Background: an optimization exercise with open tools, aiming at small area and a short achievable clock period. Do not read the settings as production practice. Function was checked by simulation only, so behaviour that the tests miss may differ from the original. Not every run is shown, and edits may drop behaviour that the tests do not exercise. Power figures rest on the tool's default switching activity, not on a simulated workload.

run_1/met1.png
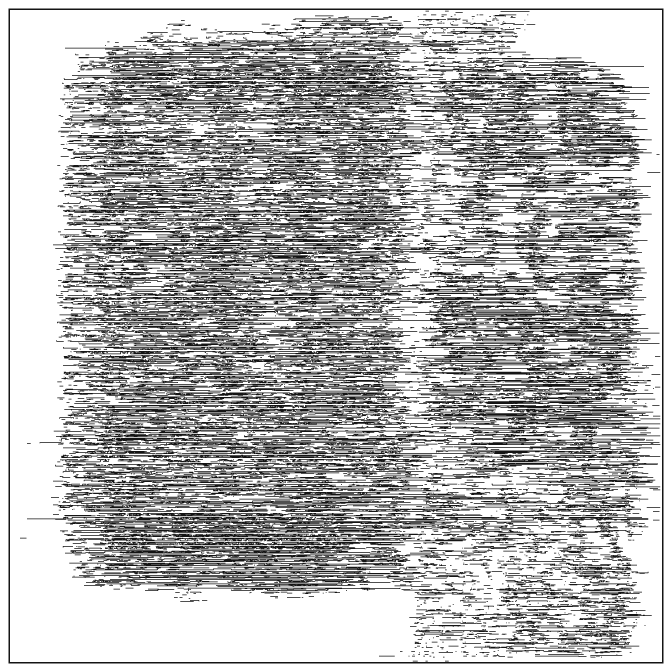
run_1/met2.png
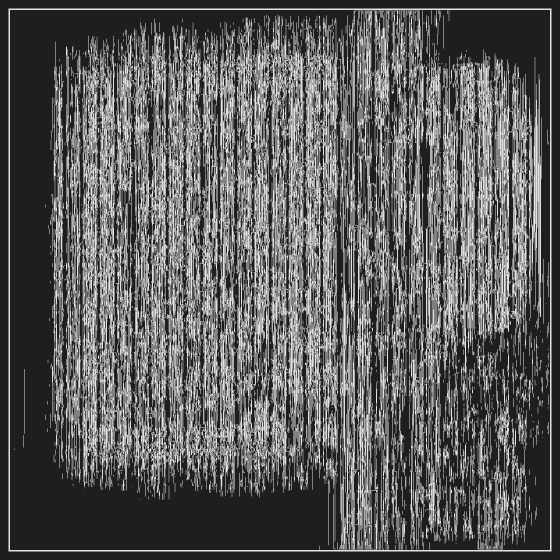
run_1/met3.png
Cells faint in the background.
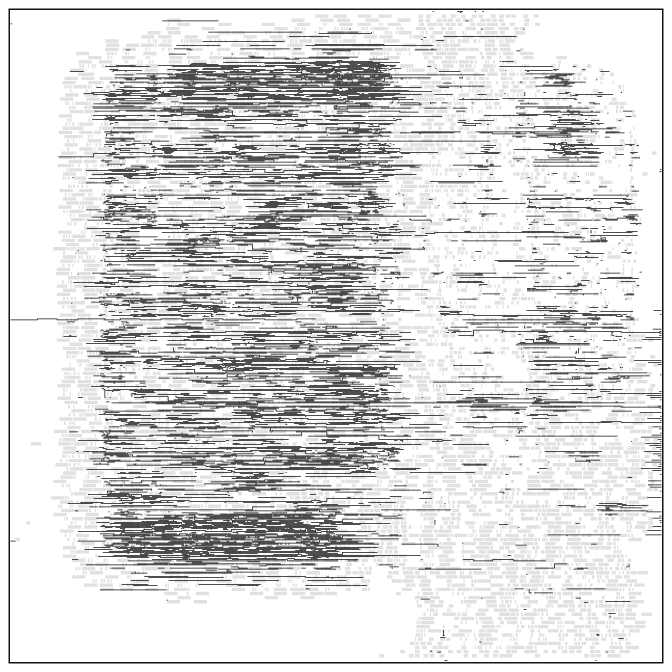
run_1/met4.png
Cells faint in the background.
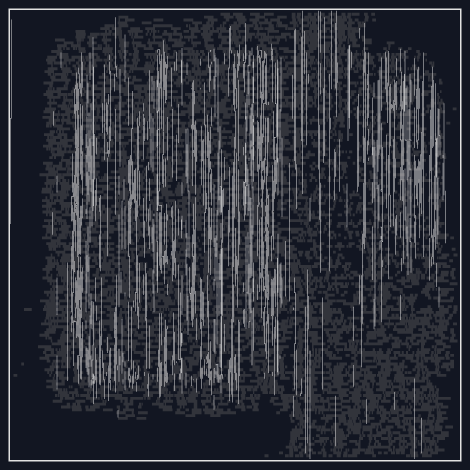
===== run.sh =====
#!/bin/bash
# synth_recipe.tcl (not shown) runs the flow's synth.tcl, then flattens the netlist and writes it again
# the make line also repeats each setting of config.mk as NAME=value (left out here)
make -C /OpenROAD-flow-scripts/flow DESIGN_CONFIG=/design/flow/config.mk WORK_HOME=/design/flow/orfs CLKGATE_MAP_FILE= SYNTH_SCRIPT=/design/flow/synth_recipe.tcl finish

===== config.mk =====
export PLATFORM = sky130hd
export DESIGN_NAME = Risc_V
export DESIGN_NICKNAME = Risc_V
export VERILOG_FILES = /design/flow/design.v
export SDC_FILE = /design/flow/constraint.sdc
export NUM_CORES = 4
export LEC_CHECK = 0
export CAP_MARGIN = 20
export CORE_MARGIN = 2
export CORE_UTILIZATION = 40
export SLEW_MARGIN = 20

===== constraint.sdc =====
create_clock -name core_clock -period 8.0 [get_ports {clk}]
set_input_delay 1.6000 -clock core_clock [delete_from_list [all_inputs] [get_ports {clk}]]
set_output_delay 1.6000 -clock core_clock [all_outputs]
set_load 0.01 [all_outputs]

===== design.v =====
module ALU(
    input [31:0] A,
    input [31:0] B,
    input [3:0] ALUOp,
    output reg [31:0] Result,
    output logic Zero,
    output logic negative
);
typedef enum logic[3:0] { ADD= 4'b0010,
                          SUB = 4'b0110,
                          SLT = 4'b0111,
                          XOR = 4'b1100,
                          AND_ = 4'b0000,
                          OR_ = 4'b0001,
                          SLL = 4'b1000,
                          SRL = 4'b1001,
                          SRA = 4'b1010   } operation;
assign Zero = A-B == 0;  
assign negative = Result[31];  
always @(*) begin
    case (ALUOp)
        ADD: Result = (A) + (B);  
        SUB: Result = $signed(A) - $signed(B);  
        SLT: Result = $signed(A) < $signed(B)?1'b1:1'b0;  
        XOR: Result = A ^ B;  
        AND_: Result = A & B;  
        OR_: Result = (A | B);  
        SLL: Result = A << B[4:0];  
        SRL: Result = A >> B[4:0];  
        SRA: Result = $signed(A) >>> B[4:0];  
        default: Result = 32'h00000000;  
    endcase
end
endmodule
module sign_extend(
    input [11:0] offset_load,input [11:0] offset_store,input [12:0] offset_branch, input [1:0] ctrl_sign_extend,
    output reg [31:0] out
);
    always @(*) begin
        case (ctrl_sign_extend)
            2'b00: out = {{20{offset_load[11]}}, offset_load};  
            2'b01: out = {{20{offset_store[11]}}, offset_store};  
            2'b10: out = {{19{offset_branch[12]}}, offset_branch};  
            default: out = 32'h00000000;  
        endcase
    end
endmodule
module Control_Unit(opcode,branch,mem_read,mem_to_register,ALU_op,mem_write,ALU_src,Reg_write,ctrl_sign_extend);
typedef enum logic[6:0] {R_format=7'h33,I_format_load=7'h03 ,S_format=7'h23,B_format=7'h63 ,I_format=7'h13 } op_code;
output reg Reg_write,mem_write,mem_read,mem_to_register,ALU_src,branch;
output reg [1:0] ALU_op, ctrl_sign_extend;
input [6:0] opcode;
always @(*) begin
    case (opcode)
        R_format:begin     
            ALU_src=0;
            mem_to_register=0;
            Reg_write=1;
            mem_read=0;
            mem_write=0;
            branch=0;
            ALU_op=2'b10;
            ctrl_sign_extend=2'b00;  
        end
        I_format:begin     
            ALU_src=1;
            mem_to_register=0;
            Reg_write=1;
            mem_read=0;
            mem_write=0;
            branch=0;
            ALU_op=2'b11;
            ctrl_sign_extend=2'b00;  
        end
        I_format_load:begin      
            ALU_src=1;
            mem_to_register=1;
            Reg_write=1;
            mem_read=1;
            mem_write=0;
            branch=0;
            ALU_op=2'b11;
            ctrl_sign_extend=2'b00;  
        end
        S_format:begin    
            ALU_src=1;
            mem_to_register=1'b0;
            Reg_write=0;
            mem_read=0;
            mem_write=1;
            branch=0;
            ALU_op=2'b00;
            ctrl_sign_extend=2'b01;  
        end
        B_format:begin   
            ALU_src=0;
            mem_to_register=1'b0;
            Reg_write=0;
            mem_read=0;
            mem_write=0;
            branch=1;
            ALU_op=2'b01;
            ctrl_sign_extend=2'b10;  
        end
        default:begin
            ALU_src=1'b0;
            mem_to_register=1'b0;
            Reg_write=1'b0;
            mem_read=1'b0;
            mem_write=1'b0;
            branch=1'b0;
            ALU_op=2'b00;
            ctrl_sign_extend=2'b00;
        end
    endcase
end
endmodule
module ALU_ctrl_unit (
    input  logic [1:0] alu_op,
    input  logic [2:0] funct3,
    input  logic [6:0] funct7,
    output logic [3:0] alu_ctrl_lines
);
    typedef enum logic [9:0] {
        ADD_R = 10'b0000000000,
        SUB_R = 10'b0100000000,
        SLL_R = 10'b0000000001,
        SLT_R = 10'b0000000010,
        XOR_R = 10'b0000000100,
        SRL_R = 10'b0000000101,
        SRA_R = 10'b0100000101,
        OR_R  = 10'b0000000110,
        AND_R = 10'b0000000111
    } R_format;
    typedef enum logic[2:0] { 
        ADD_I = 3'b000,
        SLL_I = 3'b001,
        SLT_I = 3'b010,
        SRA_I = 3'b011,
        XOR_I = 3'b100,
        SRL_I = 3'b101,
        OR_I  = 3'b110,
        AND_I = 3'b111
     } I_format;
    logic [9:0] funct_total;
    assign funct_total = {funct7, funct3};
    always_comb begin
        case (alu_op)
            2'b00: alu_ctrl_lines = 4'b0010;  
            2'b01: alu_ctrl_lines = 4'b0110;  
            2'b10: begin                      
                case (funct_total)
                    ADD_R: alu_ctrl_lines = 4'b0010;
                    SUB_R: alu_ctrl_lines = 4'b0110;
                    SLT_R: alu_ctrl_lines = 4'b0111;
                    XOR_R: alu_ctrl_lines = 4'b1100;
                    AND_R: alu_ctrl_lines = 4'b0000;
                    OR_R : alu_ctrl_lines = 4'b0001;
                    SLL_R: alu_ctrl_lines = 4'b1000;
                    SRL_R: alu_ctrl_lines = 4'b1001;
                    SRA_R: alu_ctrl_lines = 4'b1010;
                    default: alu_ctrl_lines = 4'b1111;  
                endcase
            end
            2'b11: begin
                case (funct3)
                    ADD_I: alu_ctrl_lines = 4'b0010;  
                    SLL_I: alu_ctrl_lines = 4'b1000;  
                    SLT_I: alu_ctrl_lines = 4'b0111;  
                    SRA_I: alu_ctrl_lines = 4'b1010;  
                    XOR_I: alu_ctrl_lines = 4'b1100;  
                    SRL_I: alu_ctrl_lines = (funct7[5]) ? 4'b1010 : 4'b1001;  
                    OR_I : alu_ctrl_lines = 4'b0001;  
                    AND_I: alu_ctrl_lines = 4'b0000;  
                    default: alu_ctrl_lines = 4'b1111;  
                endcase
            end
            default: alu_ctrl_lines = 4'b1111;
        endcase
    end
endmodule
module branch_control(
    input  logic B_format,
    input  logic Zero,
    input  logic negative,
    input logic [2:0] funct3,
    output logic branch
);
    always_comb begin
        case (funct3)
            3'b000: branch = B_format && Zero;  
            3'b001: branch = B_format && !Zero;  
            3'b100: branch = B_format && negative;  
            3'b101: branch = B_format && !negative;  
            default: branch = 1'b0;  
        endcase
    end
endmodule
module data_forwarding_unit(
    input logic [31:0] current_instruction,EX_MEM_instruction, MEM_WB_instruction,
    input logic Reg_write_EX_MEM, Reg_write_MEM_WB,
    output logic [1:0] ctrl_alu_src1, ctrl_alu_src2,
    output logic [1:0] sw_ctrl
);
    reg [4:0] rd_ex_mem, rd_mem_wb;
    reg [4:0] rs1, rs2;
    reg sw_flag;
    assign rs1 = current_instruction[19:15];  
    assign rs2 = current_instruction[24:20];  
    assign rd_ex_mem = EX_MEM_instruction[11:7];  
    assign rd_mem_wb = MEM_WB_instruction[11:7];  
    assign sw_flag = (current_instruction[6:0] == 7'b0100011);  
    always_comb begin
        if (Reg_write_EX_MEM && (rd_ex_mem != 0) && (rd_ex_mem == rs1)) begin
            ctrl_alu_src1 = 2'b01;  
        end else if (Reg_write_MEM_WB && (rd_mem_wb != 0) && (rd_mem_wb == rs1)) begin
            ctrl_alu_src1 = 2'b10;  
        end else begin
            ctrl_alu_src1 = 2'b00;  
        end
        if (Reg_write_EX_MEM && (rd_ex_mem != 0) && (rd_ex_mem == rs2)) begin
            ctrl_alu_src2 = 2'b01;  
        end else if (Reg_write_MEM_WB && (rd_mem_wb != 0) && (rd_mem_wb == rs2)) begin
            ctrl_alu_src2 = 2'b10;  
        end else begin
            ctrl_alu_src2 = 2'b00;  
        end
        if (sw_flag && (rd_ex_mem != 0) && EX_MEM_instruction[6:0]==7'b0000011) begin 
            sw_ctrl = 2'b11;  
        end else if (sw_flag && (rd_ex_mem != 0) && (rd_ex_mem == rs2)) begin
            sw_ctrl = 2'b01;  
        end else if (sw_flag && (rd_mem_wb != 0) && (rd_mem_wb == rs2)) begin
            sw_ctrl = 2'b10;  
        end else begin
            sw_ctrl = 2'b00;  
        end
    end
endmodule
module hazard_detection_unit(
    input logic [6:0] opcode,  
    input logic Mem_read_EX_MEM, 
    input logic [4:0] rd_ex_mem,
    input logic [4:0] rs1, rs2,
    output logic stall
);
    always_comb begin
        if (opcode == 7'b0100011) begin  
            stall = 1'b0;  
        end else if (Mem_read_EX_MEM  && ((rd_ex_mem == rs1) || (rd_ex_mem == rs2))) begin
            stall = 1'b1;  
        end else begin
            stall = 1'b0;  
        end
    end
endmodule
module branch_predictor(
    input logic branch,
    input logic Zero,
    output logic flush
);
    always_comb begin
        if (branch && Zero) begin
            flush = 1'b1;  
        end else begin
            flush = 1'b0;  
        end
    end
endmodule
module Register_file(
    input clk,
    input rst,
    input [4:0] read_reg1,
    input [4:0] read_reg2,
    input [4:0] write_reg,
    input [31:0] write_data,
    input reg_write,
    output reg [31:0] read_data1,
    output reg [31:0] read_data2
);
    reg [31:0] registers [31:0];  
    always @(posedge clk or posedge rst) begin
        if (rst) begin
            integer i;
            for (i = 0; i < 32; i = i + 1) begin
                registers[i] <= i;
            end
        end else if (reg_write && write_reg != 5'b00000) begin
            registers[write_reg] <= write_data;
        end
    end
    always @(*) begin
        read_data1 = (read_reg1 != 5'b00000) ? registers[read_reg1] : 32'h00000000;
        read_data2 = (read_reg2 != 5'b00000) ? registers[read_reg2] : 32'h00000000;
    end
endmodule
module PC_updater (
    input  logic        clk,
    input  logic        rst,
    input  logic        branch,
    input  logic        stall,
    input  logic [31:0] branch_offset,  
    output logic [31:0] PC
);
    reg [31:0] PC_4,PC_reg,PC_reg2,branched_PC,branched_PC_reg;
    assign PC_4=PC+ 32'h00000004;  
    assign branched_PC = PC_reg2 + branch_offset;  
    always_ff @(posedge clk or posedge rst) begin
        if (rst)
            PC <= 32'h00000000;
        else begin
                if (stall) begin
                    PC<=PC;
                end else if (branch) begin
                    PC <= branched_PC_reg;  
                end else begin
                    PC <= PC_4;  
                end
            end
    end
    always_ff @(posedge clk) begin
        PC_reg <= PC;  
        PC_reg2 <= PC_reg;  
        branched_PC_reg <= branched_PC;  
    end
endmodule
module Risc_V(
    input  logic        clk,
    input  logic        rst,
    output logic [31:0] imem_addr,
    input  logic [31:0] imem_data,
    output logic [31:0] dmem_addr,
    output logic [31:0] dmem_wdata,
    output logic        dmem_we,
    output logic        dmem_re,
    input  logic [31:0] dmem_rdata,
    output logic        wb_we,
    output logic [4:0]  wb_rd,
    output logic [31:0] wb_data
);
    wire branch, mem_read, ALU_src, mem_write;
    wire [31:0] address, instruction;
    wire [1:0] ctrl_sign_extend, ALUOp_ctrl;
    wire [4:0] read_reg1, read_reg2, write_reg;
    wire [31:0] write_data_reg, read_data1, read_data2;
    wire [31:0] A, B, Result;
    wire [3:0] ALUOp,ALU_opcode;
    wire Zero;
        wire [11:0] offset_load_Iformat, offset_store;
    wire [12:0] offset_branch;
    wire [31:0] sign_extended_out;
    reg [31:0] sign_extended_out2,read_data1_reg,read_data2_reg,read_data2_reg2;  
    reg branch1,branch2,branch3,Zero2;  
    reg negative1, negative2;  
    wire [31:0] write_data, read_data;
    reg [31:0] instruction_reg,instruction_reg2, instruction_reg3,instruction_reg4;  
    reg [4:0] write_reg1, write_reg2,write_reg3;  
    reg reg_write1, reg_write2, reg_write3, reg_write4;  
    reg mem_to_register1, mem_to_register2, mem_to_register3, mem_to_register4;  
    reg [1:0] ALUOp_ctrl1, ALUOp_ctrl2;  
    reg ALU_src1, ALU_src2;  
    reg [31:0] Result2, Result3,read_data_reg;  
    reg mem_read1,mem_read2,mem_read3, mem_write1,mem_write2,mem_write3;  
    wire [1:0] ctrl_alu_src1, ctrl_alu_src2;
    wire [1:0]sw_source_ctrl;
    wire stall,branch4;
    Control_Unit control_unit_inst (
        .opcode(instruction_reg[6:0]),
        .branch(branch1),
        .mem_read(mem_read1),
        .mem_to_register(mem_to_register1),
        .ALU_op(ALUOp_ctrl1),
        .mem_write(mem_write1),
        .ALU_src(ALU_src1),
        .Reg_write(reg_write1),
        .ctrl_sign_extend(ctrl_sign_extend)
    );
    wire [31:0] PC;
    PC_updater pc_updater_inst (
        .clk(clk),
        .rst(rst),
        .stall(stall),
        .branch(branch4),  
        .branch_offset(sign_extended_out2),  
        .PC(PC)
    );
    branch_control branch_control_inst (
        .B_format(branch3),  
        .Zero(Zero2),  
        .negative(negative2),  
        .funct3(instruction_reg3[14:12]),  
        .branch(branch4)  
    );
    assign imem_addr = PC;
    assign instruction = imem_data;
    assign read_reg1 = instruction_reg[19:15];  
    assign read_reg2 = instruction_reg[24:20];  
    assign write_reg = write_reg3;  
    assign write_data_reg =(mem_to_register4) ? read_data_reg : Result3 ;  
    Register_file reg_file_inst (
        .clk(clk),
        .rst(rst),
        .read_reg1(read_reg1),
        .read_reg2(read_reg2),
        .write_reg(write_reg),
        .write_data(write_data_reg),
        .reg_write(reg_write4), 
        .read_data1(read_data1),
        .read_data2(read_data2)
    );
    ALU_ctrl_unit alu_ctrl_unit_inst (
        .alu_op(ALUOp_ctrl2),  
        .funct3(instruction_reg2[14:12]),  
        .funct7(instruction_reg2[31:25]),  
        .alu_ctrl_lines(ALUOp)  
    );
    wire [31:0] B_stage1;
    assign A = (ctrl_alu_src1 == 2'b10) ? write_data_reg : (ctrl_alu_src1 == 2'b01) ? Result2 : read_data1_reg;  
    assign B_stage1 = (ctrl_alu_src2 == 2'b10) ? write_data_reg : (ctrl_alu_src2 == 2'b01) ? Result2 : read_data2_reg;
    assign B = (ALU_src2) ? sign_extended_out2 : B_stage1; 
    assign ALU_opcode = ALUOp;  
    ALU alu_inst (
        .A(A),
        .B(B),
        .ALUOp(ALU_opcode),
        .Result(Result),
        .Zero(Zero),
        .negative(negative1)  
    );
    assign offset_load_Iformat = instruction_reg[31:20];  
    assign offset_store = {instruction_reg[31:25],instruction_reg[11:7]};  
    assign offset_branch = {instruction_reg[31],instruction_reg[7],instruction_reg[30:25],instruction_reg[11:8],1'b0};  
    sign_extend sign_extend_inst (
        .offset_load(offset_load_Iformat),
        .offset_store(offset_store),
        .offset_branch(offset_branch),
        .ctrl_sign_extend(ctrl_sign_extend), 
        .out(sign_extended_out)
    );
    wire [31:0] sw_source_data;
    assign sw_source_data = (sw_source_ctrl == 2'b11)?read_data:(sw_source_ctrl == 2'b10) ? write_data_reg : 
                            (sw_source_ctrl == 2'b01) ? Result2 : read_data2_reg;
    assign write_data = read_data2_reg2;  
    assign address = Result2;  
    assign dmem_addr = address;
    assign dmem_wdata = write_data;
    assign dmem_we = mem_write3;
    assign dmem_re = mem_read3;
    assign read_data = dmem_rdata;
    assign wb_we = reg_write4;
    assign wb_rd = write_reg;
    assign wb_data = write_data_reg;
    data_forwarding_unit data_forwarding_unit_inst (
        .current_instruction(instruction_reg2),  
        .EX_MEM_instruction(instruction_reg3),  
        .MEM_WB_instruction(instruction_reg4),  
        .Reg_write_EX_MEM(reg_write3),  
        .Reg_write_MEM_WB(reg_write4),  
        .ctrl_alu_src1(ctrl_alu_src1),  
        .ctrl_alu_src2(ctrl_alu_src2),  
        .sw_ctrl(sw_source_ctrl)  
    );
    hazard_detection_unit hazard_detection_unit_inst (
        .opcode(instruction_reg[6:0]),  
        .Mem_read_EX_MEM(mem_read2),  
        .rd_ex_mem(instruction_reg2[11:7]),  
        .rs1(instruction_reg[19:15]),  
        .rs2(instruction_reg[24:20]),  
        .stall(stall)  
    );
    wire flush;
    branch_predictor branch_predictor_inst (
        .branch(branch3),  
        .Zero(Zero2),  
        .flush(flush)  
    );
    always @(posedge clk or posedge rst) begin
      if (rst) begin
        instruction_reg  <= 32'b0;
        reg_write2       <= 1'b0;
        mem_to_register2 <= 1'b0;
        ALUOp_ctrl2      <= 2'b00;
        ALU_src2         <= 1'b0;
        branch2          <= 1'b0;
        mem_read2        <= 1'b0;
        mem_write2       <= 1'b0;
      end else begin
        instruction_reg  <= (stall ) ? instruction_reg: (flush)? 0 : instruction;
        reg_write2       <= (stall || flush)? 0:reg_write1;  
        mem_to_register2 <= (stall ) ? mem_to_register2: (flush)? 0:mem_to_register1;  
        ALUOp_ctrl2      <= (stall ) ? ALUOp_ctrl2: (flush)? 0:ALUOp_ctrl1;  
        ALU_src2         <= (stall ) ? ALU_src2: (flush)? 0: ALU_src1;  
        branch2          <= (stall || flush)? 0: branch1;  
        mem_read2        <= (stall || flush)? 0:mem_read1;  
        mem_write2 <= (stall || flush)? 0:mem_write1;  
      end
    end
    always @(posedge clk or posedge rst) begin
      if (rst) begin
        instruction_reg2 <= 32'b0;
        reg_write3       <= 1'b0;
        mem_to_register3 <= 1'b0;
        branch3          <= 1'b0;
        mem_read3        <= 1'b0;
      end else begin
        instruction_reg2 <= flush ? 32'b0 : instruction_reg;  
        reg_write3 <= flush ? 0 : reg_write2;  
        mem_to_register3 <= flush ? 0 : mem_to_register2;  
        branch3 <= flush ? 0 : branch2;  
        mem_read3 <= flush ? 0 : mem_read2;  
      end
    end
    always @(posedge clk or posedge rst) begin
      if (rst) begin
        instruction_reg3 <= 32'b0;
        instruction_reg4 <= 32'b0;
        reg_write4       <= 1'b0;
        mem_to_register4 <= 1'b0;
        Zero2            <= 1'b0;
        negative2        <= 1'b0;
        mem_write3       <= 1'b0;
      end else begin
        instruction_reg3 <= instruction_reg2;  
        instruction_reg4 <= instruction_reg3;  
        reg_write4 <= reg_write3;  
        mem_to_register4 <= mem_to_register3;  
        Zero2 <= Zero;  
        negative2 <= negative1;  
        mem_write3 <= mem_write2;  
      end
    end
    always @(posedge clk) begin
        write_reg1 <= instruction_reg[11:7];  
        write_reg2 <= write_reg1;  
        write_reg3 <= write_reg2;  
        sign_extended_out2 <= sign_extended_out;  
        read_data1_reg <= read_data1;  
        read_data2_reg <= read_data2;  
        read_data2_reg2 <= sw_source_data;  
        read_data_reg<= read_data;  
        Result2 <= Result;  
        Result3 <= Result2;  
    end
endmodule

==> out/results.tsv, run 1 <==
metric	value	unit
grt_max_degree	149	
post_cts_resized	0	
clk_share	0.0684	
synth_area_leader_cell	dfrtp_1	
r2r-start	instruction_reg3[7]$_DFF_PP0_	
taps	2355	
dp.cells	10004	
multi_input_comb_area	34600	um2
hold_buffers	0	
status	finished clean	
drv_cap	0	
drive_gt1_frac	0.0957	
regToRegSetupSlack	1.16	ns
synth-seq-cells	1441	
cp_common_cell	nand4_1	
power.group.top	registers	
pre_cts_slack	1.27	ns
synth_area_leaders	dfrtp_1, dfxtp_1, a22oi_1, a21oi_1, o21ai_0	
worst_setup_path_end_kind	flop	
cp_slowest_cell	a2111oi_0	
final_nets	8009	
avgRoutedWirePerCell	35.0	um
fmax	0.146	GHz
ys_async_sr_fraction	0.781	
clockRootBuffer	clkbuf_16	
largest_class	multi-input combinational cells	
timing.critical_path.buf_inv	1	
synthXorXnorAreaFrac	0.0124	
cts_tree	built	
syn_to_final_growth	14.8	%
num_rows	155	
pwr-share-comb	0.117	
cts_setup_buffers	0	
diodes	18	
synth_area	71600	um2
worstSetupStartpoint	instruction_reg3[7]$_DFF_PP0_	
fp.dieArea	182000	um2
avgSynthCellArea	9.02	um2
final_design_area_no_fill	82100	um2
crit_cells	18	
dr.pass1.iters	13	
p_clk_frac	0.440	
synth_seq_area_share	0.483	
largest_reg_flops	992	
final_util	0.461	
min_from	pc_updater_inst.PC_reg[11]$_DFF_P_	
r2r-end	Zero2$_DFF_PP0_	
finalHoldViolCount	0	
route.antenna.remaining_nets	0	
worst-setup-path-type	reg2reg	
clkTransAtPathRegs	0.06	ns
cts_made_buffers	156	
synth.most_common_cell	dfrtp_1	
die_y	427	um
pg_seq	7.95	mW
synth-simple-area-share	0.143	
seqPwrFrac	0.443	
critPathCapture	Zero2$_DFF_PP0_	
grt_pass1_vias	65722	
n_fill_cell	16998	
fin_crit	6.84	ns
min_path_type	reg2reg	
setup_ws	1.16	ns
syn_nets	8129	
p_sw	4.98	mW
rr_worst_depth	18	
synth_cell_types	102	
boundaryPins	202	
grt.total_usage	0.387	
io_buffer_count	201	
core_area	178000	um2
place_area	76400	um2
clock_buffers	220	
seq_cells	1441	
synthCells	7931	
chipWidth	427	um
multi_input_area_share	0.422	
num-nonclk-inverters	154	
seq_area_frac	0.421	
maxSlewViolCount	0	
viasPerCell	6.77	
nonClkBufAreaFrac	0.0453	
worst_pin_slew	1.30	ns
p_leak	34.6	nW
skew	0.0576	ns
relSlewSlack	0.134	
cp.arrival	7.54	ns
cts_buffer_depth	3	
startpoint_type	flop	
min_path_cells	0	
drc_errors	0	
buffers	401	
htreeDepth	4	
synth-main-ff-cell	dfrtp_1	
synth-edff-count	0	
grt_pass1_wl	502	mm
ys_warn_count	19	
place_congestion	1.03	
-- met1.png (at the start) --
main direction: horizontal
longest straight run: 130 um
total wire length: 361 mm
met1 Track Usage GR: 0.472
Via Count: 69.8k

-- met2.png (at the start) --
share of all routed wire: 42%
longest straight run: 187 um
main direction: vertical
met2 GRT Util: 0.566

-- met3.png (at the start) --
wire length on this layer: 47.5 mm
share of all routed wire: 13%
longest straight run: 197 um

-- met4.png (at the start) --
longest straight run: 215 um
main direction: vertical
nets with wire on the layer: 330
wire length on this layer: 30.2 mm

[run 1: cell usage in the layout (no fill, tap or decap), drive strengths merged, types with 166 or more instances in the layout]
master / count
buf: 200
a22oi: 593
a21oi: 756
nand2: 824
clkdlybuf4s50: 201
dfxtp: 316
dfrtp: 1045
nand3: 187
nor2: 870
o21ai: 745
clkbuf: 220
mux2i: 213
a221oi: 175
a22o: 166
[run 1: metrics by stage]
stage               total power [mW]  hold WS, ns
detailed placement              10.1        0.312
finish                          17.9        0.321
CTS                             17.9        0.325
global route                    18.4        0.331
floorplan                       9.14        0.310
global placement                10.1        0.310
[run 1: routing by layer]
metal | wire length, um | vias to the layer above
met5 | 622 | -
met4 | 30200 | 29
met3 | 47500 | 1780
met2 | 152000 | 5614
met1 | 131000 | 33696
li1 | - | 28694
[run 1: worst reg2reg max path, delay by kind of cell (launching register included)]
kind | cells | cell delay (ns)
AND/OR/NAND/NOR | 9 | 2.81
AO/OA/AOI/OAI | 6 | 2.49
adder cells (fa/ha/maj) | 2 | 0.87
flip-flops | 1 | 0.44
buffers and inverters | 1 | 0.14
run_1/final_clocks.png
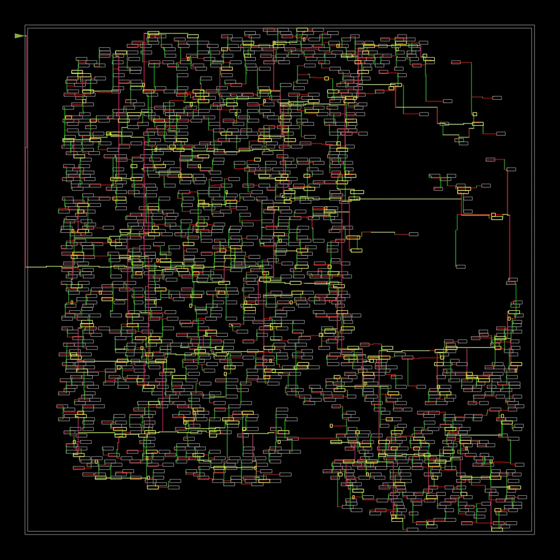

--- run 2 (changed files replaced; the others as in run 1) ---
==> design.v <==
module ALU(
    input  logic [31:0] A,
    input  logic [31:0] B,
    input  logic [8:0]  op,
    input  logic        sub,       
    output logic [31:0] Result,
    output logic        Zero,
    output logic        negative
);
    logic [31:0] sum, shl, shr;
    logic        lt;
    assign sum = A + (B ^ {32{sub}}) + {31'b0, sub};
    assign lt  = (A[31] ^ B[31]) ? A[31] : sum[31];
    assign shl = A << B[4:0];
    assign shr = $signed({op[8] & A[31], A}) >>> B[4:0];
    assign Result = {32{op[0] | op[1]}} & sum
                  | {32{op[2]}}         & {31'b0, lt}
                  | {32{op[3]}}         & (A ^ B)
                  | {32{op[4]}}         & (A & B)
                  | {32{op[5]}}         & (A | B)
                  | {32{op[6]}}         & shl
                  | {32{op[7] | op[8]}} & shr;
    assign Zero     = (A == B);
    assign negative = Result[31];
endmodule
module Control_Unit(
    input  logic [6:0] opcode,
    output logic       branch,
    output logic       mem_read,
    output logic       mem_to_register,
    output logic [1:0] ALU_op,
    output logic       mem_write,
    output logic       ALU_src,
    output logic       Reg_write,
    output logic       is_store
);
    logic r, i, l, s, b;
    assign r = (opcode == 7'h33);
    assign i = (opcode == 7'h13);
    assign l = (opcode == 7'h03);
    assign s = (opcode == 7'h23);
    assign b = (opcode == 7'h63);
    assign branch          = b;
    assign mem_read        = l;
    assign mem_to_register = l;
    assign mem_write       = s;
    assign ALU_src         = i | l | s;
    assign Reg_write       = r | i | l;
    assign ALU_op          = {r | i | l, i | l | b};
    assign is_store        = s;
endmodule
module ALU_ctrl_unit (
    input  logic [1:0] alu_op,
    input  logic [2:0] funct3,
    input  logic [6:0] funct7,
    output logic [8:0] op
);
    always_comb begin
        op = 9'b0;
        case (alu_op)
            2'b00: op[0] = 1'b1;
            2'b01: op[1] = 1'b1;
            2'b10: begin
                if (funct7 == 7'h00)
                    case (funct3)
                        3'b000: op[0] = 1'b1;
                        3'b001: op[6] = 1'b1;
                        3'b010: op[2] = 1'b1;
                        3'b100: op[3] = 1'b1;
                        3'b101: op[7] = 1'b1;
                        3'b110: op[5] = 1'b1;
                        3'b111: op[4] = 1'b1;
                        default: ;
                    endcase
                else if (funct7 == 7'h20)
                    case (funct3)
                        3'b000: op[1] = 1'b1;
                        3'b101: op[8] = 1'b1;
                        default: ;
                    endcase
            end
            default: begin
                case (funct3)
                    3'b000: op[0] = 1'b1;
                    3'b001: op[6] = 1'b1;
                    3'b010: op[2] = 1'b1;
                    3'b011: op[8] = 1'b1;
                    3'b100: op[3] = 1'b1;
                    3'b101: if (funct7[5]) op[8] = 1'b1; else op[7] = 1'b1;
                    3'b110: op[5] = 1'b1;
                    3'b111: op[4] = 1'b1;
                endcase
            end
        endcase
    end
endmodule
module Register_file(
    input  logic        clk,
    input  logic        rst,
    input  logic [4:0]  read_reg1,
    input  logic [4:0]  read_reg2,
    input  logic [4:0]  write_reg,
    input  logic [31:0] write_data,
    input  logic        reg_write,
    output logic [31:0] read_data1,
    output logic [31:0] read_data2
);
    logic [31:0] t1 [1:31];
    logic [31:0] t2 [1:31];
    genvar g;
    generate
        for (g = 1; g < 32; g = g + 1) begin : r
            logic [31:0] q;
            logic        v;
            logic        s1, s2;
            always_ff @(posedge clk)
                if (reg_write && write_reg == g) q <= write_data;
            always_ff @(posedge clk or posedge rst)
                if (rst) v <= 1'b0;
                else if (reg_write && write_reg == g) v <= 1'b1;
            assign s1 = (read_reg1 == g);
            assign s2 = (read_reg2 == g);
            assign t1[g] = {32{s1 & v}} & q | {32{s1 & ~v}} & 32'(g);
            assign t2[g] = {32{s2 & v}} & q | {32{s2 & ~v}} & 32'(g);
        end
    endgenerate
    always_comb begin
        read_data1 = 32'b0;
        read_data2 = 32'b0;
        for (int i = 1; i < 32; i = i + 1) begin
            read_data1 = read_data1 | t1[i];
            read_data2 = read_data2 | t2[i];
        end
    end
endmodule
module Risc_V(
    input  logic        clk,
    input  logic        rst,
    output logic [31:0] imem_addr,
    input  logic [31:0] imem_data,
    output logic [31:0] dmem_addr,
    output logic [31:0] dmem_wdata,
    output logic        dmem_we,
    output logic        dmem_re,
    input  logic [31:0] dmem_rdata,
    output logic        wb_we,
    output logic [4:0]  wb_rd,
    output logic [31:0] wb_data
);
    logic [31:1] pc, pc_d1, pc_d2;
    logic [31:0] ir1;
    logic        rw2, mtr2, src2, br2, mr2, mw2, ld2;
    logic [1:0]  aluop2;
    logic [4:0]  rd2;
    logic [2:0]  f3_2;
    logic [8:0]  op2;
    logic        sub2;
    logic        fa_mem, fa_wb, fb_mem, fb_wb;
    logic [1:0]  sws2;
    logic [31:0] imm2, rs1v, rs2v;
    logic        rw3, mtr3, br3, mr3, mw3, z3, n3;
    logic [4:0]  rd3;
    logic [2:0]  f3_3;
    logic [31:0] res3, st3;
    logic [31:1] bpc;
    logic        rw4;
    logic [4:0]  rd4;
    logic [31:0] wd4;
    logic       br1, mr1, mtr1, mw1, src1, rw1, st1;
    logic [1:0] aluop1;
    Control_Unit control_unit_inst (
        .opcode(ir1[6:0]), .branch(br1), .mem_read(mr1), .mem_to_register(mtr1),
        .ALU_op(aluop1), .mem_write(mw1), .ALU_src(src1), .Reg_write(rw1),
        .is_store(st1)
    );
    logic [4:0] rs1, rs2, rd1;
    assign rs1 = ir1[19:15];
    assign rs2 = ir1[24:20];
    assign rd1 = ir1[11:7];
    logic [31:0] imm1;
    assign imm1 = st1 ? {{20{ir1[31]}}, ir1[31:25], ir1[11:7]} :
                  br1 ? {{19{ir1[31]}}, ir1[31], ir1[7], ir1[30:25], ir1[11:8], 1'b0} :
                        {{20{ir1[31]}}, ir1[31:20]};
    logic flush, stall, taken;
    assign flush = br3 & z3;
    assign stall = ~st1 & mr2 & ((rd2 == rs1) | (rd2 == rs2));
    logic [31:0] rf1, rf2;
    Register_file reg_file_inst (
        .clk(clk), .rst(rst),
        .read_reg1(rs1), .read_reg2(rs2),
        .write_reg(rd4), .write_data(wd4), .reg_write(rw4),
        .read_data1(rf1), .read_data2(rf2)
    );
    logic [1:0] aluop2_n;
    logic [8:0] op_n;
    assign aluop2_n = stall ? aluop2 : (flush ? 2'b00 : aluop1);
    ALU_ctrl_unit alu_ctrl_unit_inst (
        .alu_op(aluop2_n),
        .funct3(flush ? 3'b0 : ir1[14:12]),
        .funct7(flush ? 7'b0 : ir1[31:25]),
        .op(op_n)
    );
    logic w3, w4;                         
    assign w3 = rw2 & (rd2 != 5'd0);
    assign w4 = rw3 & (rd3 != 5'd0);
    logic fa_mem_n, fa_wb_n, fb_mem_n, fb_wb_n;
    assign fa_mem_n = ~flush & w3 & (rd2 == rs1);
    assign fa_wb_n  = ~flush & w4 & (rd3 == rs1);
    assign fb_mem_n = ~flush & w3 & (rd2 == rs2);
    assign fb_wb_n  = ~flush & w4 & (rd3 == rs2);
    logic [1:0] sws_n;
    always_comb begin
        if (flush | ~st1)                          sws_n = 2'b00;
        else if (ld2 & (rd2 != 5'd0))              sws_n = 2'b11;
        else if ((rd2 != 5'd0) & (rd2 == rs2))     sws_n = 2'b01;
        else if ((rd3 != 5'd0) & (rd3 == rs2))     sws_n = 2'b10;
        else                                       sws_n = 2'b00;
    end
    logic [31:0] A, B, Bf, result;
    logic        zero, negative;
    assign A  = fa_mem ? res3 : fa_wb ? wd4 : rs1v;
    assign Bf = fb_mem ? res3 : fb_wb ? wd4 : rs2v;
    assign B  = src2 ? imm2 : Bf;
    ALU alu_inst (
        .A(A), .B(B), .op(op2), .sub(sub2),
        .Result(result), .Zero(zero), .negative(negative)
    );
    logic [31:0] st_n;
    assign st_n = (sws2 == 2'b11) ? dmem_rdata :
                  (sws2 == 2'b10) ? wd4 :
                  (sws2 == 2'b01) ? res3 : rs2v;
    always_comb begin
        case (f3_3)
            3'b000:  taken = br3 & z3;
            3'b001:  taken = br3 & ~z3;
            3'b100:  taken = br3 & n3;
            3'b101:  taken = br3 & ~n3;
            default: taken = 1'b0;
        endcase
    end
    assign imem_addr  = {pc, 1'b0};
    assign dmem_addr  = res3;
    assign dmem_wdata = st3;
    assign dmem_we    = mw3;
    assign dmem_re    = mr3;
    assign wb_we      = rw4;
    assign wb_rd      = rd4;
    assign wb_data    = wd4;
    always_ff @(posedge clk or posedge rst) begin
        if (rst) pc <= 31'b0;
        else if (!stall) pc <= taken ? bpc : {pc[31:2] + 30'd1, pc[1]};
    end
    always_ff @(posedge clk) begin
        pc_d1 <= pc;
        pc_d2 <= pc_d1;
        bpc   <= pc_d2 + imm2[31:1];
        imm2  <= imm1;
        rs1v  <= rf1;
        rs2v  <= rf2;
        res3  <= result;
        st3   <= st_n;
        wd4   <= mtr3 ? dmem_rdata : res3;
    end
    always_ff @(posedge clk or posedge rst) begin
        if (rst) begin
            ir1 <= 32'b0;
            rw2 <= 1'b0; mtr2 <= 1'b0; src2 <= 1'b0; br2 <= 1'b0;
            mr2 <= 1'b0; mw2 <= 1'b0; ld2 <= 1'b0; aluop2 <= 2'b00;
            rd2 <= 5'd0; f3_2 <= 3'd0;
            op2 <= 9'b1; sub2 <= 1'b0;
            fa_mem <= 1'b0; fa_wb <= 1'b0; fb_mem <= 1'b0; fb_wb <= 1'b0;
            sws2 <= 2'b00;
            rw3 <= 1'b0; mtr3 <= 1'b0; br3 <= 1'b0; mr3 <= 1'b0; mw3 <= 1'b0;
            z3 <= 1'b0; n3 <= 1'b0; rd3 <= 5'd0; f3_3 <= 3'd0;
            rw4 <= 1'b0; rd4 <= 5'd0;
        end else begin
            if (!stall) ir1 <= flush ? 32'b0 : imem_data;
            rw2 <= ~stall & ~flush & rw1;
            br2 <= ~stall & ~flush & br1;
            mr2 <= ~stall & ~flush & mr1;
            mw2 <= ~stall & ~flush & mw1;
            if (!stall) begin
                mtr2 <= ~flush & mtr1;
                src2 <= ~flush & src1;
            end
            aluop2 <= aluop2_n;
            ld2  <= ~flush & mr1;
            rd2  <= flush ? 5'd0 : rd1;
            f3_2 <= flush ? 3'd0 : ir1[14:12];
            op2  <= op_n;
            sub2 <= op_n[1] | op_n[2];
            fa_mem <= fa_mem_n; fa_wb <= fa_wb_n;
            fb_mem <= fb_mem_n; fb_wb <= fb_wb_n;
            sws2 <= sws_n;
            rw3  <= ~flush & rw2;
            mtr3 <= ~flush & mtr2;
            br3  <= ~flush & br2;
            mr3  <= ~flush & mr2;
            mw3  <= mw2;
            z3   <= zero;
            n3   <= negative;
            rd3  <= rd2;
            f3_3 <= f3_2;
            rw4 <= rw3;
            rd4 <= rd3;
        end
    end
endmodule
run_2/final_clocks.png
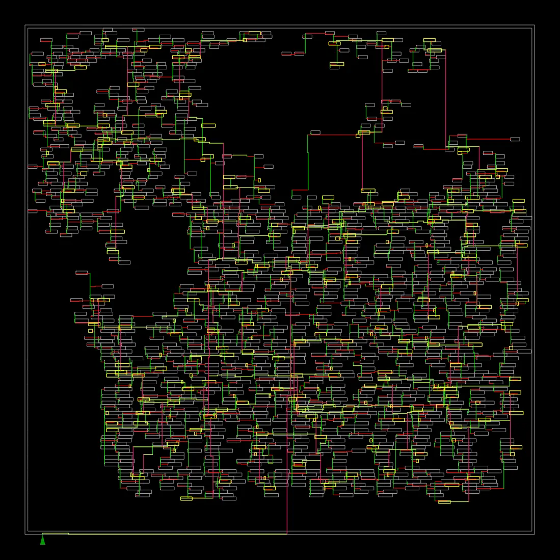
number of CTS-inserted buffers: 146
clk latency of the worst-skew pair: 0.83 ns
P_clk: 7.03 mW
Seq Cell Count: 1,406

==> run 2 against run 1 <==
  * Global-route usage is 2.3 points lower
  * Die area is 10% lower
  * Largest power group unchanged
  * Highest routed layer unchanged
  * Sequential power is 3.5% higher
  * Non-clock buffer count is 59 lower
==> out/results.tsv, run 2 <==
metric	value	unit
ys_warn_count	5	
synth_seq_area_share	0.603	
drc_errors	0	
final_design_area_no_fill	74000	um2
synth-seq-cells	1406	
synth_adder_area_share	0.0259	
viasPerCell	7.16	
power	16.7	mW
cts_buffer_depth	3	
synth-simple-area-share	0.0936	
io_buffer_count	200	
synthCells	5242	
startpoint_type	flop	
final_cell_mix	edfxtp_1, nand2_1, a22oi_1	
status	finished clean	
core_area	160000	um2
multi_input_comb_area	24100	um2
clockRootBuffer	clkbuf_16	
cp.arrival	6.13	ns
worstSetupStartpoint	fb_wb$_DFF_PP0_	
dr.pass1.iters	13	
place_congestion	0.963	
synth-main-ff-cell	edfxtp_1	
final_util	0.462	
layout_commonest_cell	edfxtp_1	
avgSynthCellArea	12.3	um2
power.group.top	registers	
hold_slack	0.317	ns
boundaryPins	202	
grt_pass1_wl	414	mm
finalHoldViolCount	0	
min_path_cells	0	
worst_setup_path_end_kind	flop	
clkTransAtPathRegs	0.07	ns
pwr-share-comb	0.085	
setup_ws	2.60	ns
drv_cap	0	
place_area	69000	um2
syn_to_final_growth	15.0	%
die_y	405	um
fp.dieArea	164000	um2
p_clk_frac	0.422	
grt_max_degree	89	
cts_setup_buffers	0	
worst_pin_slew	1.22	ns
final_nets	5523	
synth-edff-count	992	
top_layer	met5	
seqPwrFrac	0.494	
wl_met3	51.8	mm
r2r-start	fb_wb$_DFF_PP0_	
pg_seq	8.23	mW
wl_met2	119	mm
htreeDepth	4	
regToRegSetupSlack	2.60	ns
synth_area	64300	um2
drt-initial-drc-count	12852	
n_fill_cell	14377	
fin_setup_tns	0	ns
num_vias	54521	
pre_cts_slack	2.69	ns
dp.cells	7336	
largest_reg_flops	992	
syn_nets	5440	
p_sw	4.22	mW
route.antenna.remaining_nets	0	
critPathCapture	res3[26]$_DFF_P_	
drive_gt1_frac	0.113	
met1_length	112	mm
p_leak	28.3	nW
wl	307	mm
avgRoutedWirePerCell	40.3	um
skew	0.0711	ns
min_from	pc_d1[14]$_DFF_P_	
synthXorXnorAreaFrac	0.0144	
synth_cell_types	82	
synth_area_leader_cell	edfxtp_1	
cts_tree	built	
globalRouteMet1Util	0.482	
min_path_type	reg2reg	
grt.total_usage	0.364	
ys_async_sr_fraction	0.105	
hold_buffers	0	
synth.most_common_cell	edfxtp_1	
worst-setup-path-type	reg2reg	
rr_worst_depth	17	
relSlewSlack	0.186	
grt_util_met2	0.491	
num_rows	147	
maxSlewViolCount	0	
synth_area_leaders	edfxtp_1, dfxtp_1, dfrtp_1, a22oi_1, a221oi_1	
chipWidth	405	um
fin_crit	5.40	ns
r2r-end	res3[26]$_DFF_P_	
yosys.area.top_type_share	0.463	
post_cts_resized	0	
grt_pass1_vias	51665	
run_2/met1.png
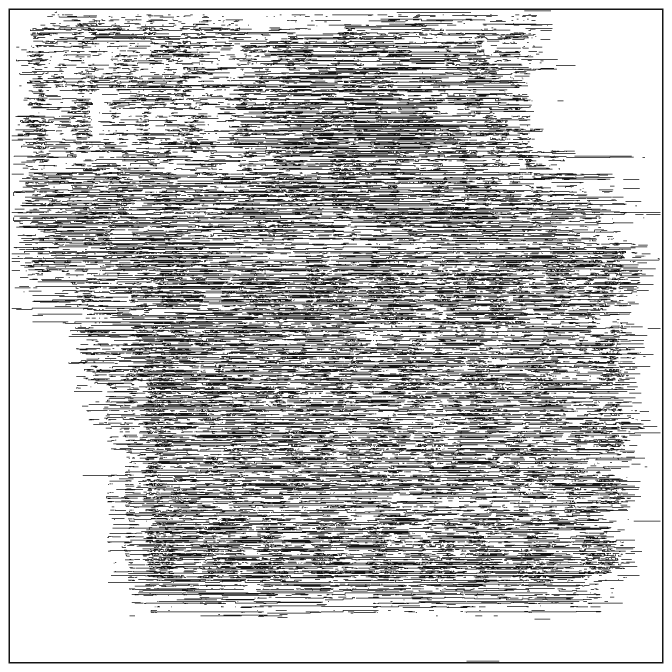
nets with wire on the layer: 5,228
share of all routed wire: 36%
wire length on this layer: 112 mm
main direction: horizontal
longest straight run: 80.0 um

==> run 2: changes by cell type after synthesis, moves of 264 or more <==
cell,previous run,this run
dfrtp_1,1045,147
nand2_1,824,418
edfxtp_1,0,992
a21oi_1,756,199
o21ai_0,709,169
a22oi_1,593,329
clkbuf_1,610,324
nor2_1,868,191
==> run 2: final cells by class <==
| class | instances | share of cell area |
|---|---|---|
| Clock inverter | 83 | 0.0132 |
| Tap cell | 2160 | 0.0365 |
| Multi-Input combinational cell | 3337 | 0.325 |
| Timing Repair Buffer | 342 | 0.0415 |
| Antenna cell | 8 | 0.000271 |
| Sequential cell | 1406 | 0.525 |
| Inverter | 92 | 0.00474 |
| Clock buffer | 185 | 0.0536 |
==> run 2: worst max-delay path, stage by stage (launching register included) <==
cell,delay [ns]
dfrtp_2,0.49
buf_4,0.47
nor2b_1,0.10
a211oi_1,0.24
o31a_2,0.17
buf_4,0.53
xnor2_1,0.15
ha_1,0.37
and3_1,0.17
a221oi_1,0.58
o21ai_0,0.36
a2111oi_0,0.51
buf_4,0.22
o31ai_1,0.20
a221oi_1,0.40
xnor2_1,0.16
nand2_1,0.08
nand4_1,0.09
run_2/met4.png
Cells faint in the background.
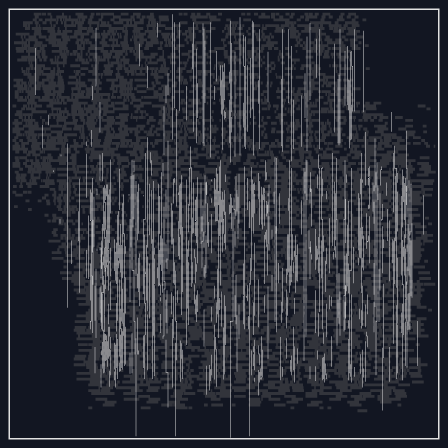

==> run 3: changes to the inputs <==
--- a/design.v
+++ b/design.v
@@ -148,5 +148,5 @@
     output logic [31:0] wb_data
 );
-    logic [31:1] pc, pc_d1, pc_d2;
+    logic [31:1] pc, pc_d1, bpc_x;
     logic [31:0] ir1;
     logic        rw2, mtr2, src2, br2, mr2, mw2, ld2;
@@ -156,7 +156,6 @@
     logic [8:0]  op2;
     logic        sub2;
-    logic        fa_mem, fa_wb, fb_mem, fb_wb;
-    logic [1:0]  sws2;
-    logic [31:0] imm2, rs1v, rs2v;
+    logic        fa_mem, b_mem, sw_ld, sw_mem;
+    logic [31:0] aop, bop, sdat;
     logic        rw3, mtr3, br3, mr3, mw3, z3, n3;
     logic [4:0]  rd3;
@@ -210,4 +209,8 @@
     assign fb_wb_n  = ~flush & w4 & (rd3 == rs2);
     logic [1:0] sws_n;
+    logic       src2_n;
+    logic [31:0] wd_n;                    
+    assign src2_n = stall ? src2 : (~flush & src1);
+    assign wd_n   = mtr3 ? dmem_rdata : res3;
     always_comb begin
         if (flush | ~st1)                          sws_n = 2'b00;
@@ -217,9 +220,8 @@
         else                                       sws_n = 2'b00;
     end
-    logic [31:0] A, B, Bf, result;
+    logic [31:0] A, B, result;
     logic        zero, negative;
-    assign A  = fa_mem ? res3 : fa_wb ? wd4 : rs1v;
-    assign Bf = fb_mem ? res3 : fb_wb ? wd4 : rs2v;
-    assign B  = src2 ? imm2 : Bf;
+    assign A = fa_mem ? res3 : aop;
+    assign B = b_mem  ? res3 : bop;
     ALU alu_inst (
         .A(A), .B(B), .op(op2), .sub(sub2),
@@ -227,7 +229,5 @@
     );
     logic [31:0] st_n;
-    assign st_n = (sws2 == 2'b11) ? dmem_rdata :
-                  (sws2 == 2'b10) ? wd4 :
-                  (sws2 == 2'b01) ? res3 : rs2v;
+    assign st_n = sw_ld ? dmem_rdata : sw_mem ? res3 : sdat;
     always_comb begin
         case (f3_3)
@@ -253,12 +253,12 @@
     always_ff @(posedge clk) begin
         pc_d1 <= pc;
-        pc_d2 <= pc_d1;
-        bpc   <= pc_d2 + imm2[31:1];
-        imm2  <= imm1;
-        rs1v  <= rf1;
-        rs2v  <= rf2;
+        bpc_x <= pc_d1 + imm1[31:1];
+        bpc   <= bpc_x;
+        aop   <= fa_wb_n ? wd_n : rf1;
+        bop   <= src2_n ? imm1 : fb_wb_n ? wd_n : rf2;
+        sdat  <= (sws_n == 2'b10) ? wd_n : rf2;
         res3  <= result;
         st3   <= st_n;
-        wd4   <= mtr3 ? dmem_rdata : res3;
+        wd4   <= wd_n;
     end
     always_ff @(posedge clk or posedge rst) begin
@@ -269,6 +269,5 @@
             rd2 <= 5'd0; f3_2 <= 3'd0;
             op2 <= 9'b1; sub2 <= 1'b0;
-            fa_mem <= 1'b0; fa_wb <= 1'b0; fb_mem <= 1'b0; fb_wb <= 1'b0;
-            sws2 <= 2'b00;
+            fa_mem <= 1'b0; b_mem <= 1'b0; sw_ld <= 1'b0; sw_mem <= 1'b0;
             rw3 <= 1'b0; mtr3 <= 1'b0; br3 <= 1'b0; mr3 <= 1'b0; mw3 <= 1'b0;
             z3 <= 1'b0; n3 <= 1'b0; rd3 <= 5'd0; f3_3 <= 3'd0;
@@ -280,8 +279,6 @@
             mr2 <= ~stall & ~flush & mr1;
             mw2 <= ~stall & ~flush & mw1;
-            if (!stall) begin
-                mtr2 <= ~flush & mtr1;
-                src2 <= ~flush & src1;
-            end
+            if (!stall) mtr2 <= ~flush & mtr1;
+            src2 <= src2_n;
             aluop2 <= aluop2_n;
             ld2  <= ~flush & mr1;
@@ -290,7 +287,8 @@
             op2  <= op_n;
             sub2 <= op_n[1] | op_n[2];
-            fa_mem <= fa_mem_n; fa_wb <= fa_wb_n;
-            fb_mem <= fb_mem_n; fb_wb <= fb_wb_n;
-            sws2 <= sws_n;
+            fa_mem <= fa_mem_n;
+            b_mem  <= ~src2_n & fb_mem_n;
+            sw_ld  <= (sws_n == 2'b11);
+            sw_mem <= (sws_n == 2'b01);
             rw3  <= ~flush & rw2;
             mtr3 <= ~flush & mtr2;
--- a/config.mk
+++ b/config.mk
@@ -9,3 +9,4 @@
 export CORE_MARGIN = 2
 export CORE_UTILIZATION = 40
+export SETUP_SLACK_MARGIN = 4.5
 export SLEW_MARGIN = 20
run_3/met4.png
Cells faint in the background.
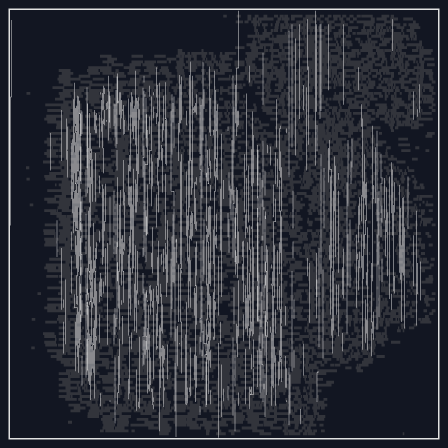
wire length on this layer: 27.0 mm
longest straight run: 214 um
share of all routed wire: 8.5%

run_3/final_clocks.png
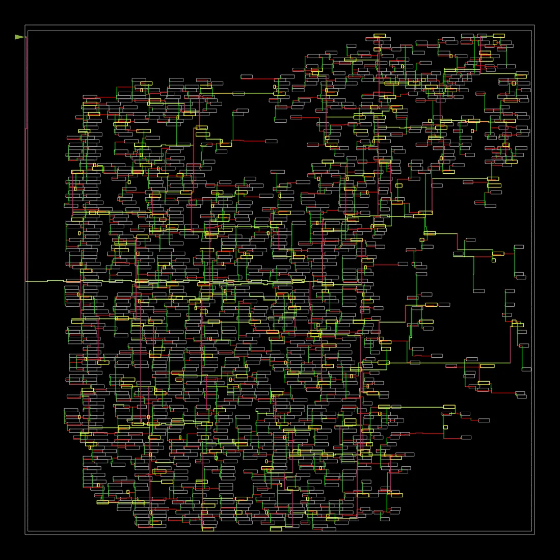
Worst Skew: 0.0371 ns
P_clk: 7.44 mW
Seq Cell Count: 1,423
clock buf count: 196

==> run 3 against run 2 <==
  * Routed wire length rose by 3.9%
  * Still clean on timing, DRC and antenna
  * Sequential power rose by 3.8%
  * Final cell count rose by 5.0%
  * Clock-buffer cell count rose by 11
==> out/results.tsv, run 3 <==
metric	value	unit
p_int	13.2	mW
p_clk_frac	0.418	
pre_cts_slack	3.22	ns
dp.cells	7589	
cp_common_cell	buf_4	
cts_made_buffers	150	
final_design_area_no_fill	78400	um2
final_nets	5898	
swShare	0.258	
rsz0062_at_grt	yes	
path_delay_family	compound AO/OA/AOI/OAI gates	
rr_worst_depth	12	
buffers	494	
worst_setup_path_end_kind	flop	
drt-initial-drc-count	12787	
cts_setup_buffers	43	
r2r-start	b_mem$_DFF_PP0_	
drive_gt1_frac	0.174	
grt_max_degree	147	
layoutNonFillerInstCount	7995	
pwr-share-comb	0.102	
clock_sinks	1423	
final_util	0.487	
cts_tree	built	
num_vias	57232	
largest_class	flip-flops and latches	
taps	2160	
dpl.hpwl	183	mm
p_comb	1.81	mW
fin_setup_tns	0	ns
multi_input_comb_area	26000	um2
num-multi-input-gates	3525	
wl	319	mm
synth_cell_types	83	
largest_register	reg_file_inst.r.q	
clkLatencyLatePin	0.83	ns
avgSynthCellArea	11.9	um2
chipWidth	407	um
p_sw	4.60	mW
layout_commonest_cell	edfxtp_1	
maxSlewViolCount	0	
cp.arrival	4.33	ns
status	finished clean	
fp.dieArea	166000	um2
p_leak	28.3	nW
synth-edff-count	992	
route.antenna.remaining_nets	0	
regArea	39300	um2
syn_to_final_growth	20.6	%
htreeDepth	4	
antenna_found_initial	19	
boundaryPins	202	
largest_reg_flops	992	
ys_async_sr_fraction	0.103	
synth-seq-cells	1423	
synth-main-ff-cell	edfxtp_1	
cts_buffer_depth	3	
regToRegSetupSlack	4.35	ns
powerDensity	227	nW/um2
r2r-end	res3[25]$_DFF_P_	
ir_drop	0.162	mV
setup_violations	0	
core_area	161000	um2
period_share	0.456	
min_path_cells	0	
clk_share	0.0667	
place_congestion	1.02	
fin_crit	3.65	ns
num_rows	147	
seqPwrFrac	0.480	
crit_chain	buf_4, buf_4, mux2i_4, buf_4, clkbuf_8, mux2_2, nor2_1, a21oi_1, o21ai_0, a21oi_1, a2111oi_0, o211ai_1	
worst_pin_slew	1.21	ns
slowest_delay	0.55	ns
yosys.area.top_type_share	0.458	
fmax	0.274	GHz
min_from	bpc_x[11]$_DFF_P_	
post_cts_resized	329	
die_y	407	um
avgRoutedWirePerCell	39.9	um
hold_buffers	0	
grt-ovfl-total	0	
synth_area	65000	um2
min_path_type	reg2reg	
drv_cap	0	
n_fill_cell	14063	
synth_area_leader_cell	edfxtp_1	
grt_pass1_vias	53206	
critPathCapture	res3[25]$_DFF_P_	
relSlewSlack	0.168	
crit_cells	12	
clkTransAtPathRegs	0.06	ns
grt.total_usage	0.371	
ys_warn_count	5	
min_to	bpc[11]$_DFF_P_	
power	17.8	mW
viasPerCell	7.16	
dr.pass1.iters	14	
grt_pass1_wl	427	mm
drc_errors	0	
seq_area_frac	0.502	
pg_seq	8.54	mW
clockRootBuffer	clkbuf_16	
startpoint_type	flop	
io_buffer_count	200	
diodes	6	
num-nonclk-inverters	106	
critPathMaxFanout	53	
synthCells	5459	
place_area	70000	um2
synth_area_leaders	edfxtp_1, dfxtp_1, dfrtp_1, a22oi_1, mux2i_1	
critPathRequiredTime	8.69	ns
finalHoldViolCount	0	
hold_slack	0.323	ns
synth_common_cells	edfxtp_1, nand2_1, a22oi_1	
power.group.top	registers	
syn_nets	5657	
timing.critical_path.buf_inv	4	
multi_input_area_share	0.331	
synth.most_common_cell	edfxtp_1	
nonClkBufAreaFrac	0.0605	
synth_seq_area_share	0.602	
worstSetupStartpoint	b_mem$_DFF_PP0_	
setup_ws	4.35	ns
initial_utilization	0.404	
cp_slowest_cell	a2111oi_0	
worst-setup-path-type	reg2reg	
final_cell_mix	edfxtp_1, nand2_1, a22oi_1	
## run 3: cell types whose count changed after synthesis, moves of 19 or more
cell / change
nand2_1: +21
a22oi_1: +64
nand4_1: +25
a22o_1: -39
a221oi_1: -32
o21ai_0: +100
dfxtp_1: +19
mux4_2: -30
o22ai_1: -39
a31oi_1: +35
nor2_1: +46
a21oi_1: +47
o21a_1: -42
## run 3: cells by family (layout without fill, tap and decap cells)
group / after synthesis / after routing / synth area share
buffers and inverters: 512 / 881 / 0.0302
adder cells (fa/ha/maj): 132 / 132 / 0.0256
flip-flops: 1423 / 1423 / 0.602
multiplexers: 235 / 235 / 0.0374
AND/OR/NAND/NOR: 1346 / 1347 / 0.0998
AO/OA/AOI/OAI: 1714 / 1714 / 0.192
XOR/XNOR: 96 / 96 / 0.0129
other: 1 / 7 / 0.0000577
## run 3: per-layer routing
layer | track usage | up-vias | wire length, um
li1 | - | 22080 | -
met1 | 0.448 | 27739 | 107000
met2 | 0.540 | 5759 | 133000
met3 | 0.158 | 1636 | 51300
met4 | 0.240 | 18 | 27000
met5 | 0.0167 | - | 522
run_3/met2.png
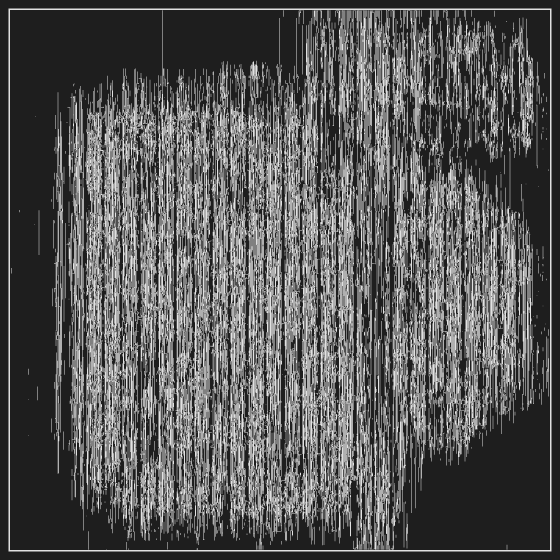

==> run 4: changes to the inputs <==
--- a/config.mk
+++ b/config.mk
@@ -8,5 +8,6 @@
 export CAP_MARGIN = 20
 export CORE_MARGIN = 2
-export CORE_UTILIZATION = 40
+export CORE_UTILIZATION = 60
 export SETUP_SLACK_MARGIN = 4.5
 export SLEW_MARGIN = 20
+export TNS_END_PERCENT = 10
run_4/met2.png
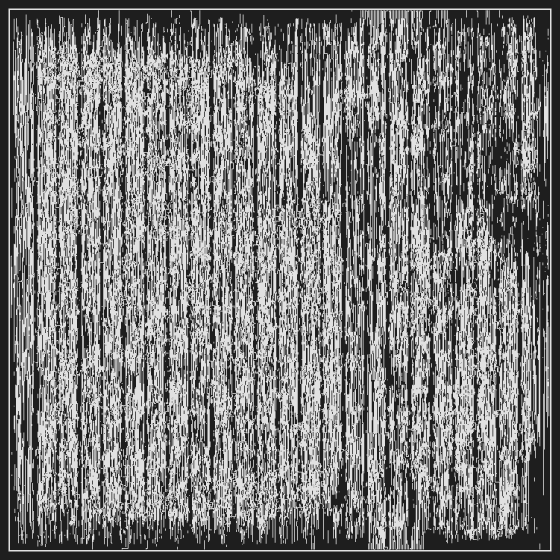
longest straight run: 114 um
share of all routed wire: 39%
main direction: vertical
wire length on this layer: 119 mm
met2 GRT Util: 0.727
total wire length: 303 mm
Via Count: 58.6k

run_4/met3.png
Cells faint in the background.
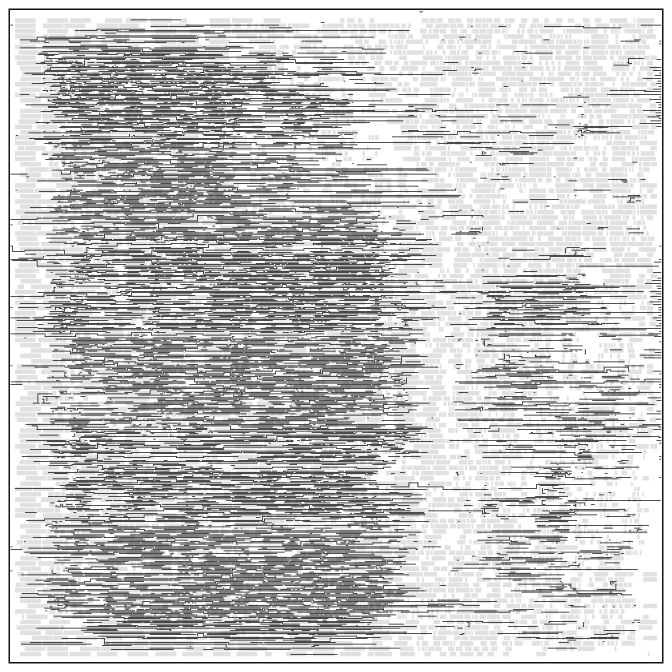
nets with wire on the layer: 1,259
longest straight run: 170 um
main direction: horizontal
GRT met3 Usage: 0.290

==> run 4 against run 3 <==
  * Flip-flop and latch count unchanged
  * Still clean on timing, DRC and antenna
  * Non-clock buffer count is 54 lower
  * Core utilization is 22 points higher
  * Sequential share of layout area increased by 1.4 points
  * Largest power group unchanged
==> out/results.tsv, run 4 <==
metric	value	unit
drive_gt1_frac	0.146	
min_path_type	reg2reg	
place_area	68800	um2
n_fill_cell	7454	
hold_slack	0.304	ns
p_sw	4.49	mW
synth_compound_area_frac	0.192	
synthXorXnorAreaFrac	0.0129	
cts_tree	built	
synth-seq-cells	1423	
worstSetupStartpoint	ir1[17]$_DFFE_PP0N_	
drt-initial-drc-count	14888	
setup_violations	0	
grt.total_usage	0.529	
crit_chain	nor2_1, and4_2, buf_4, a22oi_1, nand4_1, a2111oi_0, nand4_1, o22a_1	
dpl.hpwl	172	mm
fin_setup_tns	0	ns
seqPwrFrac	0.492	
antenna_found_initial	14	
viasPerCell	8.17	
timing.critical_path.buf_inv	1	
initial_utilization	0.606	
power	17.4	mW
nonClkBufAreaFrac	0.0563	
chipWidth	333	um
critPathRequiredTime	8.63	ns
final_cell_mix	edfxtp_1, nand2_1, a22oi_1	
skew	0.0580	ns
p_clk_frac	0.411	
clk_share	0.0664	
regArea	39200	um2
num-nonclk-inverters	106	
synth.most_common_cell	edfxtp_1	
ys_warn_count	5	
clkLatencyLatePin	0.81	ns
grt_pass1_wl	410	mm
clock_sinks	1423	
maxSlewViolCount	0	
cp_common_cell	nand4_1	
synth-main-ff-cell	edfxtp_1	
fmax	0.256	GHz
grt_pass1_vias	53228	
synth_seq_area_share	0.602	
finalHoldViolCount	0	
p_comb	1.69	mW
cp_slowest_cell	and4_2	
slowest_delay	0.78	ns
r2r-end	aop[7]$_DFF_P_	
ir_drop	0.286	mV
taps	1403	
min_path_cells	0	
largest_reg_flops	992	
r2r-start	ir1[17]$_DFFE_PP0N_	
buffers	440	
cp.arrival	4.54	ns
regToRegSetupSlack	4.09	ns
clkTransAtPathRegs	0.06	ns
synth-edff-count	992	
dp.cells	6813	
hold_buffers	0	
route.antenna.remaining_nets	0	
grt_max_degree	72	
worst_pin_slew	1.26	ns
multi_input_area_share	0.333	
synth_area_leaders	edfxtp_1, dfxtp_1, dfrtp_1, a22oi_1, mux2i_1	
avgRoutedWirePerCell	42.3	um
num_rows	120	
layoutNonFillerInstCount	7175	
min_to	bpc[4]$_DFF_P_	
final_nets	5838	
seq_area_frac	0.515	
synth-simple-area-share	0.0998	
rsz0062_at_grt	yes	
syn_nets	5657	
final_util	0.710	
synthCells	5459	
largest_class	flip-flops and latches	
min_from	bpc_x[4]$_DFF_P_	
avgSynthCellArea	11.9	um2
synth_area_leader_cell	edfxtp_1	
synth_adder_area_share	0.0256	
period_share	0.488	
num-multi-input-gates	3524	
cts_made_buffers	145	
synth_cell_types	83	
worst_setup_path_end_kind	flop	
pre_cts_slack	3.50	ns
relSlewSlack	0.160	
clock_buffers	181	
boundaryPins	202	
critPathMaxFanout	21	
worst-setup-path-type	reg2reg	
synth_top_family_by_area	compound AO/OA/AOI/OAI gates	
p_leak	27.8	nW
synth_area	65000	um2
dr.pass1.iters	22	
powerDensity	229	nW/um2
diodes	9	
rr_worst_depth	8	
status	finished clean	
core_area	107000	um2
cts_buffer_depth	3	
power.group.top	registers	
setup_ws	4.09	ns
fp.dieArea	111000	um2
clk-power	7.17	mW
clockRootBuffer	clkbuf_16	
pg_seq	8.59	mW
path_delay_family	simple AND/OR/NAND/NOR gates	
swShare	0.257	
place_congestion	1.03	
yosys.area.top_type_share	0.458	
pwr-share-comb	0.097	
syn_to_final_growth	17.2	%
grt-ovfl-total	0	
ys_async_sr_fraction	0.103	
largest_register	reg_file_inst.r.q	
drc_errors	0	
io_buffer_count	200	
drv_cap	0	
layout_commonest_cell	edfxtp_1	
die_y	333	um
final_design_area_no_fill	76200	um2
synth_common_cells	edfxtp_1, nand2_1, a22oi_1	
p_int	13.0	mW
startpoint_type	flop	
htreeDepth	4	
synth_mux_area_frac	0.0374	
multi_input_comb_area	25400	um2
seq_cells	1423	
fin_crit	3.91	ns
[run 4: changes by cell type in the layout (fill, tap and decap cells not counted), sizes merged, moves of 2 or more]
cell,before,now
dlygate4sd2,28,5
inv,109,112
clkdlybuf4s50,166,195
clkbuf,203,184
bufinv,18,14
bufbuf,5,7
buf,286,230
diode,6,9
clkdlybuf4s15,2,0
clkinv,56,60
[run 4: worst max path at each step]
stage                        end  cells past startpoint  slack (ns)
2_1_floorplan       n3$_DFF_PP0_                     17        3.87
3_3_place_gp    res3[30]$_DFF_P_                     14        3.51
3_5_place_dp    res3[30]$_DFF_P_                     14        3.50
4_1_cts        bpc_x[30]$_DFF_P_                     15        4.28
5_1_grt         res3[16]$_DFF_P_                     16        4.18
6_report          aop[7]$_DFF_P_                      8        4.09
[run 4: timing repair]
item / in CTS / in global routing
pin swaps: 35 / 29
gates cloned: 13 / 0
setup buffers: 43 / 24
resized for setup: 218 / 93
setup endpoints to repair: 200 / 196
[run 4: metal layers]
layer	wire length (um)	global-route usage
met1	95000	0.633
met2	119000	0.727
met3	59200	0.290
met4	29500	0.359
met5	707	0.0165
run_4/final_clocks.png
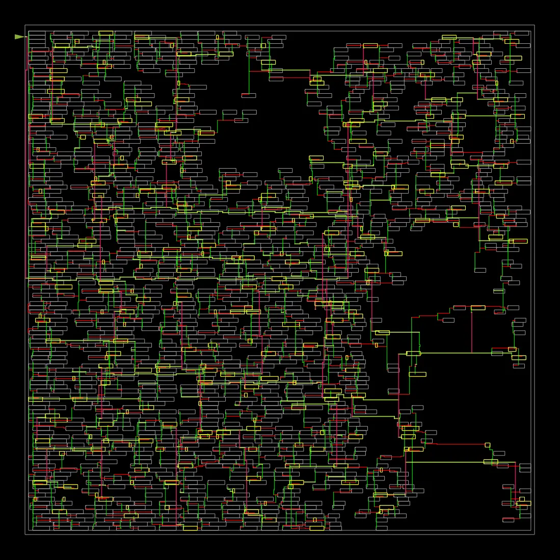

==> run 5: changes to the inputs <==
--- a/design.v
+++ b/design.v
@@ -1,5 +1,5 @@
 module ALU(
     input  logic [31:0] A,
-    input  logic [31:0] B,
+    input  logic [31:0] B,         
     input  logic [8:0]  op,
     input  logic        sub,       
@@ -8,18 +8,38 @@
     output logic        negative
 );
-    logic [31:0] sum, shl, shr;
+    logic [31:0] bx, p0, g0, sum, shl, shr;
     logic        lt;
-    assign sum = A + (B ^ {32{sub}}) + {31'b0, sub};
-    assign lt  = (A[31] ^ B[31]) ? A[31] : sum[31];
+    assign bx = B;
+    assign p0 = A ^ bx;
+    assign g0 = A & bx;
+    logic [32*6-1:0] G, P;
+    assign G[31:0] = {g0[31:1], g0[0] | (p0[0] & sub)};
+    assign P[31:0] = p0;
+    genvar l, i;
+    generate
+        for (l = 0; l < 5; l = l + 1) begin : lvl
+            for (i = 0; i < 32; i = i + 1) begin : bit_
+                if (i >= (1 << l)) begin : op_
+                    assign G[32*(l+1)+i] = G[32*l+i] | (P[32*l+i] & G[32*l+i-(1<<l)]);
+                    assign P[32*(l+1)+i] = P[32*l+i] & P[32*l+i-(1<<l)];
+                end else begin : pass
+                    assign G[32*(l+1)+i] = G[32*l+i];
+                    assign P[32*(l+1)+i] = P[32*l+i];
+                end
+            end
+        end
+    endgenerate
+    assign sum = p0 ^ {G[32*5+30 -: 31], sub};
+    assign lt  = (A[31] ^ B[31] ^ sub) ? A[31] : sum[31];
     assign shl = A << B[4:0];
     assign shr = $signed({op[8] & A[31], A}) >>> B[4:0];
     assign Result = {32{op[0] | op[1]}} & sum
                   | {32{op[2]}}         & {31'b0, lt}
-                  | {32{op[3]}}         & (A ^ B)
-                  | {32{op[4]}}         & (A & B)
-                  | {32{op[5]}}         & (A | B)
+                  | {32{op[3]}}         & p0
+                  | {32{op[4]}}         & g0
+                  | {32{op[5]}}         & (p0 | g0)
                   | {32{op[6]}}         & shl
                   | {32{op[7] | op[8]}} & shr;
-    assign Zero     = (A == B);
+    assign Zero     = sub ? (&p0) : ~(|p0);
     assign negative = Result[31];
 endmodule
@@ -156,5 +176,5 @@
     logic [8:0]  op2;
     logic        sub2;
-    logic        fa_mem, b_mem, sw_ld, sw_mem;
+    logic        sw_ld, sw_mem;
     logic [31:0] aop, bop, sdat;
     logic        rw3, mtr3, br3, mr3, mw3, z3, n3;
@@ -179,5 +199,4 @@
     logic [31:0] imm1;
     assign imm1 = st1 ? {{20{ir1[31]}}, ir1[31:25], ir1[11:7]} :
-                  br1 ? {{19{ir1[31]}}, ir1[31], ir1[7], ir1[30:25], ir1[11:8], 1'b0} :
                         {{20{ir1[31]}}, ir1[31:20]};
     logic flush, stall, taken;
@@ -193,4 +212,6 @@
     logic [1:0] aluop2_n;
     logic [8:0] op_n;
+    logic       sub_n;
+    assign sub_n = op_n[1] | op_n[2];
     assign aluop2_n = stall ? aluop2 : (flush ? 2'b00 : aluop1);
     ALU_ctrl_unit alu_ctrl_unit_inst (
@@ -222,6 +243,6 @@
     logic [31:0] A, B, result;
     logic        zero, negative;
-    assign A = fa_mem ? res3 : aop;
-    assign B = b_mem  ? res3 : bop;
+    assign A = aop;
+    assign B = bop;
     ALU alu_inst (
         .A(A), .B(B), .op(op2), .sub(sub2),
@@ -253,8 +274,8 @@
     always_ff @(posedge clk) begin
         pc_d1 <= pc;
-        bpc_x <= pc_d1 + imm1[31:1];
+        bpc_x <= pc_d1 + {{19{ir1[31]}}, ir1[31], ir1[7], ir1[30:25], ir1[11:8]};
         bpc   <= bpc_x;
-        aop   <= fa_wb_n ? wd_n : rf1;
-        bop   <= src2_n ? imm1 : fb_wb_n ? wd_n : rf2;
+        aop   <= fa_mem_n ? result : fa_wb_n ? wd_n : rf1;
+        bop   <= (src2_n ? imm1 : fb_mem_n ? result : fb_wb_n ? wd_n : rf2) ^ {32{sub_n}};
         sdat  <= (sws_n == 2'b10) ? wd_n : rf2;
         res3  <= result;
@@ -269,5 +290,5 @@
             rd2 <= 5'd0; f3_2 <= 3'd0;
             op2 <= 9'b1; sub2 <= 1'b0;
-            fa_mem <= 1'b0; b_mem <= 1'b0; sw_ld <= 1'b0; sw_mem <= 1'b0;
+            sw_ld <= 1'b0; sw_mem <= 1'b0;
             rw3 <= 1'b0; mtr3 <= 1'b0; br3 <= 1'b0; mr3 <= 1'b0; mw3 <= 1'b0;
             z3 <= 1'b0; n3 <= 1'b0; rd3 <= 5'd0; f3_3 <= 3'd0;
@@ -286,7 +307,5 @@
             f3_2 <= flush ? 3'd0 : ir1[14:12];
             op2  <= op_n;
-            sub2 <= op_n[1] | op_n[2];
-            fa_mem <= fa_mem_n;
-            b_mem  <= ~src2_n & fb_mem_n;
+            sub2 <= sub_n;
             sw_ld  <= (sws_n == 2'b11);
             sw_mem <= (sws_n == 2'b01);
--- a/config.mk
+++ b/config.mk
@@ -8,6 +8,7 @@
 export CAP_MARGIN = 20
 export CORE_MARGIN = 2
-export CORE_UTILIZATION = 60
-export SETUP_SLACK_MARGIN = 4.5
+export CORE_UTILIZATION = 50
+export CTS_CLUSTER_DIAMETER = 100
+export CTS_CLUSTER_SIZE = 20
+export SETUP_SLACK_MARGIN = 5
 export SLEW_MARGIN = 20
-export TNS_END_PERCENT = 10
run_5/final_clocks.png
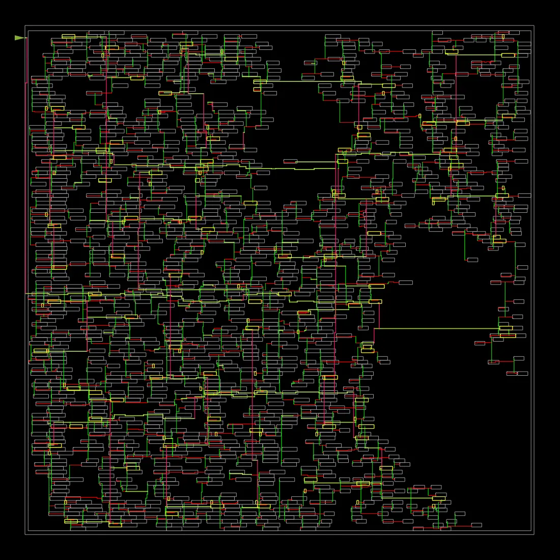
clock buf count: 135
total clock sinks: 1,421
Worst Skew: 0.101 ns

run_5/met4.png
Cells faint in the background.
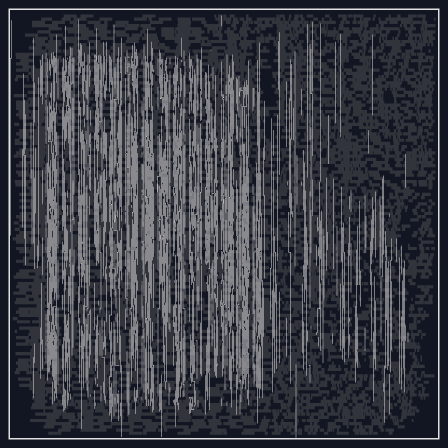
total wire length: 357 mm
Via Count: 62.3k

==> run 5 against run 4 <==
  * Fmax increased by 10%
  * Still clean on timing, DRC and antenna
  * Sequential power decreased by 2%
  * Critical path depth increased by 10
  * Via count increased by 6.3%
  * Highest routed layer unchanged
  * Synthesized cell count decreased by 2.8%
==> out/results.tsv, run 5 <==
metric	value	unit
status	finished clean	
synth_compound_area_frac	0.193	
synth.most_common_cell	edfxtp_1	
diodes	40	
p_int	11.3	mW
final_design_area_no_fill	82700	um2
buffers	929	
clockRootBuffer	clkbuf_16	
worst_setup_path_end_kind	flop	
die_y	366	um
p_comb	2.30	mW
syn_to_final_growth	26.6	%
crit_chain	fa_2, inv_2, fa_2, nor2b_4, o31ai_4, a211oi_2, buf_4, o211ai_1, buf_4, a21oi_4, buf_4, buf_6, buf_6, o31ai_4, o211ai_1, nand2_1, a31oi_1, xnor2_1	
hold_buffers	0	
seq_area_frac	0.476	
r2r-start	sub2$_DFF_PP0_	
p_sw	4.14	mW
ys_async_sr_fraction	0.101	
ir_drop	0.216	mV
power	15.4	mW
layoutNonFillerInstCount	7762	
nonClkBufAreaFrac	0.128	
clkTransAtPathRegs	0.09	ns
avgSynthCellArea	12.3	um2
largest_reg_flops	992	
r2r-end	bop[26]$_DFF_P_	
synth_mux_area_frac	0.0483	
clkLatencyLatePin	0.80	ns
regToRegSetupSlack	4.46	ns
cp_common_cell	buf_4	
period_share	0.443	
synthCells	5306	
cts_made_buffers	82	
drc_errors	0	
synth_adder_area_share	0.0201	
worst-setup-path-type	reg2reg	
taps	1742	
setup_violations	0	
grt-ovfl-total	0	
seq_cells	1421	
min_path_type	reg2reg	
critPathRequiredTime	8.62	ns
seqPwrFrac	0.550	
multi_input_area_share	0.330	
grt_pass1_wl	465	mm
finalHoldViolCount	0	
dp.cells	6962	
syn_nets	5475	
synth_seq_area_share	0.598	
grt_pass1_vias	55458	
synth-main-ff-cell	edfxtp_1	
cts_buffer_depth	3	
yosys.area.top_type_share	0.456	
fmax	0.282	GHz
rr_worst_depth	18	
worstSetupStartpoint	sub2$_DFF_PP0_	
largest_register	reg_file_inst.r.q	
place_area	69300	um2
num-nonclk-inverters	157	
clk_share	0.0300	
setup_ws	4.46	ns
final_cell_mix	edfxtp_1, buf_4, a22oi_1	
crit_cells	18	
n_fill_cell	9885	
p_clk_frac	0.301	
grt_max_degree	145	
place_congestion	0.991	
critPathCapture	bop[26]$_DFF_P_	
layout_commonest_cell	edfxtp_1	
antenna_found_initial	32	
fin_setup_tns	0	ns
cts_tree	built	
initial_utilization	0.504	
chipWidth	366	um
drive_gt1_frac	0.284	
hold_slack	0.331	ns
avgRoutedWirePerCell	46.0	um
core_area	130000	um2
ys_warn_count	5	
synth_area	65400	um2
timing.critical_path.buf_inv	6	
synth_top_family_by_area	compound AO/OA/AOI/OAI gates	
clk-power	4.64	mW
cp.arrival	4.16	ns
critPathMaxFanout	5	
synth-seq-cells	1421	
fin_crit	3.54	ns
relSlewSlack	0.188	
dpl.hpwl	173	mm
num-multi-input-gates	3328	
power.group.top	registers	
multi_input_comb_area	27300	um2
final_util	0.638	
dr.pass1.iters	16	
regArea	39400	um2
final_nets	6088	
maxSlewViolCount	0	
viasPerCell	8.02	
synth_common_cells	edfxtp_1, a22oi_1, nand2_1	
powerDensity	186	nW/um2
pwr-share-comb	0.149	
path_delay_family	compound AO/OA/AOI/OAI gates	
startpoint_type	flop	
drv_cap	0	
rsz0062_at_grt	yes	
slowest_delay	0.45	ns
synth-simple-area-share	0.0901	
io_buffer_count	200	
cp_slowest_cell	dfrtp_2	
synth_area_leader_cell	edfxtp_1	
synth_cell_types	88	
grt.total_usage	0.514	
worst_pin_slew	1.22	ns
## run 5: changes by cell type after synthesis, sizes merged, moves of 36 or more
cell / change
mux4: +63
nand2: -140
a22o: +72
a21oi: -56
buf: +62
o22ai: +42
clkbuf: -43
mux2i: -83
a221oi: +67
a22oi: -36
nor3: -47
inv: +47
## run 5: worst min path at each step
stage,slack [ns],cells past startpoint,end,startpoint
final,0.33,0,bpc[4]$_DFF_P_,bpc_x[4]$_DFF_P_
after global routing,0.34,0,bpc[25]$_DFF_P_,bpc_x[25]$_DFF_P_
after global placement,0.31,0,bpc[24]$_DFF_P_,bpc_x[24]$_DFF_P_
after detailed placement,0.31,0,bpc[21]$_DFF_P_,bpc_x[21]$_DFF_P_
after floorplan,0.31,0,bpc[10]$_DFF_P_,bpc_x[10]$_DFF_P_
after CTS,0.33,0,bpc[4]$_DFF_P_,bpc_x[4]$_DFF_P_
## run 5: layer usage
layer	wire length, um	track usage
met5	1440	0.0523
met4	40300	0.392
met3	63900	0.287
met2	139000	0.700
met1	113000	0.592
## run 5: repair_timing
action / CTS / global route
resized for setup: 1142 / 308
buffers inserted: 385 / 154
setup endpoints to repair: 290 / 144
cloned: 64 / 12
pin swaps: 181 / 184
run_5/met3.png
Cells faint in the background.
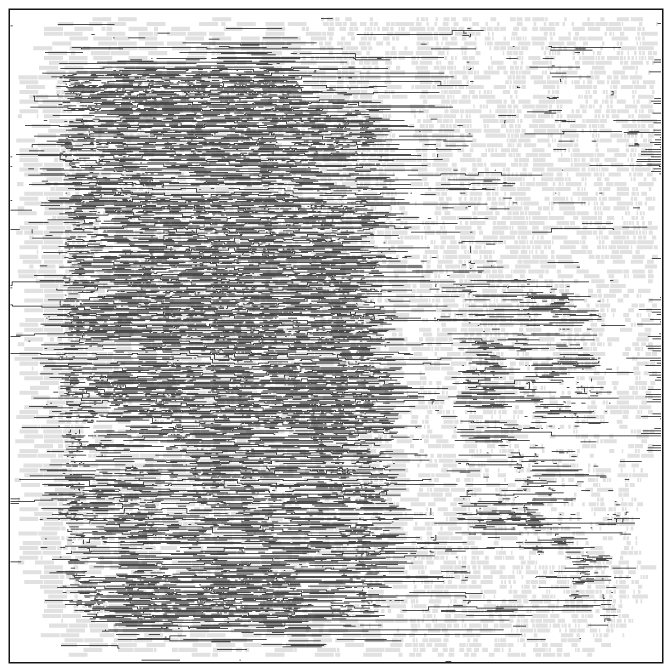

==> run 6: changes to the inputs <==
--- a/config.mk
+++ b/config.mk
@@ -8,7 +8,7 @@
 export CAP_MARGIN = 20
 export CORE_MARGIN = 2
-export CORE_UTILIZATION = 50
+export CORE_UTILIZATION = 40
 export CTS_CLUSTER_DIAMETER = 100
 export CTS_CLUSTER_SIZE = 20
-export SETUP_SLACK_MARGIN = 5
+export SETUP_SLACK_MARGIN = 4.8
 export SLEW_MARGIN = 20
run_6/met3.png
Cells faint in the background.
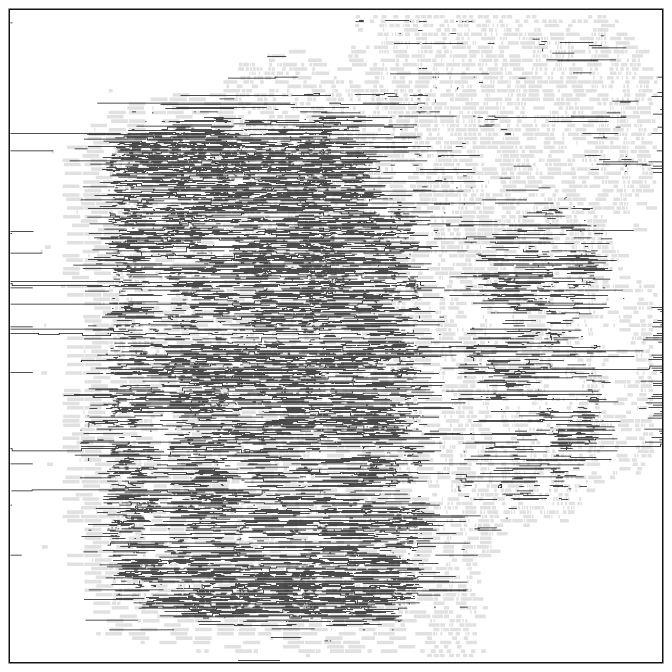
longest straight run: 215 um
share of all routed wire: 17%
wire length on this layer: 59.1 mm
Via Count: 59.1k
total wire length: 341 mm

run_6/met1.png
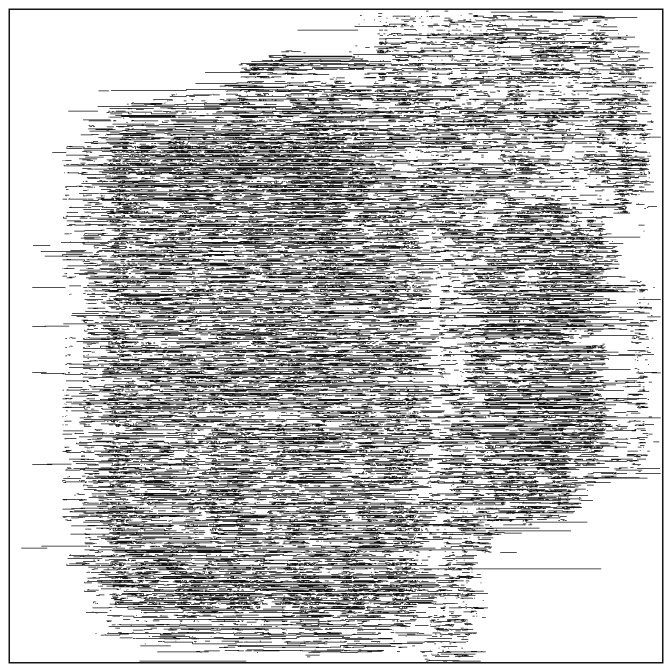
share of all routed wire: 32%
nets with wire on the layer: 5,525
longest straight run: 115 um
main direction: horizontal
met1 Track Usage GR: 0.443

==> run 6 against run 5 <==
  * Core utilization decreased by 15 points
  * Clock power about the same
  * Fmax decreased by 2.7%
  * Sequential share of layout area increased by 2.1 points
  * Clock-buffer cell count increased by 2
  * Critical path depth decreased by 8
  * Area after synthesis unchanged
  * Via count decreased by 5.1%
  * Synthesized cell count unchanged
  * Combinational power decreased by 14%
  * Power decreased by 1.8%
  * Register-to-register slack got worse by 0.096 ns
  * Critical path type unchanged
  * Largest cell class unchanged
  * Largest power group unchanged
==> out/results.tsv, run 6 <==
metric	value	unit
boundaryPins	202	
num_rows	148	
largest_reg_flops	992	
synth_common_cells	edfxtp_1, a22oi_1, nand2_1	
clock_sinks	1421	
grt_util_met2	0.542	
pre_cts_slack	2.87	ns
p_leak	28.1	nW
wl_met2	137	mm
r2r-end	bop[0]$_DFF_P_	
worst_setup_path_end_kind	flop	
grt_pass1_wl	443	mm
dpl.hpwl	171	mm
chipWidth	408	um
p_int	11.1	mW
buffers	671	
synth_mux_area_frac	0.0483	
multi_input_area_share	0.331	
place_congestion	1.04	
fin_setup_tns	0	ns
cp_slowest_cell	nor4bb_4	
grt.total_usage	0.381	
worst_pin_slew	1.24	ns
clock_buffers	137	
top_layer	met5	
grt-ovfl-total	0	
drt-initial-drc-count	14030	
synthXorXnorAreaFrac	0.0131	
avgSynthCellArea	12.3	um2
min_to	bpc[27]$_DFF_P_	
cts_buffer_depth	3	
htreeDepth	3	
maxSlewViolCount	0	
fin_crit	3.64	ns
ys_warn_count	5	
layout_commonest_cell	edfxtp_1	
min_path_cells	0	
swShare	0.268	
synth-edff-count	992	
pwr-share-comb	0.131	
startpoint_type	flop	
final_cell_mix	edfxtp_1, a22oi_1, nand2_1	
die_y	408	um
yosys.area.top_type_share	0.456	
ys_async_sr_fraction	0.101	
cts_made_buffers	83	
path_delay_family	simple AND/OR/NAND/NOR gates	
synth_adder_area_share	0.0201	
synth_area	65400	um2
skew	0.0721	ns
initial_utilization	0.402	
clkTransAtPathRegs	0.09	ns
num-multi-input-gates	3317	
n_fill_cell	14295	
layoutNonFillerInstCount	7925	
final_nets	5818	
ir_drop	0.168	mV
place_area	69800	um2
nonClkBufAreaFrac	0.0972	
relSlewSlack	0.171	
synth-seq-cells	1421	
min_path_type	reg2reg	
grt_max_degree	67	
final_util	0.487	
final_design_area_no_fill	79200	um2
multi_input_comb_area	26200	um2
clkLatencyLatePin	0.79	ns
drive_gt1_frac	0.218	
synth-simple-area-share	0.0901	
drv_cap	0	
synth_compound_area_frac	0.193	
core_area	163000	um2
setup_ws	4.36	ns
route.antenna.remaining_nets	0	
p_sw	4.04	mW
antenna_found_initial	27	
rsz0062_at_grt	yes	
viasPerCell	7.46	
timing.critical_path.buf_inv	1	
powerDensity	191	nW/um2
crit_chain	buf_4, nor4bb_4, and2_4, a221oi_2, nand4_1, or4b_4, nor2_2, a211oi_1, o22ai_1, xnor2_1	
seqPwrFrac	0.562	
clk_share	0.0317	
diodes	36	
regArea	39400	um2
taps	2175	
avgRoutedWirePerCell	43.1	um
clockRootBuffer	clkbuf_16	
wl_met3	59.1	mm
cp.arrival	4.27	ns
setup_violations	0	
syn_nets	5475	
critPathRequiredTime	8.63	ns
synth_cell_types	88	
period_share	0.455	
fp.dieArea	167000	um2
synth_seq_area_share	0.598	
drc_errors	0	
synth_top_family_by_area	compound AO/OA/AOI/OAI gates	
min_from	bpc_x[27]$_DFF_P_	
io_buffer_count	200	
use_met3	0.180	
largest_register	reg_file_inst.r.q	
syn_to_final_growth	21.1	%
grt_pass1_vias	53504	
synth.most_common_cell	edfxtp_1	
r2r-start	ir1[24]$_DFFE_PP0N_	
hold_slack	0.324	ns
worst-setup-path-type	reg2reg	
finalHoldViolCount	0	
largest_class	flip-flops and latches	
synthCells	5306	
dr.pass1.iters	13	
synth_area_leaders	edfxtp_1, dfxtp_1, dfrtp_1, a22oi_1, a221oi_1	
met1_length	109	mm
rr_worst_depth	10	
critPathMaxFanout	17	
synth_area_leader_cell	edfxtp_1	
p_clk_frac	0.306	
seq_area_frac	0.497	
power	15.1	mW
cts_tree	built	
status	finished clean	
slowest_delay	0.94	ns
fmax	0.275	GHz
grt.busiest_layer	met2	
synth-main-ff-cell	edfxtp_1	
seq_cells	1421	
hold_buffers	0	
regToRegSetupSlack	4.36	ns
dp.cells	7399	
num-nonclk-inverters	155	
==> run 6: power by group through the flow <==
stage	clock network (mW)	logic (mW)	registers (mW)
3_3_place_gp	0	1.46	8.72
2_1_floorplan	0	0.775	8.67
3_5_place_dp	0	1.46	8.72
4_1_cts	4.61	1.84	8.49
5_1_grt	4.88	2.06	8.52
6_report	4.63	1.98	8.50
==> run 6: how the worst max path moves through the flow <==
stage	from	end	slack, ns	depth (start not counted)
2_1_floorplan	rst	aluop2[0]$_DFF_PP0_	4.60	1
4_1_cts	bop[0]$_DFF_P_	bop[28]$_DFF_P_	4.60	15
3_3_place_gp	ir1[21]$_DFFE_PP0N_	bop[28]$_DFF_P_	2.93	12
6_report	ir1[24]$_DFFE_PP0N_	bop[0]$_DFF_P_	4.36	10
5_1_grt	ir1[24]$_DFFE_PP0N_	bop[11]$_DFF_P_	4.40	11
3_5_place_dp	ir1[21]$_DFFE_PP0N_	bop[7]$_DFF_P_	2.87	12
==> run 6: repair_timing <==
item,4_1_cts,5_1_grt
gates resized for setup,724,222
setup endpoints to repair,279,90
buffers inserted,204,84
cloned,35,17
pin swaps,64,108
hold endpoints to repair,0,0
run_6/met4.png
Cells faint in the background.
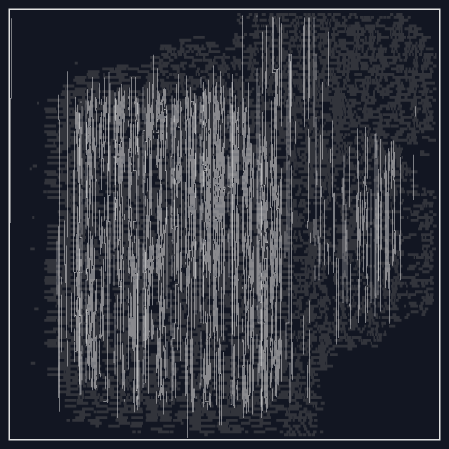

==> run 7: changes to the inputs <==
--- a/design.v
+++ b/design.v
@@ -201,6 +201,10 @@
                         {{20{ir1[31]}}, ir1[31:20]};
     logic flush, stall, taken;
-    assign flush = br3 & z3;
-    assign stall = ~st1 & mr2 & ((rd2 == rs1) | (rd2 == rs2));
+    logic flush_q, stall_q;
+    assign flush = flush_q;               
+    assign stall = stall_q;               
+    logic stall_n;
+    assign stall_n = ~stall & ~flush & mr1 & (imem_data[6:0] != 7'h23) &
+                     ((rd1 == imem_data[19:15]) | (rd1 == imem_data[24:20]));
     logic [31:0] rf1, rf2;
     Register_file reg_file_inst (
@@ -294,5 +298,8 @@
             z3 <= 1'b0; n3 <= 1'b0; rd3 <= 5'd0; f3_3 <= 3'd0;
             rw4 <= 1'b0; rd4 <= 5'd0;
+            stall_q <= 1'b0; flush_q <= 1'b0;
         end else begin
+            stall_q <= stall_n;
+            flush_q <= ~flush & br2 & zero;
             if (!stall) ir1 <= flush ? 32'b0 : imem_data;
             rw2 <= ~stall & ~flush & rw1;
run_7/met4.png
Cells faint in the background.
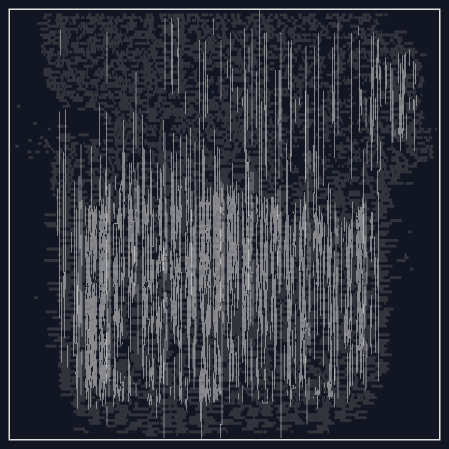
Via Count: 59.7k
total wire length: 353 mm

run_7/final_clocks.png
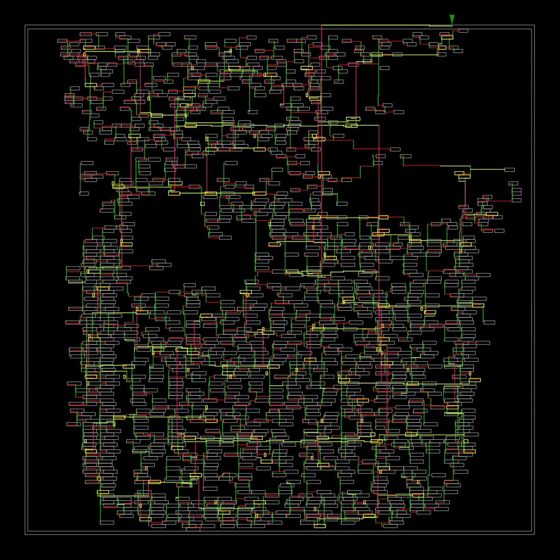
total clock sinks: 1,423
clock buf count: 139
Worst Skew: 0.0828 ns
clk latency of the worst-skew pair: 0.79 ns
P_clk: 4.63 mW

==> run 7 against run 6 <==
  * Still clean on timing, DRC and antenna
  * Clock skew rose by 0.011 ns
  * Clock power barely moved
  * Fmax rose by 4.3%
  * Worst hold slack improved by 0.0064 ns
  * Core utilization rose by 0.53 points
  * First-iteration DRC count rose by 1.5%
  * Critical path type unchanged
  * Critical endpoint is now bop[2]$_DFF_P_
  * Largest power group unchanged
==> out/results.tsv, run 7 <==
metric	value	unit
regToRegSetupSlack	4.51	ns
setup_violations	0	
slowest_delay	0.78	ns
status	finished clean	
synth_area	65500	um2
maxSlewViolCount	0	
powerDensity	190	nW/um2
largest_register	reg_file_inst.r.q	
clockRootBuffer	clkbuf_16	
p_clk_frac	0.304	
chipWidth	409	um
layout_commonest_cell	edfxtp_1	
critPathRequiredTime	8.63	ns
p_int	11.1	mW
post_cts_resized	749	
rr_worst_depth	10	
drv_cap	0	
rsz0062_at_grt	yes	
synth_seq_area_share	0.598	
grt.busiest_layer	met2	
min_from	bpc_x[26]$_DFF_P_	
avgSynthCellArea	12.3	um2
critPathMaxFanout	7	
dr.pass1.iters	13	
cp_slowest_cell	dfrtp_1	
fin_setup_tns	0	ns
final_nets	5914	
worstSetupStartpoint	reg_file_inst.r[12].v$_DFFE_PP0P_	
pwr-share-comb	0.138	
cts_buffer_depth	3	
synth_cell_types	88	
min_path_type	reg2reg	
synth_common_cells	edfxtp_1, a22oi_1, nand2_1	
relSlewSlack	0.180	
cts_made_buffers	83	
cp.arrival	4.12	ns
layoutNonFillerInstCount	8024	
hold_buffers	0	
synth-seq-cells	1423	
hold_slack	0.330	ns
avgRoutedWirePerCell	43.9	um
synth-edff-count	992	
ys_warn_count	5	
grt.total_usage	0.393	
drive_gt1_frac	0.228	
pre_cts_slack	3.35	ns
cts_tree	built	
worst_pin_slew	1.23	ns
io_buffer_count	200	
fp.dieArea	167000	um2
crit_chain	mux2i_1, a32oi_4, o2111ai_2, or4_4, or4_4, nor2_2, nor3_1, a211oi_2, a21oi_2, xnor2_4	
power.group.top	registers	
largest_reg_flops	992	
boundaryPins	202	
syn_to_final_growth	22.3	%
final_design_area_no_fill	80000	um2
htreeDepth	3	
cts_setup_buffers	135	
period_share	0.436	
worst-setup-path-type	reg2reg	
ir_drop	0.213	mV
setup_ws	4.51	ns
synth_area_leaders	edfxtp_1, dfxtp_1, a22oi_1, dfrtp_1, a22o_1	
drt-initial-drc-count	14237	
p_comb	2.10	mW
top_layer	met5	
final_cell_mix	edfxtp_1, a22oi_1, nand2_1	
timing.critical_path.buf_inv	0	
drc_errors	0	
use_met3	0.170	
pg_seq	8.50	mW
startpoint_type	flop	
cp_common_cell	or4_4	
grt_pass1_wl	454	mm
swShare	0.271	
path_delay_family	simple AND/OR/NAND/NOR gates	
finalHoldViolCount	0	
wl_met3	60.6	mm
ys_async_sr_fraction	0.103	
dpl.hpwl	187	mm
die_y	409	um
route.antenna.remaining_nets	0	
antenna_found_initial	32	
final_util	0.492	
yosys.area.top_type_share	0.455	
clkTransAtPathRegs	0.09	ns
initial_utilization	0.403	
r2r-start	reg_file_inst.r[12].v$_DFFE_PP0P_	
power	15.2	mW
core_area	163000	um2
synth.most_common_cell	edfxtp_1	
num_rows	148	
place_area	70200	um2
min_path_cells	0	
synth_area_leader_cell	edfxtp_1	
grt_max_degree	84	
fmax	0.287	GHz
met1_length	119	mm
crit_cells	10	
p_leak	29.5	nW
grt_pass1_vias	53523	
synthCells	5342	
seqPwrFrac	0.558	
fin_crit	3.49	ns
grt-ovfl-total	0	
worst_setup_path_end_kind	flop	
viasPerCell	7.44	
synth-main-ff-cell	edfxtp_1	
p_sw	4.13	mW
wl_met2	137	mm
syn_nets	5511	
place_congestion	1.04	
grt_util_met2	0.536	
dp.cells	7473	
globalRouteMet1Util	0.494	
run 7: changes by cell type in the layout (fill, tap and decap cells not counted), moves of 24 or more:
cell and delta:
a22oi_1 +175, a221oi_1 -115, a22o_1 -96, o21ai_0 -70, nand2_1 +46, mux2_2 +38
buf_4 +29, nor3_1 +26, o22ai_1 -26, inv_1 -24, o22a_1 +24
run 7: worst paths after layout:
check / end
max in group asynchronous: flush_q$_DFF_PP0_
min reg2reg: bpc[26]$_DFF_P_
max: bop[2]$_DFF_P_
max reg2reg: bop[2]$_DFF_P_
min: bpc[26]$_DFF_P_
min in group asynchronous: ir1[12]$_DFFE_PP0N_
run 7: kinds of logic after synthesis:
group                      after synthesis  synth area share
AOI/OAI and AO/OA                     1595             0.180
xor gates and xnor gates               108            0.0145
adders and majority gates              103            0.0200
buffers and inverters                  533            0.0317
DFF                                   1423             0.598
muxes                                  252            0.0526
other                                    1         0.0000573
and+or+nand+nor                       1327             0.103
run 7: cell type report:
cell class	instances	area, um2
fill	14334	82600
sequential	1423	39400
multi-input combinational	3393	26600
timing repair buffer	714	8260
tap	2175	2720
clock buffer	139	2290
inverter	129	544
clock inverter	13	189
antenna	37	92.6
timing repair inverter	1	8.76
run_7/met1.png
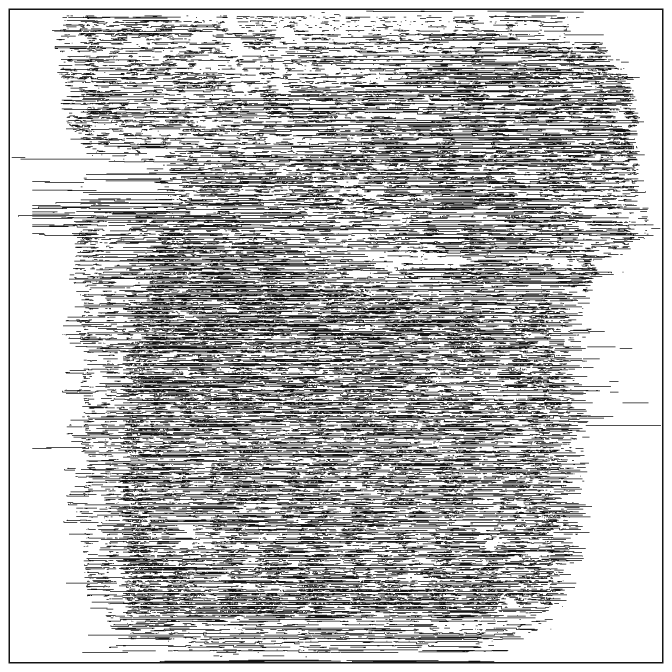

==> run 8: changes to the inputs <==
--- a/config.mk
+++ b/config.mk
@@ -13,2 +13,3 @@
 export SETUP_SLACK_MARGIN = 4.8
 export SLEW_MARGIN = 20
+export TNS_END_PERCENT = 0
run_8/met1.png
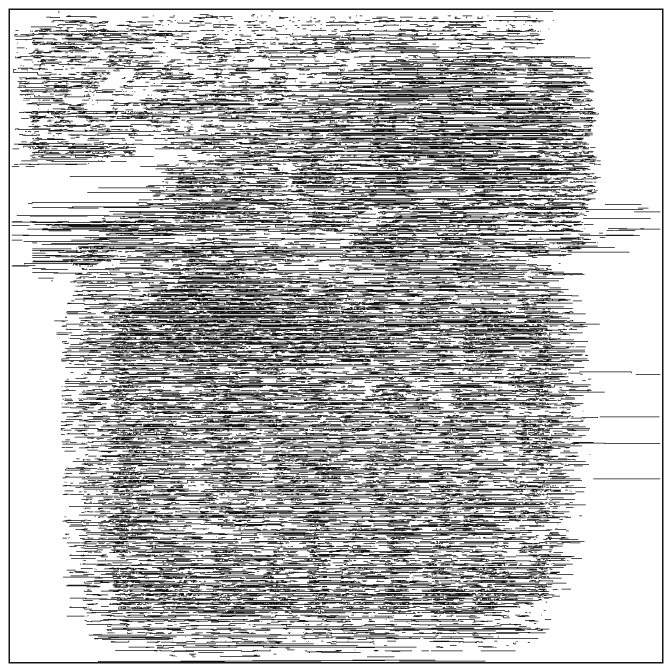
met1 Track Usage GR: 0.494
total wire length: 332 mm
Via Count: 57.1k

run_8/met4.png
Cells faint in the background.
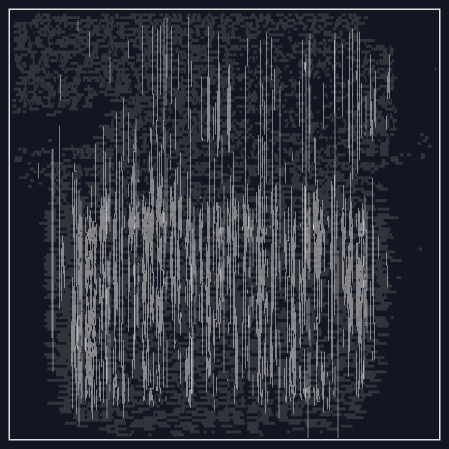

==> run 8 against run 7 <==
  * Still clean on timing, DRC and antenna
  * Sequential power up 0.5%
  * Clock power about the same
  * Register-to-register slack worse by 0.12 ns
  * Synthesized cell count unchanged
  * Power down 1.5%
  * Worst hold slack better by 0.0011 ns
  * Core utilization down 2.8 points
  * Largest cell class unchanged
  * Highest routed layer unchanged
==> out/results.tsv, run 8 <==
metric	value	unit
status	finished clean	
period_share	0.452	
swShare	0.267	
clkTransAtPathRegs	0.09	ns
p_sw	4.01	mW
critPathRequiredTime	8.63	ns
power.group.top	registers	
final_cell_mix	edfxtp_1, a22oi_1, nand2_1	
maxSlewViolCount	0	
cp_slowest_cell	dfrtp_4	
ys_async_sr_fraction	0.103	
worst-setup-path-type	reg2reg	
path_delay_family	simple AND/OR/NAND/NOR gates	
final_nets	5654	
wl_met3	55.1	mm
grt-ovfl-total	0	
crit_chain	buf_4, nor3b_4, and3_4, buf_6, a22o_1, a221oi_1, nand4_1, nor3_1, nand4_1, o21ai_0, a21oi_1	
worstSetupStartpoint	ir1[19]$_DFFE_PP0N_	
grt_max_degree	97	
p_int	11.0	mW
place_congestion	1.04	
met1_length	117	mm
clkLatencyLatePin	0.78	ns
grt_pass1_vias	52620	
fin_crit	3.61	ns
fin_setup_tns	0	ns
drc_errors	0	
largest_register	reg_file_inst.r.q	
antenna_found_initial	18	
grt.total_usage	0.377	
syn_to_final_growth	15.2	%
critPathMaxFanout	24	
drive_gt1_frac	0.158	
synth_seq_area_share	0.598	
grt.busiest_layer	met2	
r2r-end	aop[4]$_DFF_P_	
use_met3	0.145	
min_from	bpc_x[8]$_DFF_P_	
worst_pin_slew	1.27	ns
critPathCapture	aop[4]$_DFF_P_	
ir_drop	0.151	mV
core_area	163000	um2
slowest_delay	0.60	ns
clockRootBuffer	clkbuf_16	
num_rows	148	
htreeDepth	3	
min_path_cells	0	
clk-power	4.64	mW
setup_violations	0	
cp.arrival	4.25	ns
ys_warn_count	5	
startpoint_type	flop	
r2r-start	ir1[19]$_DFFE_PP0N_	
layoutNonFillerInstCount	7738	
p_clk_frac	0.309	
grt_pass1_wl	438	mm
synth_area_leaders	edfxtp_1, dfxtp_1, a22oi_1, dfrtp_1, a22o_1	
synth-main-ff-cell	edfxtp_1	
avgRoutedWirePerCell	42.8	um
p_comb	1.84	mW
boundaryPins	202	
seqPwrFrac	0.569	
crit_cells	11	
fp.dieArea	167000	um2
dr.pass1.iters	11	
rsz0062_at_grt	yes	
dpl.hpwl	189	mm
timing.critical_path.buf_inv	2	
min_to	bpc[8]$_DFF_P_	
layout_commonest_cell	edfxtp_1	
chipWidth	409	um
syn_nets	5511	
pg_seq	8.54	mW
synth_area_leader_cell	edfxtp_1	
synth_common_cells	edfxtp_1, a22oi_1, nand2_1	
synth-seq-cells	1423	
rr_worst_depth	11	
clock_sinks	1423	
grt_util_met2	0.519	
drv_cap	0	
finalHoldViolCount	0	
p_leak	26.9	nW
synth_area	65500	um2
yosys.area.top_type_share	0.455	
cts_buffer_depth	3	
dp.cells	7483	
die_y	409	um
min_path_type	reg2reg	
cts_made_buffers	83	
top_layer	met5	
synth.most_common_cell	edfxtp_1	
worst_setup_path_end_kind	flop	
synthCells	5342	
powerDensity	199	nW/um2
viasPerCell	7.38	
drt-initial-drc-count	13728	
synth_cell_types	88	
skew	0.0912	ns
relSlewSlack	0.156	
initial_utilization	0.403	
largest_reg_flops	992	
cts_tree	built	
pwr-share-comb	0.122	
synth-edff-count	992	
hold_buffers	0	
hold_slack	0.331	ns
n_fill_cell	14694	
wl_met2	129	mm
io_buffer_count	200	
avgSynthCellArea	12.3	um2
regToRegSetupSlack	4.39	ns
cp_common_cell	nand4_1	
final_util	0.464	
route.antenna.remaining_nets	0	
fmax	0.277	GHz
run 8: what timing repair did:
action | in CTS | in global routing
resized for setup | 322 | 200
setup buffers | 26 | 50
pin swaps | 22 | 46
endpoints found under the setup margin | 259 | 233
gates cloned | 6 | 9
run 8: cells by family (layout without fill, tap and decap cells):
logic type,Yosys count,in the layout,share of synthesized area
multiplexers,252,252,0.0526
buffers and inverters,533,739,0.0317
adder cells (fa/ha/maj),103,103,0.0200
AND/OR/NAND/NOR,1327,1331,0.103
AO/OA/AOI/OAI,1595,1595,0.180
XOR/XNOR,108,108,0.0145
flip-flops,1423,1423,0.598
other,1,12,0.0000573
run 8: layout make-up:
cell class,count,area (um2),area share
well taps,2175,2720,0.0361
multi-input cells,3390,25600,0.339
flip-flops and latches,1423,39300,0.521
repair buffers,458,4800,0.0636
inverters,129,515,0.00683
clock buffers,141,2350,0.0311
diodes,11,27.5,0.000365
clock inverters,11,168,0.00222
run 8: metrics by stage:
stage          cell area (um2)  worst slack [ns]  total power, mW
2_1_floorplan            65500              4.57             9.46
3_3_place_gp             70200              3.22             10.3
3_5_place_dp             70200              3.11             10.3
4_1_cts                  74100              4.53             14.9
5_1_grt                  75400              4.47             15.4
6_report                 75400              4.39             15.0
run_8/met3.png
Cells faint in the background.
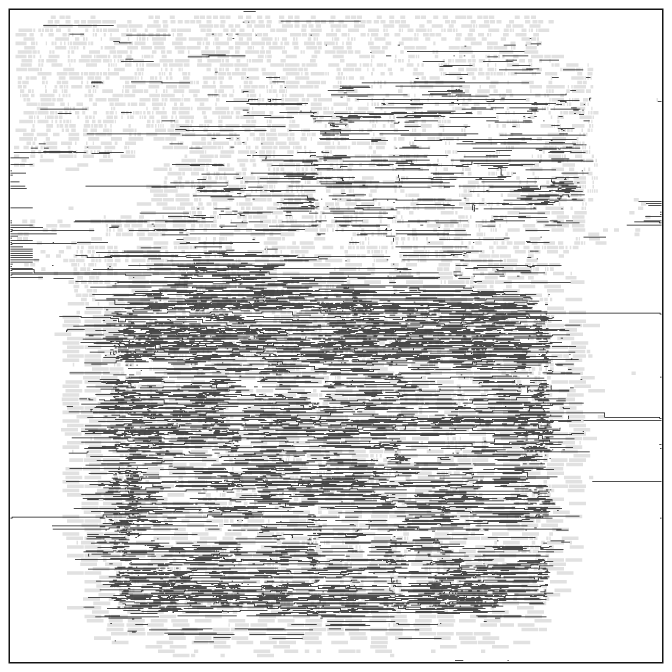

==> run 9: changes to the inputs <==
--- a/design.v
+++ b/design.v
@@ -118,6 +118,8 @@
     input  logic        clk,
     input  logic        rst,
-    input  logic [4:0]  read_reg1,
-    input  logic [4:0]  read_reg2,
+    input  logic [3:0]  read_hi1,
+    input  logic [7:0]  read_lo1,
+    input  logic [3:0]  read_hi2,
+    input  logic [7:0]  read_lo2,
     input  logic [4:0]  write_reg,
     input  logic [31:0] write_data,
@@ -139,6 +141,6 @@
                 if (rst) v <= 1'b0;
                 else if (reg_write && write_reg == g) v <= 1'b1;
-            assign s1 = (read_reg1 == g);
-            assign s2 = (read_reg2 == g);
+            assign s1 = read_hi1[g / 8] & read_lo1[g % 8];
+            assign s2 = read_hi2[g / 8] & read_lo2[g % 8];
             assign t1[g] = {32{s1 & v}} & q | {32{s1 & ~v}} & 32'(g);
             assign t2[g] = {32{s2 & v}} & q | {32{s2 & ~v}} & 32'(g);
@@ -170,4 +172,6 @@
     logic [31:1] pc, pc_d1, bpc_x;
     logic [31:0] ir1;
+    logic [3:0]  r1hi, r2hi;              
+    logic [7:0]  r1lo, r2lo;
     logic        rw2, mtr2, src2, br2, mr2, mw2, ld2;
     logic [1:0]  aluop2;
@@ -210,5 +214,5 @@
     Register_file reg_file_inst (
         .clk(clk), .rst(rst),
-        .read_reg1(rs1), .read_reg2(rs2),
+        .read_hi1(r1hi), .read_lo1(r1lo), .read_hi2(r2hi), .read_lo2(r2lo),
         .write_reg(rd4), .write_data(wd4), .reg_write(rw4),
         .read_data1(rf1), .read_data2(rf2)
@@ -290,4 +294,6 @@
         if (rst) begin
             ir1 <= 32'b0;
+            r1hi <= 4'b0001; r1lo <= 8'b00000001;
+            r2hi <= 4'b0001; r2lo <= 8'b00000001;
             rw2 <= 1'b0; mtr2 <= 1'b0; src2 <= 1'b0; br2 <= 1'b0;
             mr2 <= 1'b0; mw2 <= 1'b0; ld2 <= 1'b0; aluop2 <= 2'b00;
@@ -302,5 +308,11 @@
             stall_q <= stall_n;
             flush_q <= ~flush & br2 & zero;
-            if (!stall) ir1 <= flush ? 32'b0 : imem_data;
+            if (!stall) begin
+                ir1  <= flush ? 32'b0 : imem_data;
+                r1hi <= flush ? 4'b0001 : 4'b0001 << imem_data[19:18];
+                r1lo <= flush ? 8'b00000001 : 8'b00000001 << imem_data[17:15];
+                r2hi <= flush ? 4'b0001 : 4'b0001 << imem_data[24:23];
+                r2lo <= flush ? 8'b00000001 : 8'b00000001 << imem_data[22:20];
+            end
             rw2 <= ~stall & ~flush & rw1;
             br2 <= ~stall & ~flush & br1;
run_9/met3.png
Cells faint in the background.
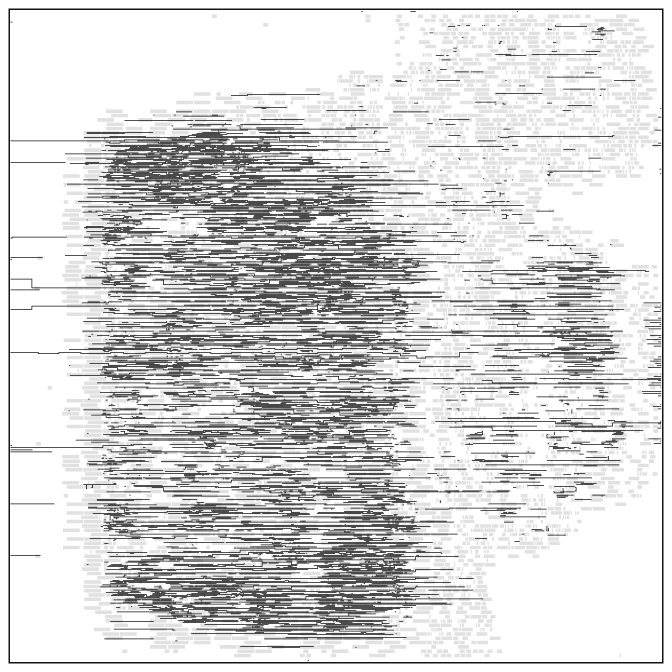
nets with wire on the layer: 1,074
main direction: horizontal
longest straight run: 206 um
wire length on this layer: 50.9 mm
Via Count: 55.7k
total wire length: 313 mm
GRT met3 Usage: 0.153

==> run 9 against run 8 <==
  * Synthesized cell count decreased by 0.36%
  * Worst setup slack lost 0.30 ns
  * Critical path type unchanged
  * Still clean on timing, DRC and antenna
  * Register-to-register slack worse by 0.30 ns
  * Core utilization down 1.2 points
  * Fmax down 7.7%
  * Global-route usage decreased by 2.0 points
  * Via count is 2.6% lower
  * Clock power grew 3%
  * First-iteration DRC count shrank 12%
==> out/results.tsv, run 9 <==
metric	value	unit
synth_cell_types	92	
syn_nets	5492	
synth_area_leaders	edfxtp_1, dfxtp_1, dfrtp_1, a22oi_1, a22o_1	
place_congestion	1.02	
syn_to_final_growth	12.5	%
rsz0062_at_grt	yes	
dp.cells	7469	
ir_drop	0.183	mV
grt_util_met2	0.528	
antenna_found_initial	16	
worst_pin_slew	1.20	ns
grt-ovfl-total	0	
min_to	bpc[8]$_DFF_P_	
synth_area	66100	um2
grt_pass1_vias	52013	
viasPerCell	7.26	
synth_area_leader_cell	edfxtp_1	
cp.arrival	4.50	ns
r2r-end	aop[3]$_DFF_P_	
synth-edff-count	992	
ys_warn_count	5	
layout_commonest_cell	edfxtp_1	
drc_errors	0	
htreeDepth	3	
power	15.2	mW
cts_made_buffers	85	
min_path_type	reg2reg	
powerDensity	204	nW/um2
hold_buffers	0	
crit_chain	inv_1, nor3_4, buf_4, nand2_1, nand2_1, a221oi_1, nand4_1, o32ai_2, a21oi_1	
io_buffer_count	200	
final_cell_mix	edfxtp_1, a22oi_1, dfxtp_1	
wl_met3	50.9	mm
avgSynthCellArea	12.4	um2
skew	0.0462	ns
grt.total_usage	0.358	
fin_crit	3.92	ns
drt-initial-drc-count	12118	
drive_gt1_frac	0.121	
worst_setup_path_end_kind	flop	
maxSlewViolCount	0	
initial_utilization	0.402	
status	finished clean	
chipWidth	411	um
synth_top_family_by_area	compound AO/OA/AOI/OAI gates	
relSlewSlack	0.201	
rr_worst_depth	9	
grt.busiest_layer	met2	
setup_violations	0	
synth_mux_area_frac	0.0542	
synth_seq_area_share	0.601	
synth-simple-area-share	0.0910	
top_layer	met5	
finalHoldViolCount	0	
wl_met2	132	mm
clock_sinks	1447	
synth-seq-cells	1447	
avgRoutedWirePerCell	40.8	um
cp_common_cell	nand2_1	
layoutNonFillerInstCount	7666	
synthCells	5323	
synth.most_common_cell	edfxtp_1	
cts_tree	built	
clkLatencyLatePin	0.75	ns
path_delay_family	simple AND/OR/NAND/NOR gates	
synthXorXnorAreaFrac	0.0121	
run_9/met4.png
Cells faint in the background.
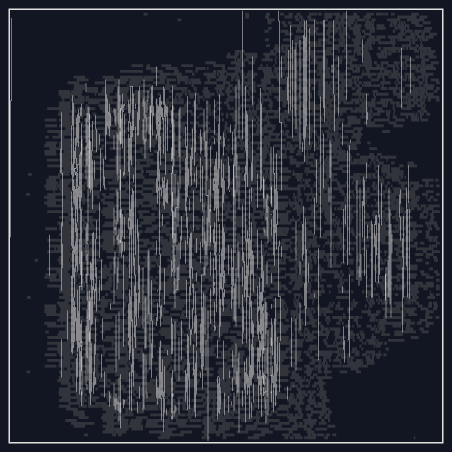
longest straight run: 134 um
share of all routed wire: 8.0%

run 9: how the worst max path moves through the flow:
stage	start	end	slack, ns	depth (start not counted)
floorplan	rst	aluop2[0]$_DFF_PP0_	4.24	1
finish	r1hi[2]$_DFFE_PP0N_	aop[3]$_DFF_P_	4.08	9
CTS	ir1[2]$_DFFE_PP0N_	bop[13]$_DFF_P_	4.46	17
global placement	ir1[3]$_DFFE_PP0N_	bop[13]$_DFF_P_	3.26	17
detailed placement	ir1[3]$_DFFE_PP0N_	bop[13]$_DFF_P_	3.31	17
global route	ir1[3]$_DFFE_PP0N_	bop[13]$_DFF_P_	4.15	17
run 9: power breakdown:
group,switching [mW],internal (mW),leakage (nW)
combinational,1.08,0.665,11.1
clock,2.69,2.07,1.22
sequential,0.299,8.40,13.7
run 9: cell type report:
class	count	area, um2
Fill cell	14784	90200
Sequential cell	1447	39800
Multi-Input combinational cell	3327	25000
Timing Repair Buffer	391	3690
Tap cell	2189	2740
Clock buffer	142	2350
Inverter	145	557
Clock inverter	16	236
Antenna cell	8	20.0
Timing Repair inverter	1	7.51
run 9: repair_timing:
item	CTS	global route
cloned	4	0
pin swaps	7	11
setup buffers	15	12
endpoints found under the setup margin	273	263
gates resized for setup	158	16
run_9/met1.png
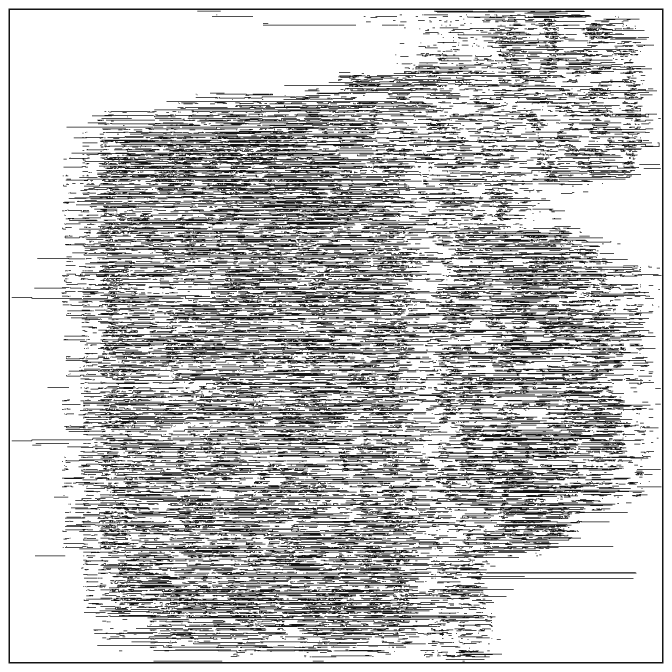

==> run 10: changes to the inputs <==
--- a/design.v
+++ b/design.v
@@ -44,6 +44,13 @@
     assign negative = Result[31];
 endmodule
-module Control_Unit(
+module Opcode_decode(
     input  logic [6:0] opcode,
+    output logic [4:0] cls        
+);
+    assign cls = {opcode == 7'h63, opcode == 7'h23, opcode == 7'h03,
+                  opcode == 7'h13, opcode == 7'h33};
+endmodule
+module Control_Unit(
+    input  logic [4:0] cls,
     output logic       branch,
     output logic       mem_read,
@@ -56,9 +63,5 @@
 );
     logic r, i, l, s, b;
-    assign r = (opcode == 7'h33);
-    assign i = (opcode == 7'h13);
-    assign l = (opcode == 7'h03);
-    assign s = (opcode == 7'h23);
-    assign b = (opcode == 7'h63);
+    assign {b, s, l, i, r} = cls;
     assign branch          = b;
     assign mem_read        = l;
@@ -174,4 +177,5 @@
     logic [3:0]  r1hi, r2hi;              
     logic [7:0]  r1lo, r2lo;
+    logic [4:0]  cls1;                    
     logic        rw2, mtr2, src2, br2, mr2, mw2, ld2;
     logic [1:0]  aluop2;
@@ -190,8 +194,10 @@
     logic [4:0]  rd4;
     logic [31:0] wd4;
+    logic [4:0] cls0;
+    Opcode_decode opcode_decode_inst (.opcode(imem_data[6:0]), .cls(cls0));
     logic       br1, mr1, mtr1, mw1, src1, rw1, st1;
     logic [1:0] aluop1;
     Control_Unit control_unit_inst (
-        .opcode(ir1[6:0]), .branch(br1), .mem_read(mr1), .mem_to_register(mtr1),
+        .cls(cls1), .branch(br1), .mem_read(mr1), .mem_to_register(mtr1),
         .ALU_op(aluop1), .mem_write(mw1), .ALU_src(src1), .Reg_write(rw1),
         .is_store(st1)
@@ -209,5 +215,5 @@
     assign stall = stall_q;               
     logic stall_n;
-    assign stall_n = ~stall & ~flush & mr1 & (imem_data[6:0] != 7'h23) &
+    assign stall_n = ~stall & ~flush & mr1 & ~cls0[3] &
                      ((rd1 == imem_data[19:15]) | (rd1 == imem_data[24:20]));
     logic [31:0] rf1, rf2;
@@ -294,4 +300,5 @@
         if (rst) begin
             ir1 <= 32'b0;
+            cls1 <= 5'b0;
             r1hi <= 4'b0001; r1lo <= 8'b00000001;
             r2hi <= 4'b0001; r2lo <= 8'b00000001;
@@ -310,4 +317,5 @@
             if (!stall) begin
                 ir1  <= flush ? 32'b0 : imem_data;
+                cls1 <= flush ? 5'b0 : cls0;
                 r1hi <= flush ? 4'b0001 : 4'b0001 << imem_data[19:18];
                 r1lo <= flush ? 8'b00000001 : 8'b00000001 << imem_data[17:15];
--- a/config.mk
+++ b/config.mk
@@ -13,3 +13,2 @@
 export SETUP_SLACK_MARGIN = 4.8
 export SLEW_MARGIN = 20
-export TNS_END_PERCENT = 0
run_10/met1.png
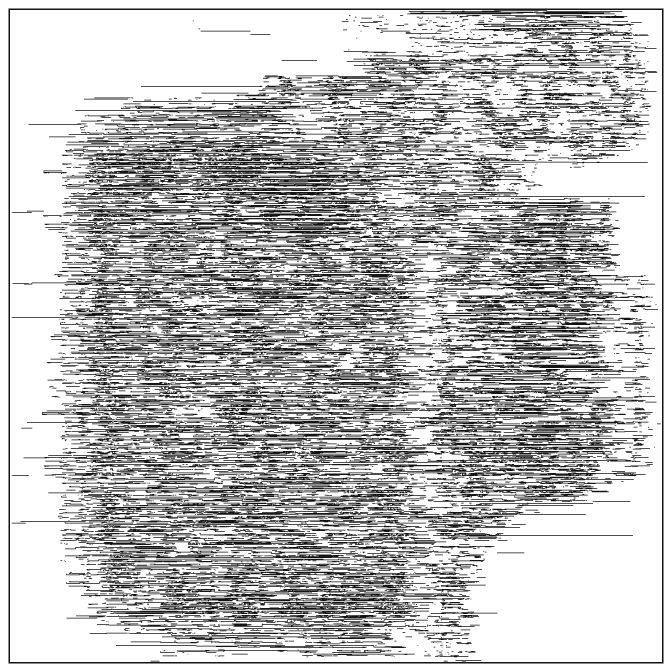
wire length on this layer: 109 mm
main direction: horizontal
share of all routed wire: 33%
longest straight run: 119 um
nets with wire on the layer: 5,471

run_10/final_clocks.png
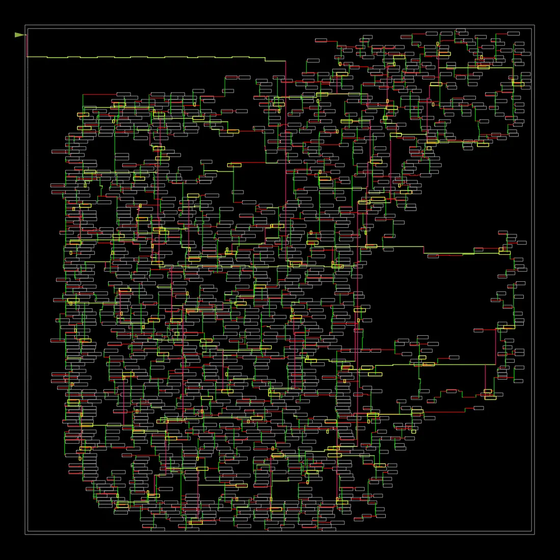
clk latency of the worst-skew pair: 0.77 ns
total clock sinks: 1,445
P_clk: 4.79 mW

==> run 10 against run 9 <==
  * Still clean on timing, DRC and antenna
  * Final cell count up 2.8%
  * Power rose by 3.3%
  * Via count rose by 4.1%
  * Clock skew increased by 0.0054 ns
==> out/results.tsv, run 10 <==
metric	value	unit
io_buffer_count	200	
worstSetupStartpoint	reg_file_inst.r[6].v$_DFFE_PP0P_	
hold_buffers	0	
critPathCapture	aop[30]$_DFF_P_	
p_int	11.4	mW
ys_async_sr_fraction	0.116	
initial_utilization	0.402	
avgRoutedWirePerCell	41.5	um
antenna_found_initial	13	
syn_to_final_growth	17.2	%
critPathRequiredTime	8.71	ns
startpoint_type	flop	
synth_common_cells	edfxtp_1, a22oi_1, clkbuf_1	
synth-edff-count	992	
setup_violations	0	
syn_nets	5548	
min_path_type	reg2reg	
synth-main-ff-cell	edfxtp_1	
fin_setup_tns	0	ns
fmax	0.292	GHz
final_design_area_no_fill	77600	um2
final_util	0.471	
rsz0062_at_grt	yes	
fp.dieArea	169000	um2
grt-ovfl-total	0	
p_leak	27.7	nW
powerDensity	202	nW/um2
clkTransAtPathRegs	0.10	ns
synth.most_common_cell	edfxtp_1	
synth_area_leader_cell	edfxtp_1	
drive_gt1_frac	0.179	
viasPerCell	7.35	
n_fill_cell	14651	
r2r-end	aop[30]$_DFF_P_	
synth_area	66200	um2
swShare	0.274	
maxSlewViolCount	0	
htreeDepth	3	
multi_input_comb_area	25800	um2
boundaryPins	202	
synthCells	5379	
power.group.top	registers	
seqPwrFrac	0.556	
dr.pass1.iters	11	
synth_cell_types	99	
layout_commonest_cell	edfxtp_1	
wl	327	mm
pre_cts_slack	3.18	ns
ir_drop	0.206	mV
synth_seq_area_share	0.600	
worst_pin_slew	1.26	ns
grt.total_usage	0.365	
die_y	411	um
num_vias	57949	
worst_setup_path_end_kind	flop	
place_congestion	0.978	
relSlewSlack	0.154	
ys_warn_count	5	
place_area	71000	um2
power	15.7	mW
cts_buffer_depth	3	
pwr-share-comb	0.139	
cts_tree	built	
clockRootBuffer	clkbuf_16	
worst-setup-path-type	reg2reg	
min_from	bpc_x[10]$_DFF_P_	
grt_max_degree	154	
dp.cells	7506	
regToRegSetupSlack	4.58	ns
drt-initial-drc-count	12703	
p_comb	2.18	mW
yosys.area.top_type_share	0.450	
chipWidth	411	um
min_path_cells	0	
grt_pass1_wl	431	mm
p_sw	4.30	mW
num_rows	149	
pg_seq	8.74	mW
grt_pass1_vias	53149	
core_area	165000	um2
route.antenna.remaining_nets	0	
fin_crit	3.42	ns
cp.arrival	4.14	ns
synth_area_leaders	edfxtp_1, dfxtp_1, dfrtp_1, a22oi_1, a22o_1	
skew	0.0516	ns
status	finished clean	
drc_errors	0	
final_cell_mix	edfxtp_1, a22oi_1, nand2_1	
dpl.hpwl	182	mm
final_nets	5779	
rr_worst_depth	8	
hold_slack	0.320	ns
regArea	40000	um2
layoutNonFillerInstCount	7884	
period_share	0.428	
largest_reg_flops	992	
synth-seq-cells	1445	
setup_ws	4.58	ns
avgSynthCellArea	12.3	um2
critPathMaxFanout	21	
p_clk_frac	0.305	
drv_cap	0	
cts_made_buffers	84	
finalHoldViolCount	0	
r2r-start	reg_file_inst.r[6].v$_DFFE_PP0P_	
largest_register	reg_file_inst.r.q	
min_to	bpc[10]$_DFF_P_	
run 10: logic make-up after synthesis:
family,count (synthesis),synth area share
xor+xnor,97,0.0128
buf+inv,583,0.0351
mux,206,0.0448
compound gates,1705,0.193
simple gates,1239,0.0946
flops,1445,0.600
fa+ha+maj,103,0.0198
other cells,1,0.0000566
run 10: worst max-delay path, stage by stage (launching register included):
cell and delay (ns):
dfrtp_1 0.74, and3_4 0.61, buf_4 0.66, a22oi_1 0.18
nand4_1 0.13, or4_1 0.34, nor2_1 0.12, a211oi_2 0.48
a21o_1 0.13
run 10: repair_timing:
action                                  4_1_cts  5_1_grt
buffers inserted                             88       91
endpoints found under the setup margin      270       84
gates resized for setup                     589      169
cloned                                       13       15
pin swaps                                    34       62
run 10: cell type report:
type	count	share of cell area
flip-flops and latches	1445	0.515
multi-input cells	3357	0.332
repair buffers	558	0.0749
well taps	2189	0.0353
clock buffers	139	0.0298
inverters	163	0.00842
clock inverters	15	0.00361
diodes	17	0.000548
repair inverters	1	0.000210
run 10: per-layer routing:
layer	GRT usage	share of wire
met5	0.00650	0.0016
met2	0.534	0.41
met3	0.155	0.17
met1	0.442	0.33
met4	0.231	0.088

==> afterwards: timing with drivers on the ports <==
The results above use ideal ports. As a check the final layouts listed here were re-extracted and re-timed, cells and wires unchanged.
Step 1 assumes that a clkbuf_16 drives the clock port and a buf_2 every other input.
Step 2 also shifts input and output timing later by t, the mid clock arrival at the registers, as if the neighbouring blocks saw the same clock.
Three values: ideal, step 1, step 2; two values: the first two.
run	shift t [ns]	slack for setup (ns)	worst hold slack (ns)	clock arrival spread, ns
run 1	0.901	1.158 / 1.158 / 1.158	0.321 / 0.321 / 0.321	0.059 / 0.058
run 2	0.885	2.596 / 2.596 / 2.596	0.317 / 0.317 / 0.317	0.080 / 0.079
run 3	0.896	4.350 / 4.339 / 4.132	0.323 / 0.323 / 0.323	0.042 / 0.042
run 4	0.861	4.093 / 4.093 / 4.093	0.304 / 0.304 / 0.304	0.064 / 0.065
run 5	0.837	4.456 / 4.456 / 4.030	0.331 / 0.331 / 0.331	0.103 / 0.103
run 6	0.840	4.359 / 4.359 / 4.200	0.324 / 0.324 / 0.324	0.072 / 0.072
run 7	0.826	4.510 / 4.510 / 4.364	0.330 / 0.330 / 0.330	0.085 / 0.085
run 8	0.812	4.386 / 4.386 / 3.989	0.331 / 0.331 / 0.331	0.095 / 0.096
run 9	0.820	4.083 / 4.083 / 4.083	0.332 / 0.332 / 0.332	0.065 / 0.066
run 10	0.835	4.576 / 4.576 / 4.273	0.320 / 0.320 / 0.320	0.071 / 0.071
After both steps setup and hold are still met in every run listed. The setup slack of run 5, which loses most, moves by 0.000 ns with the drivers and by -0.426 ns with both steps.
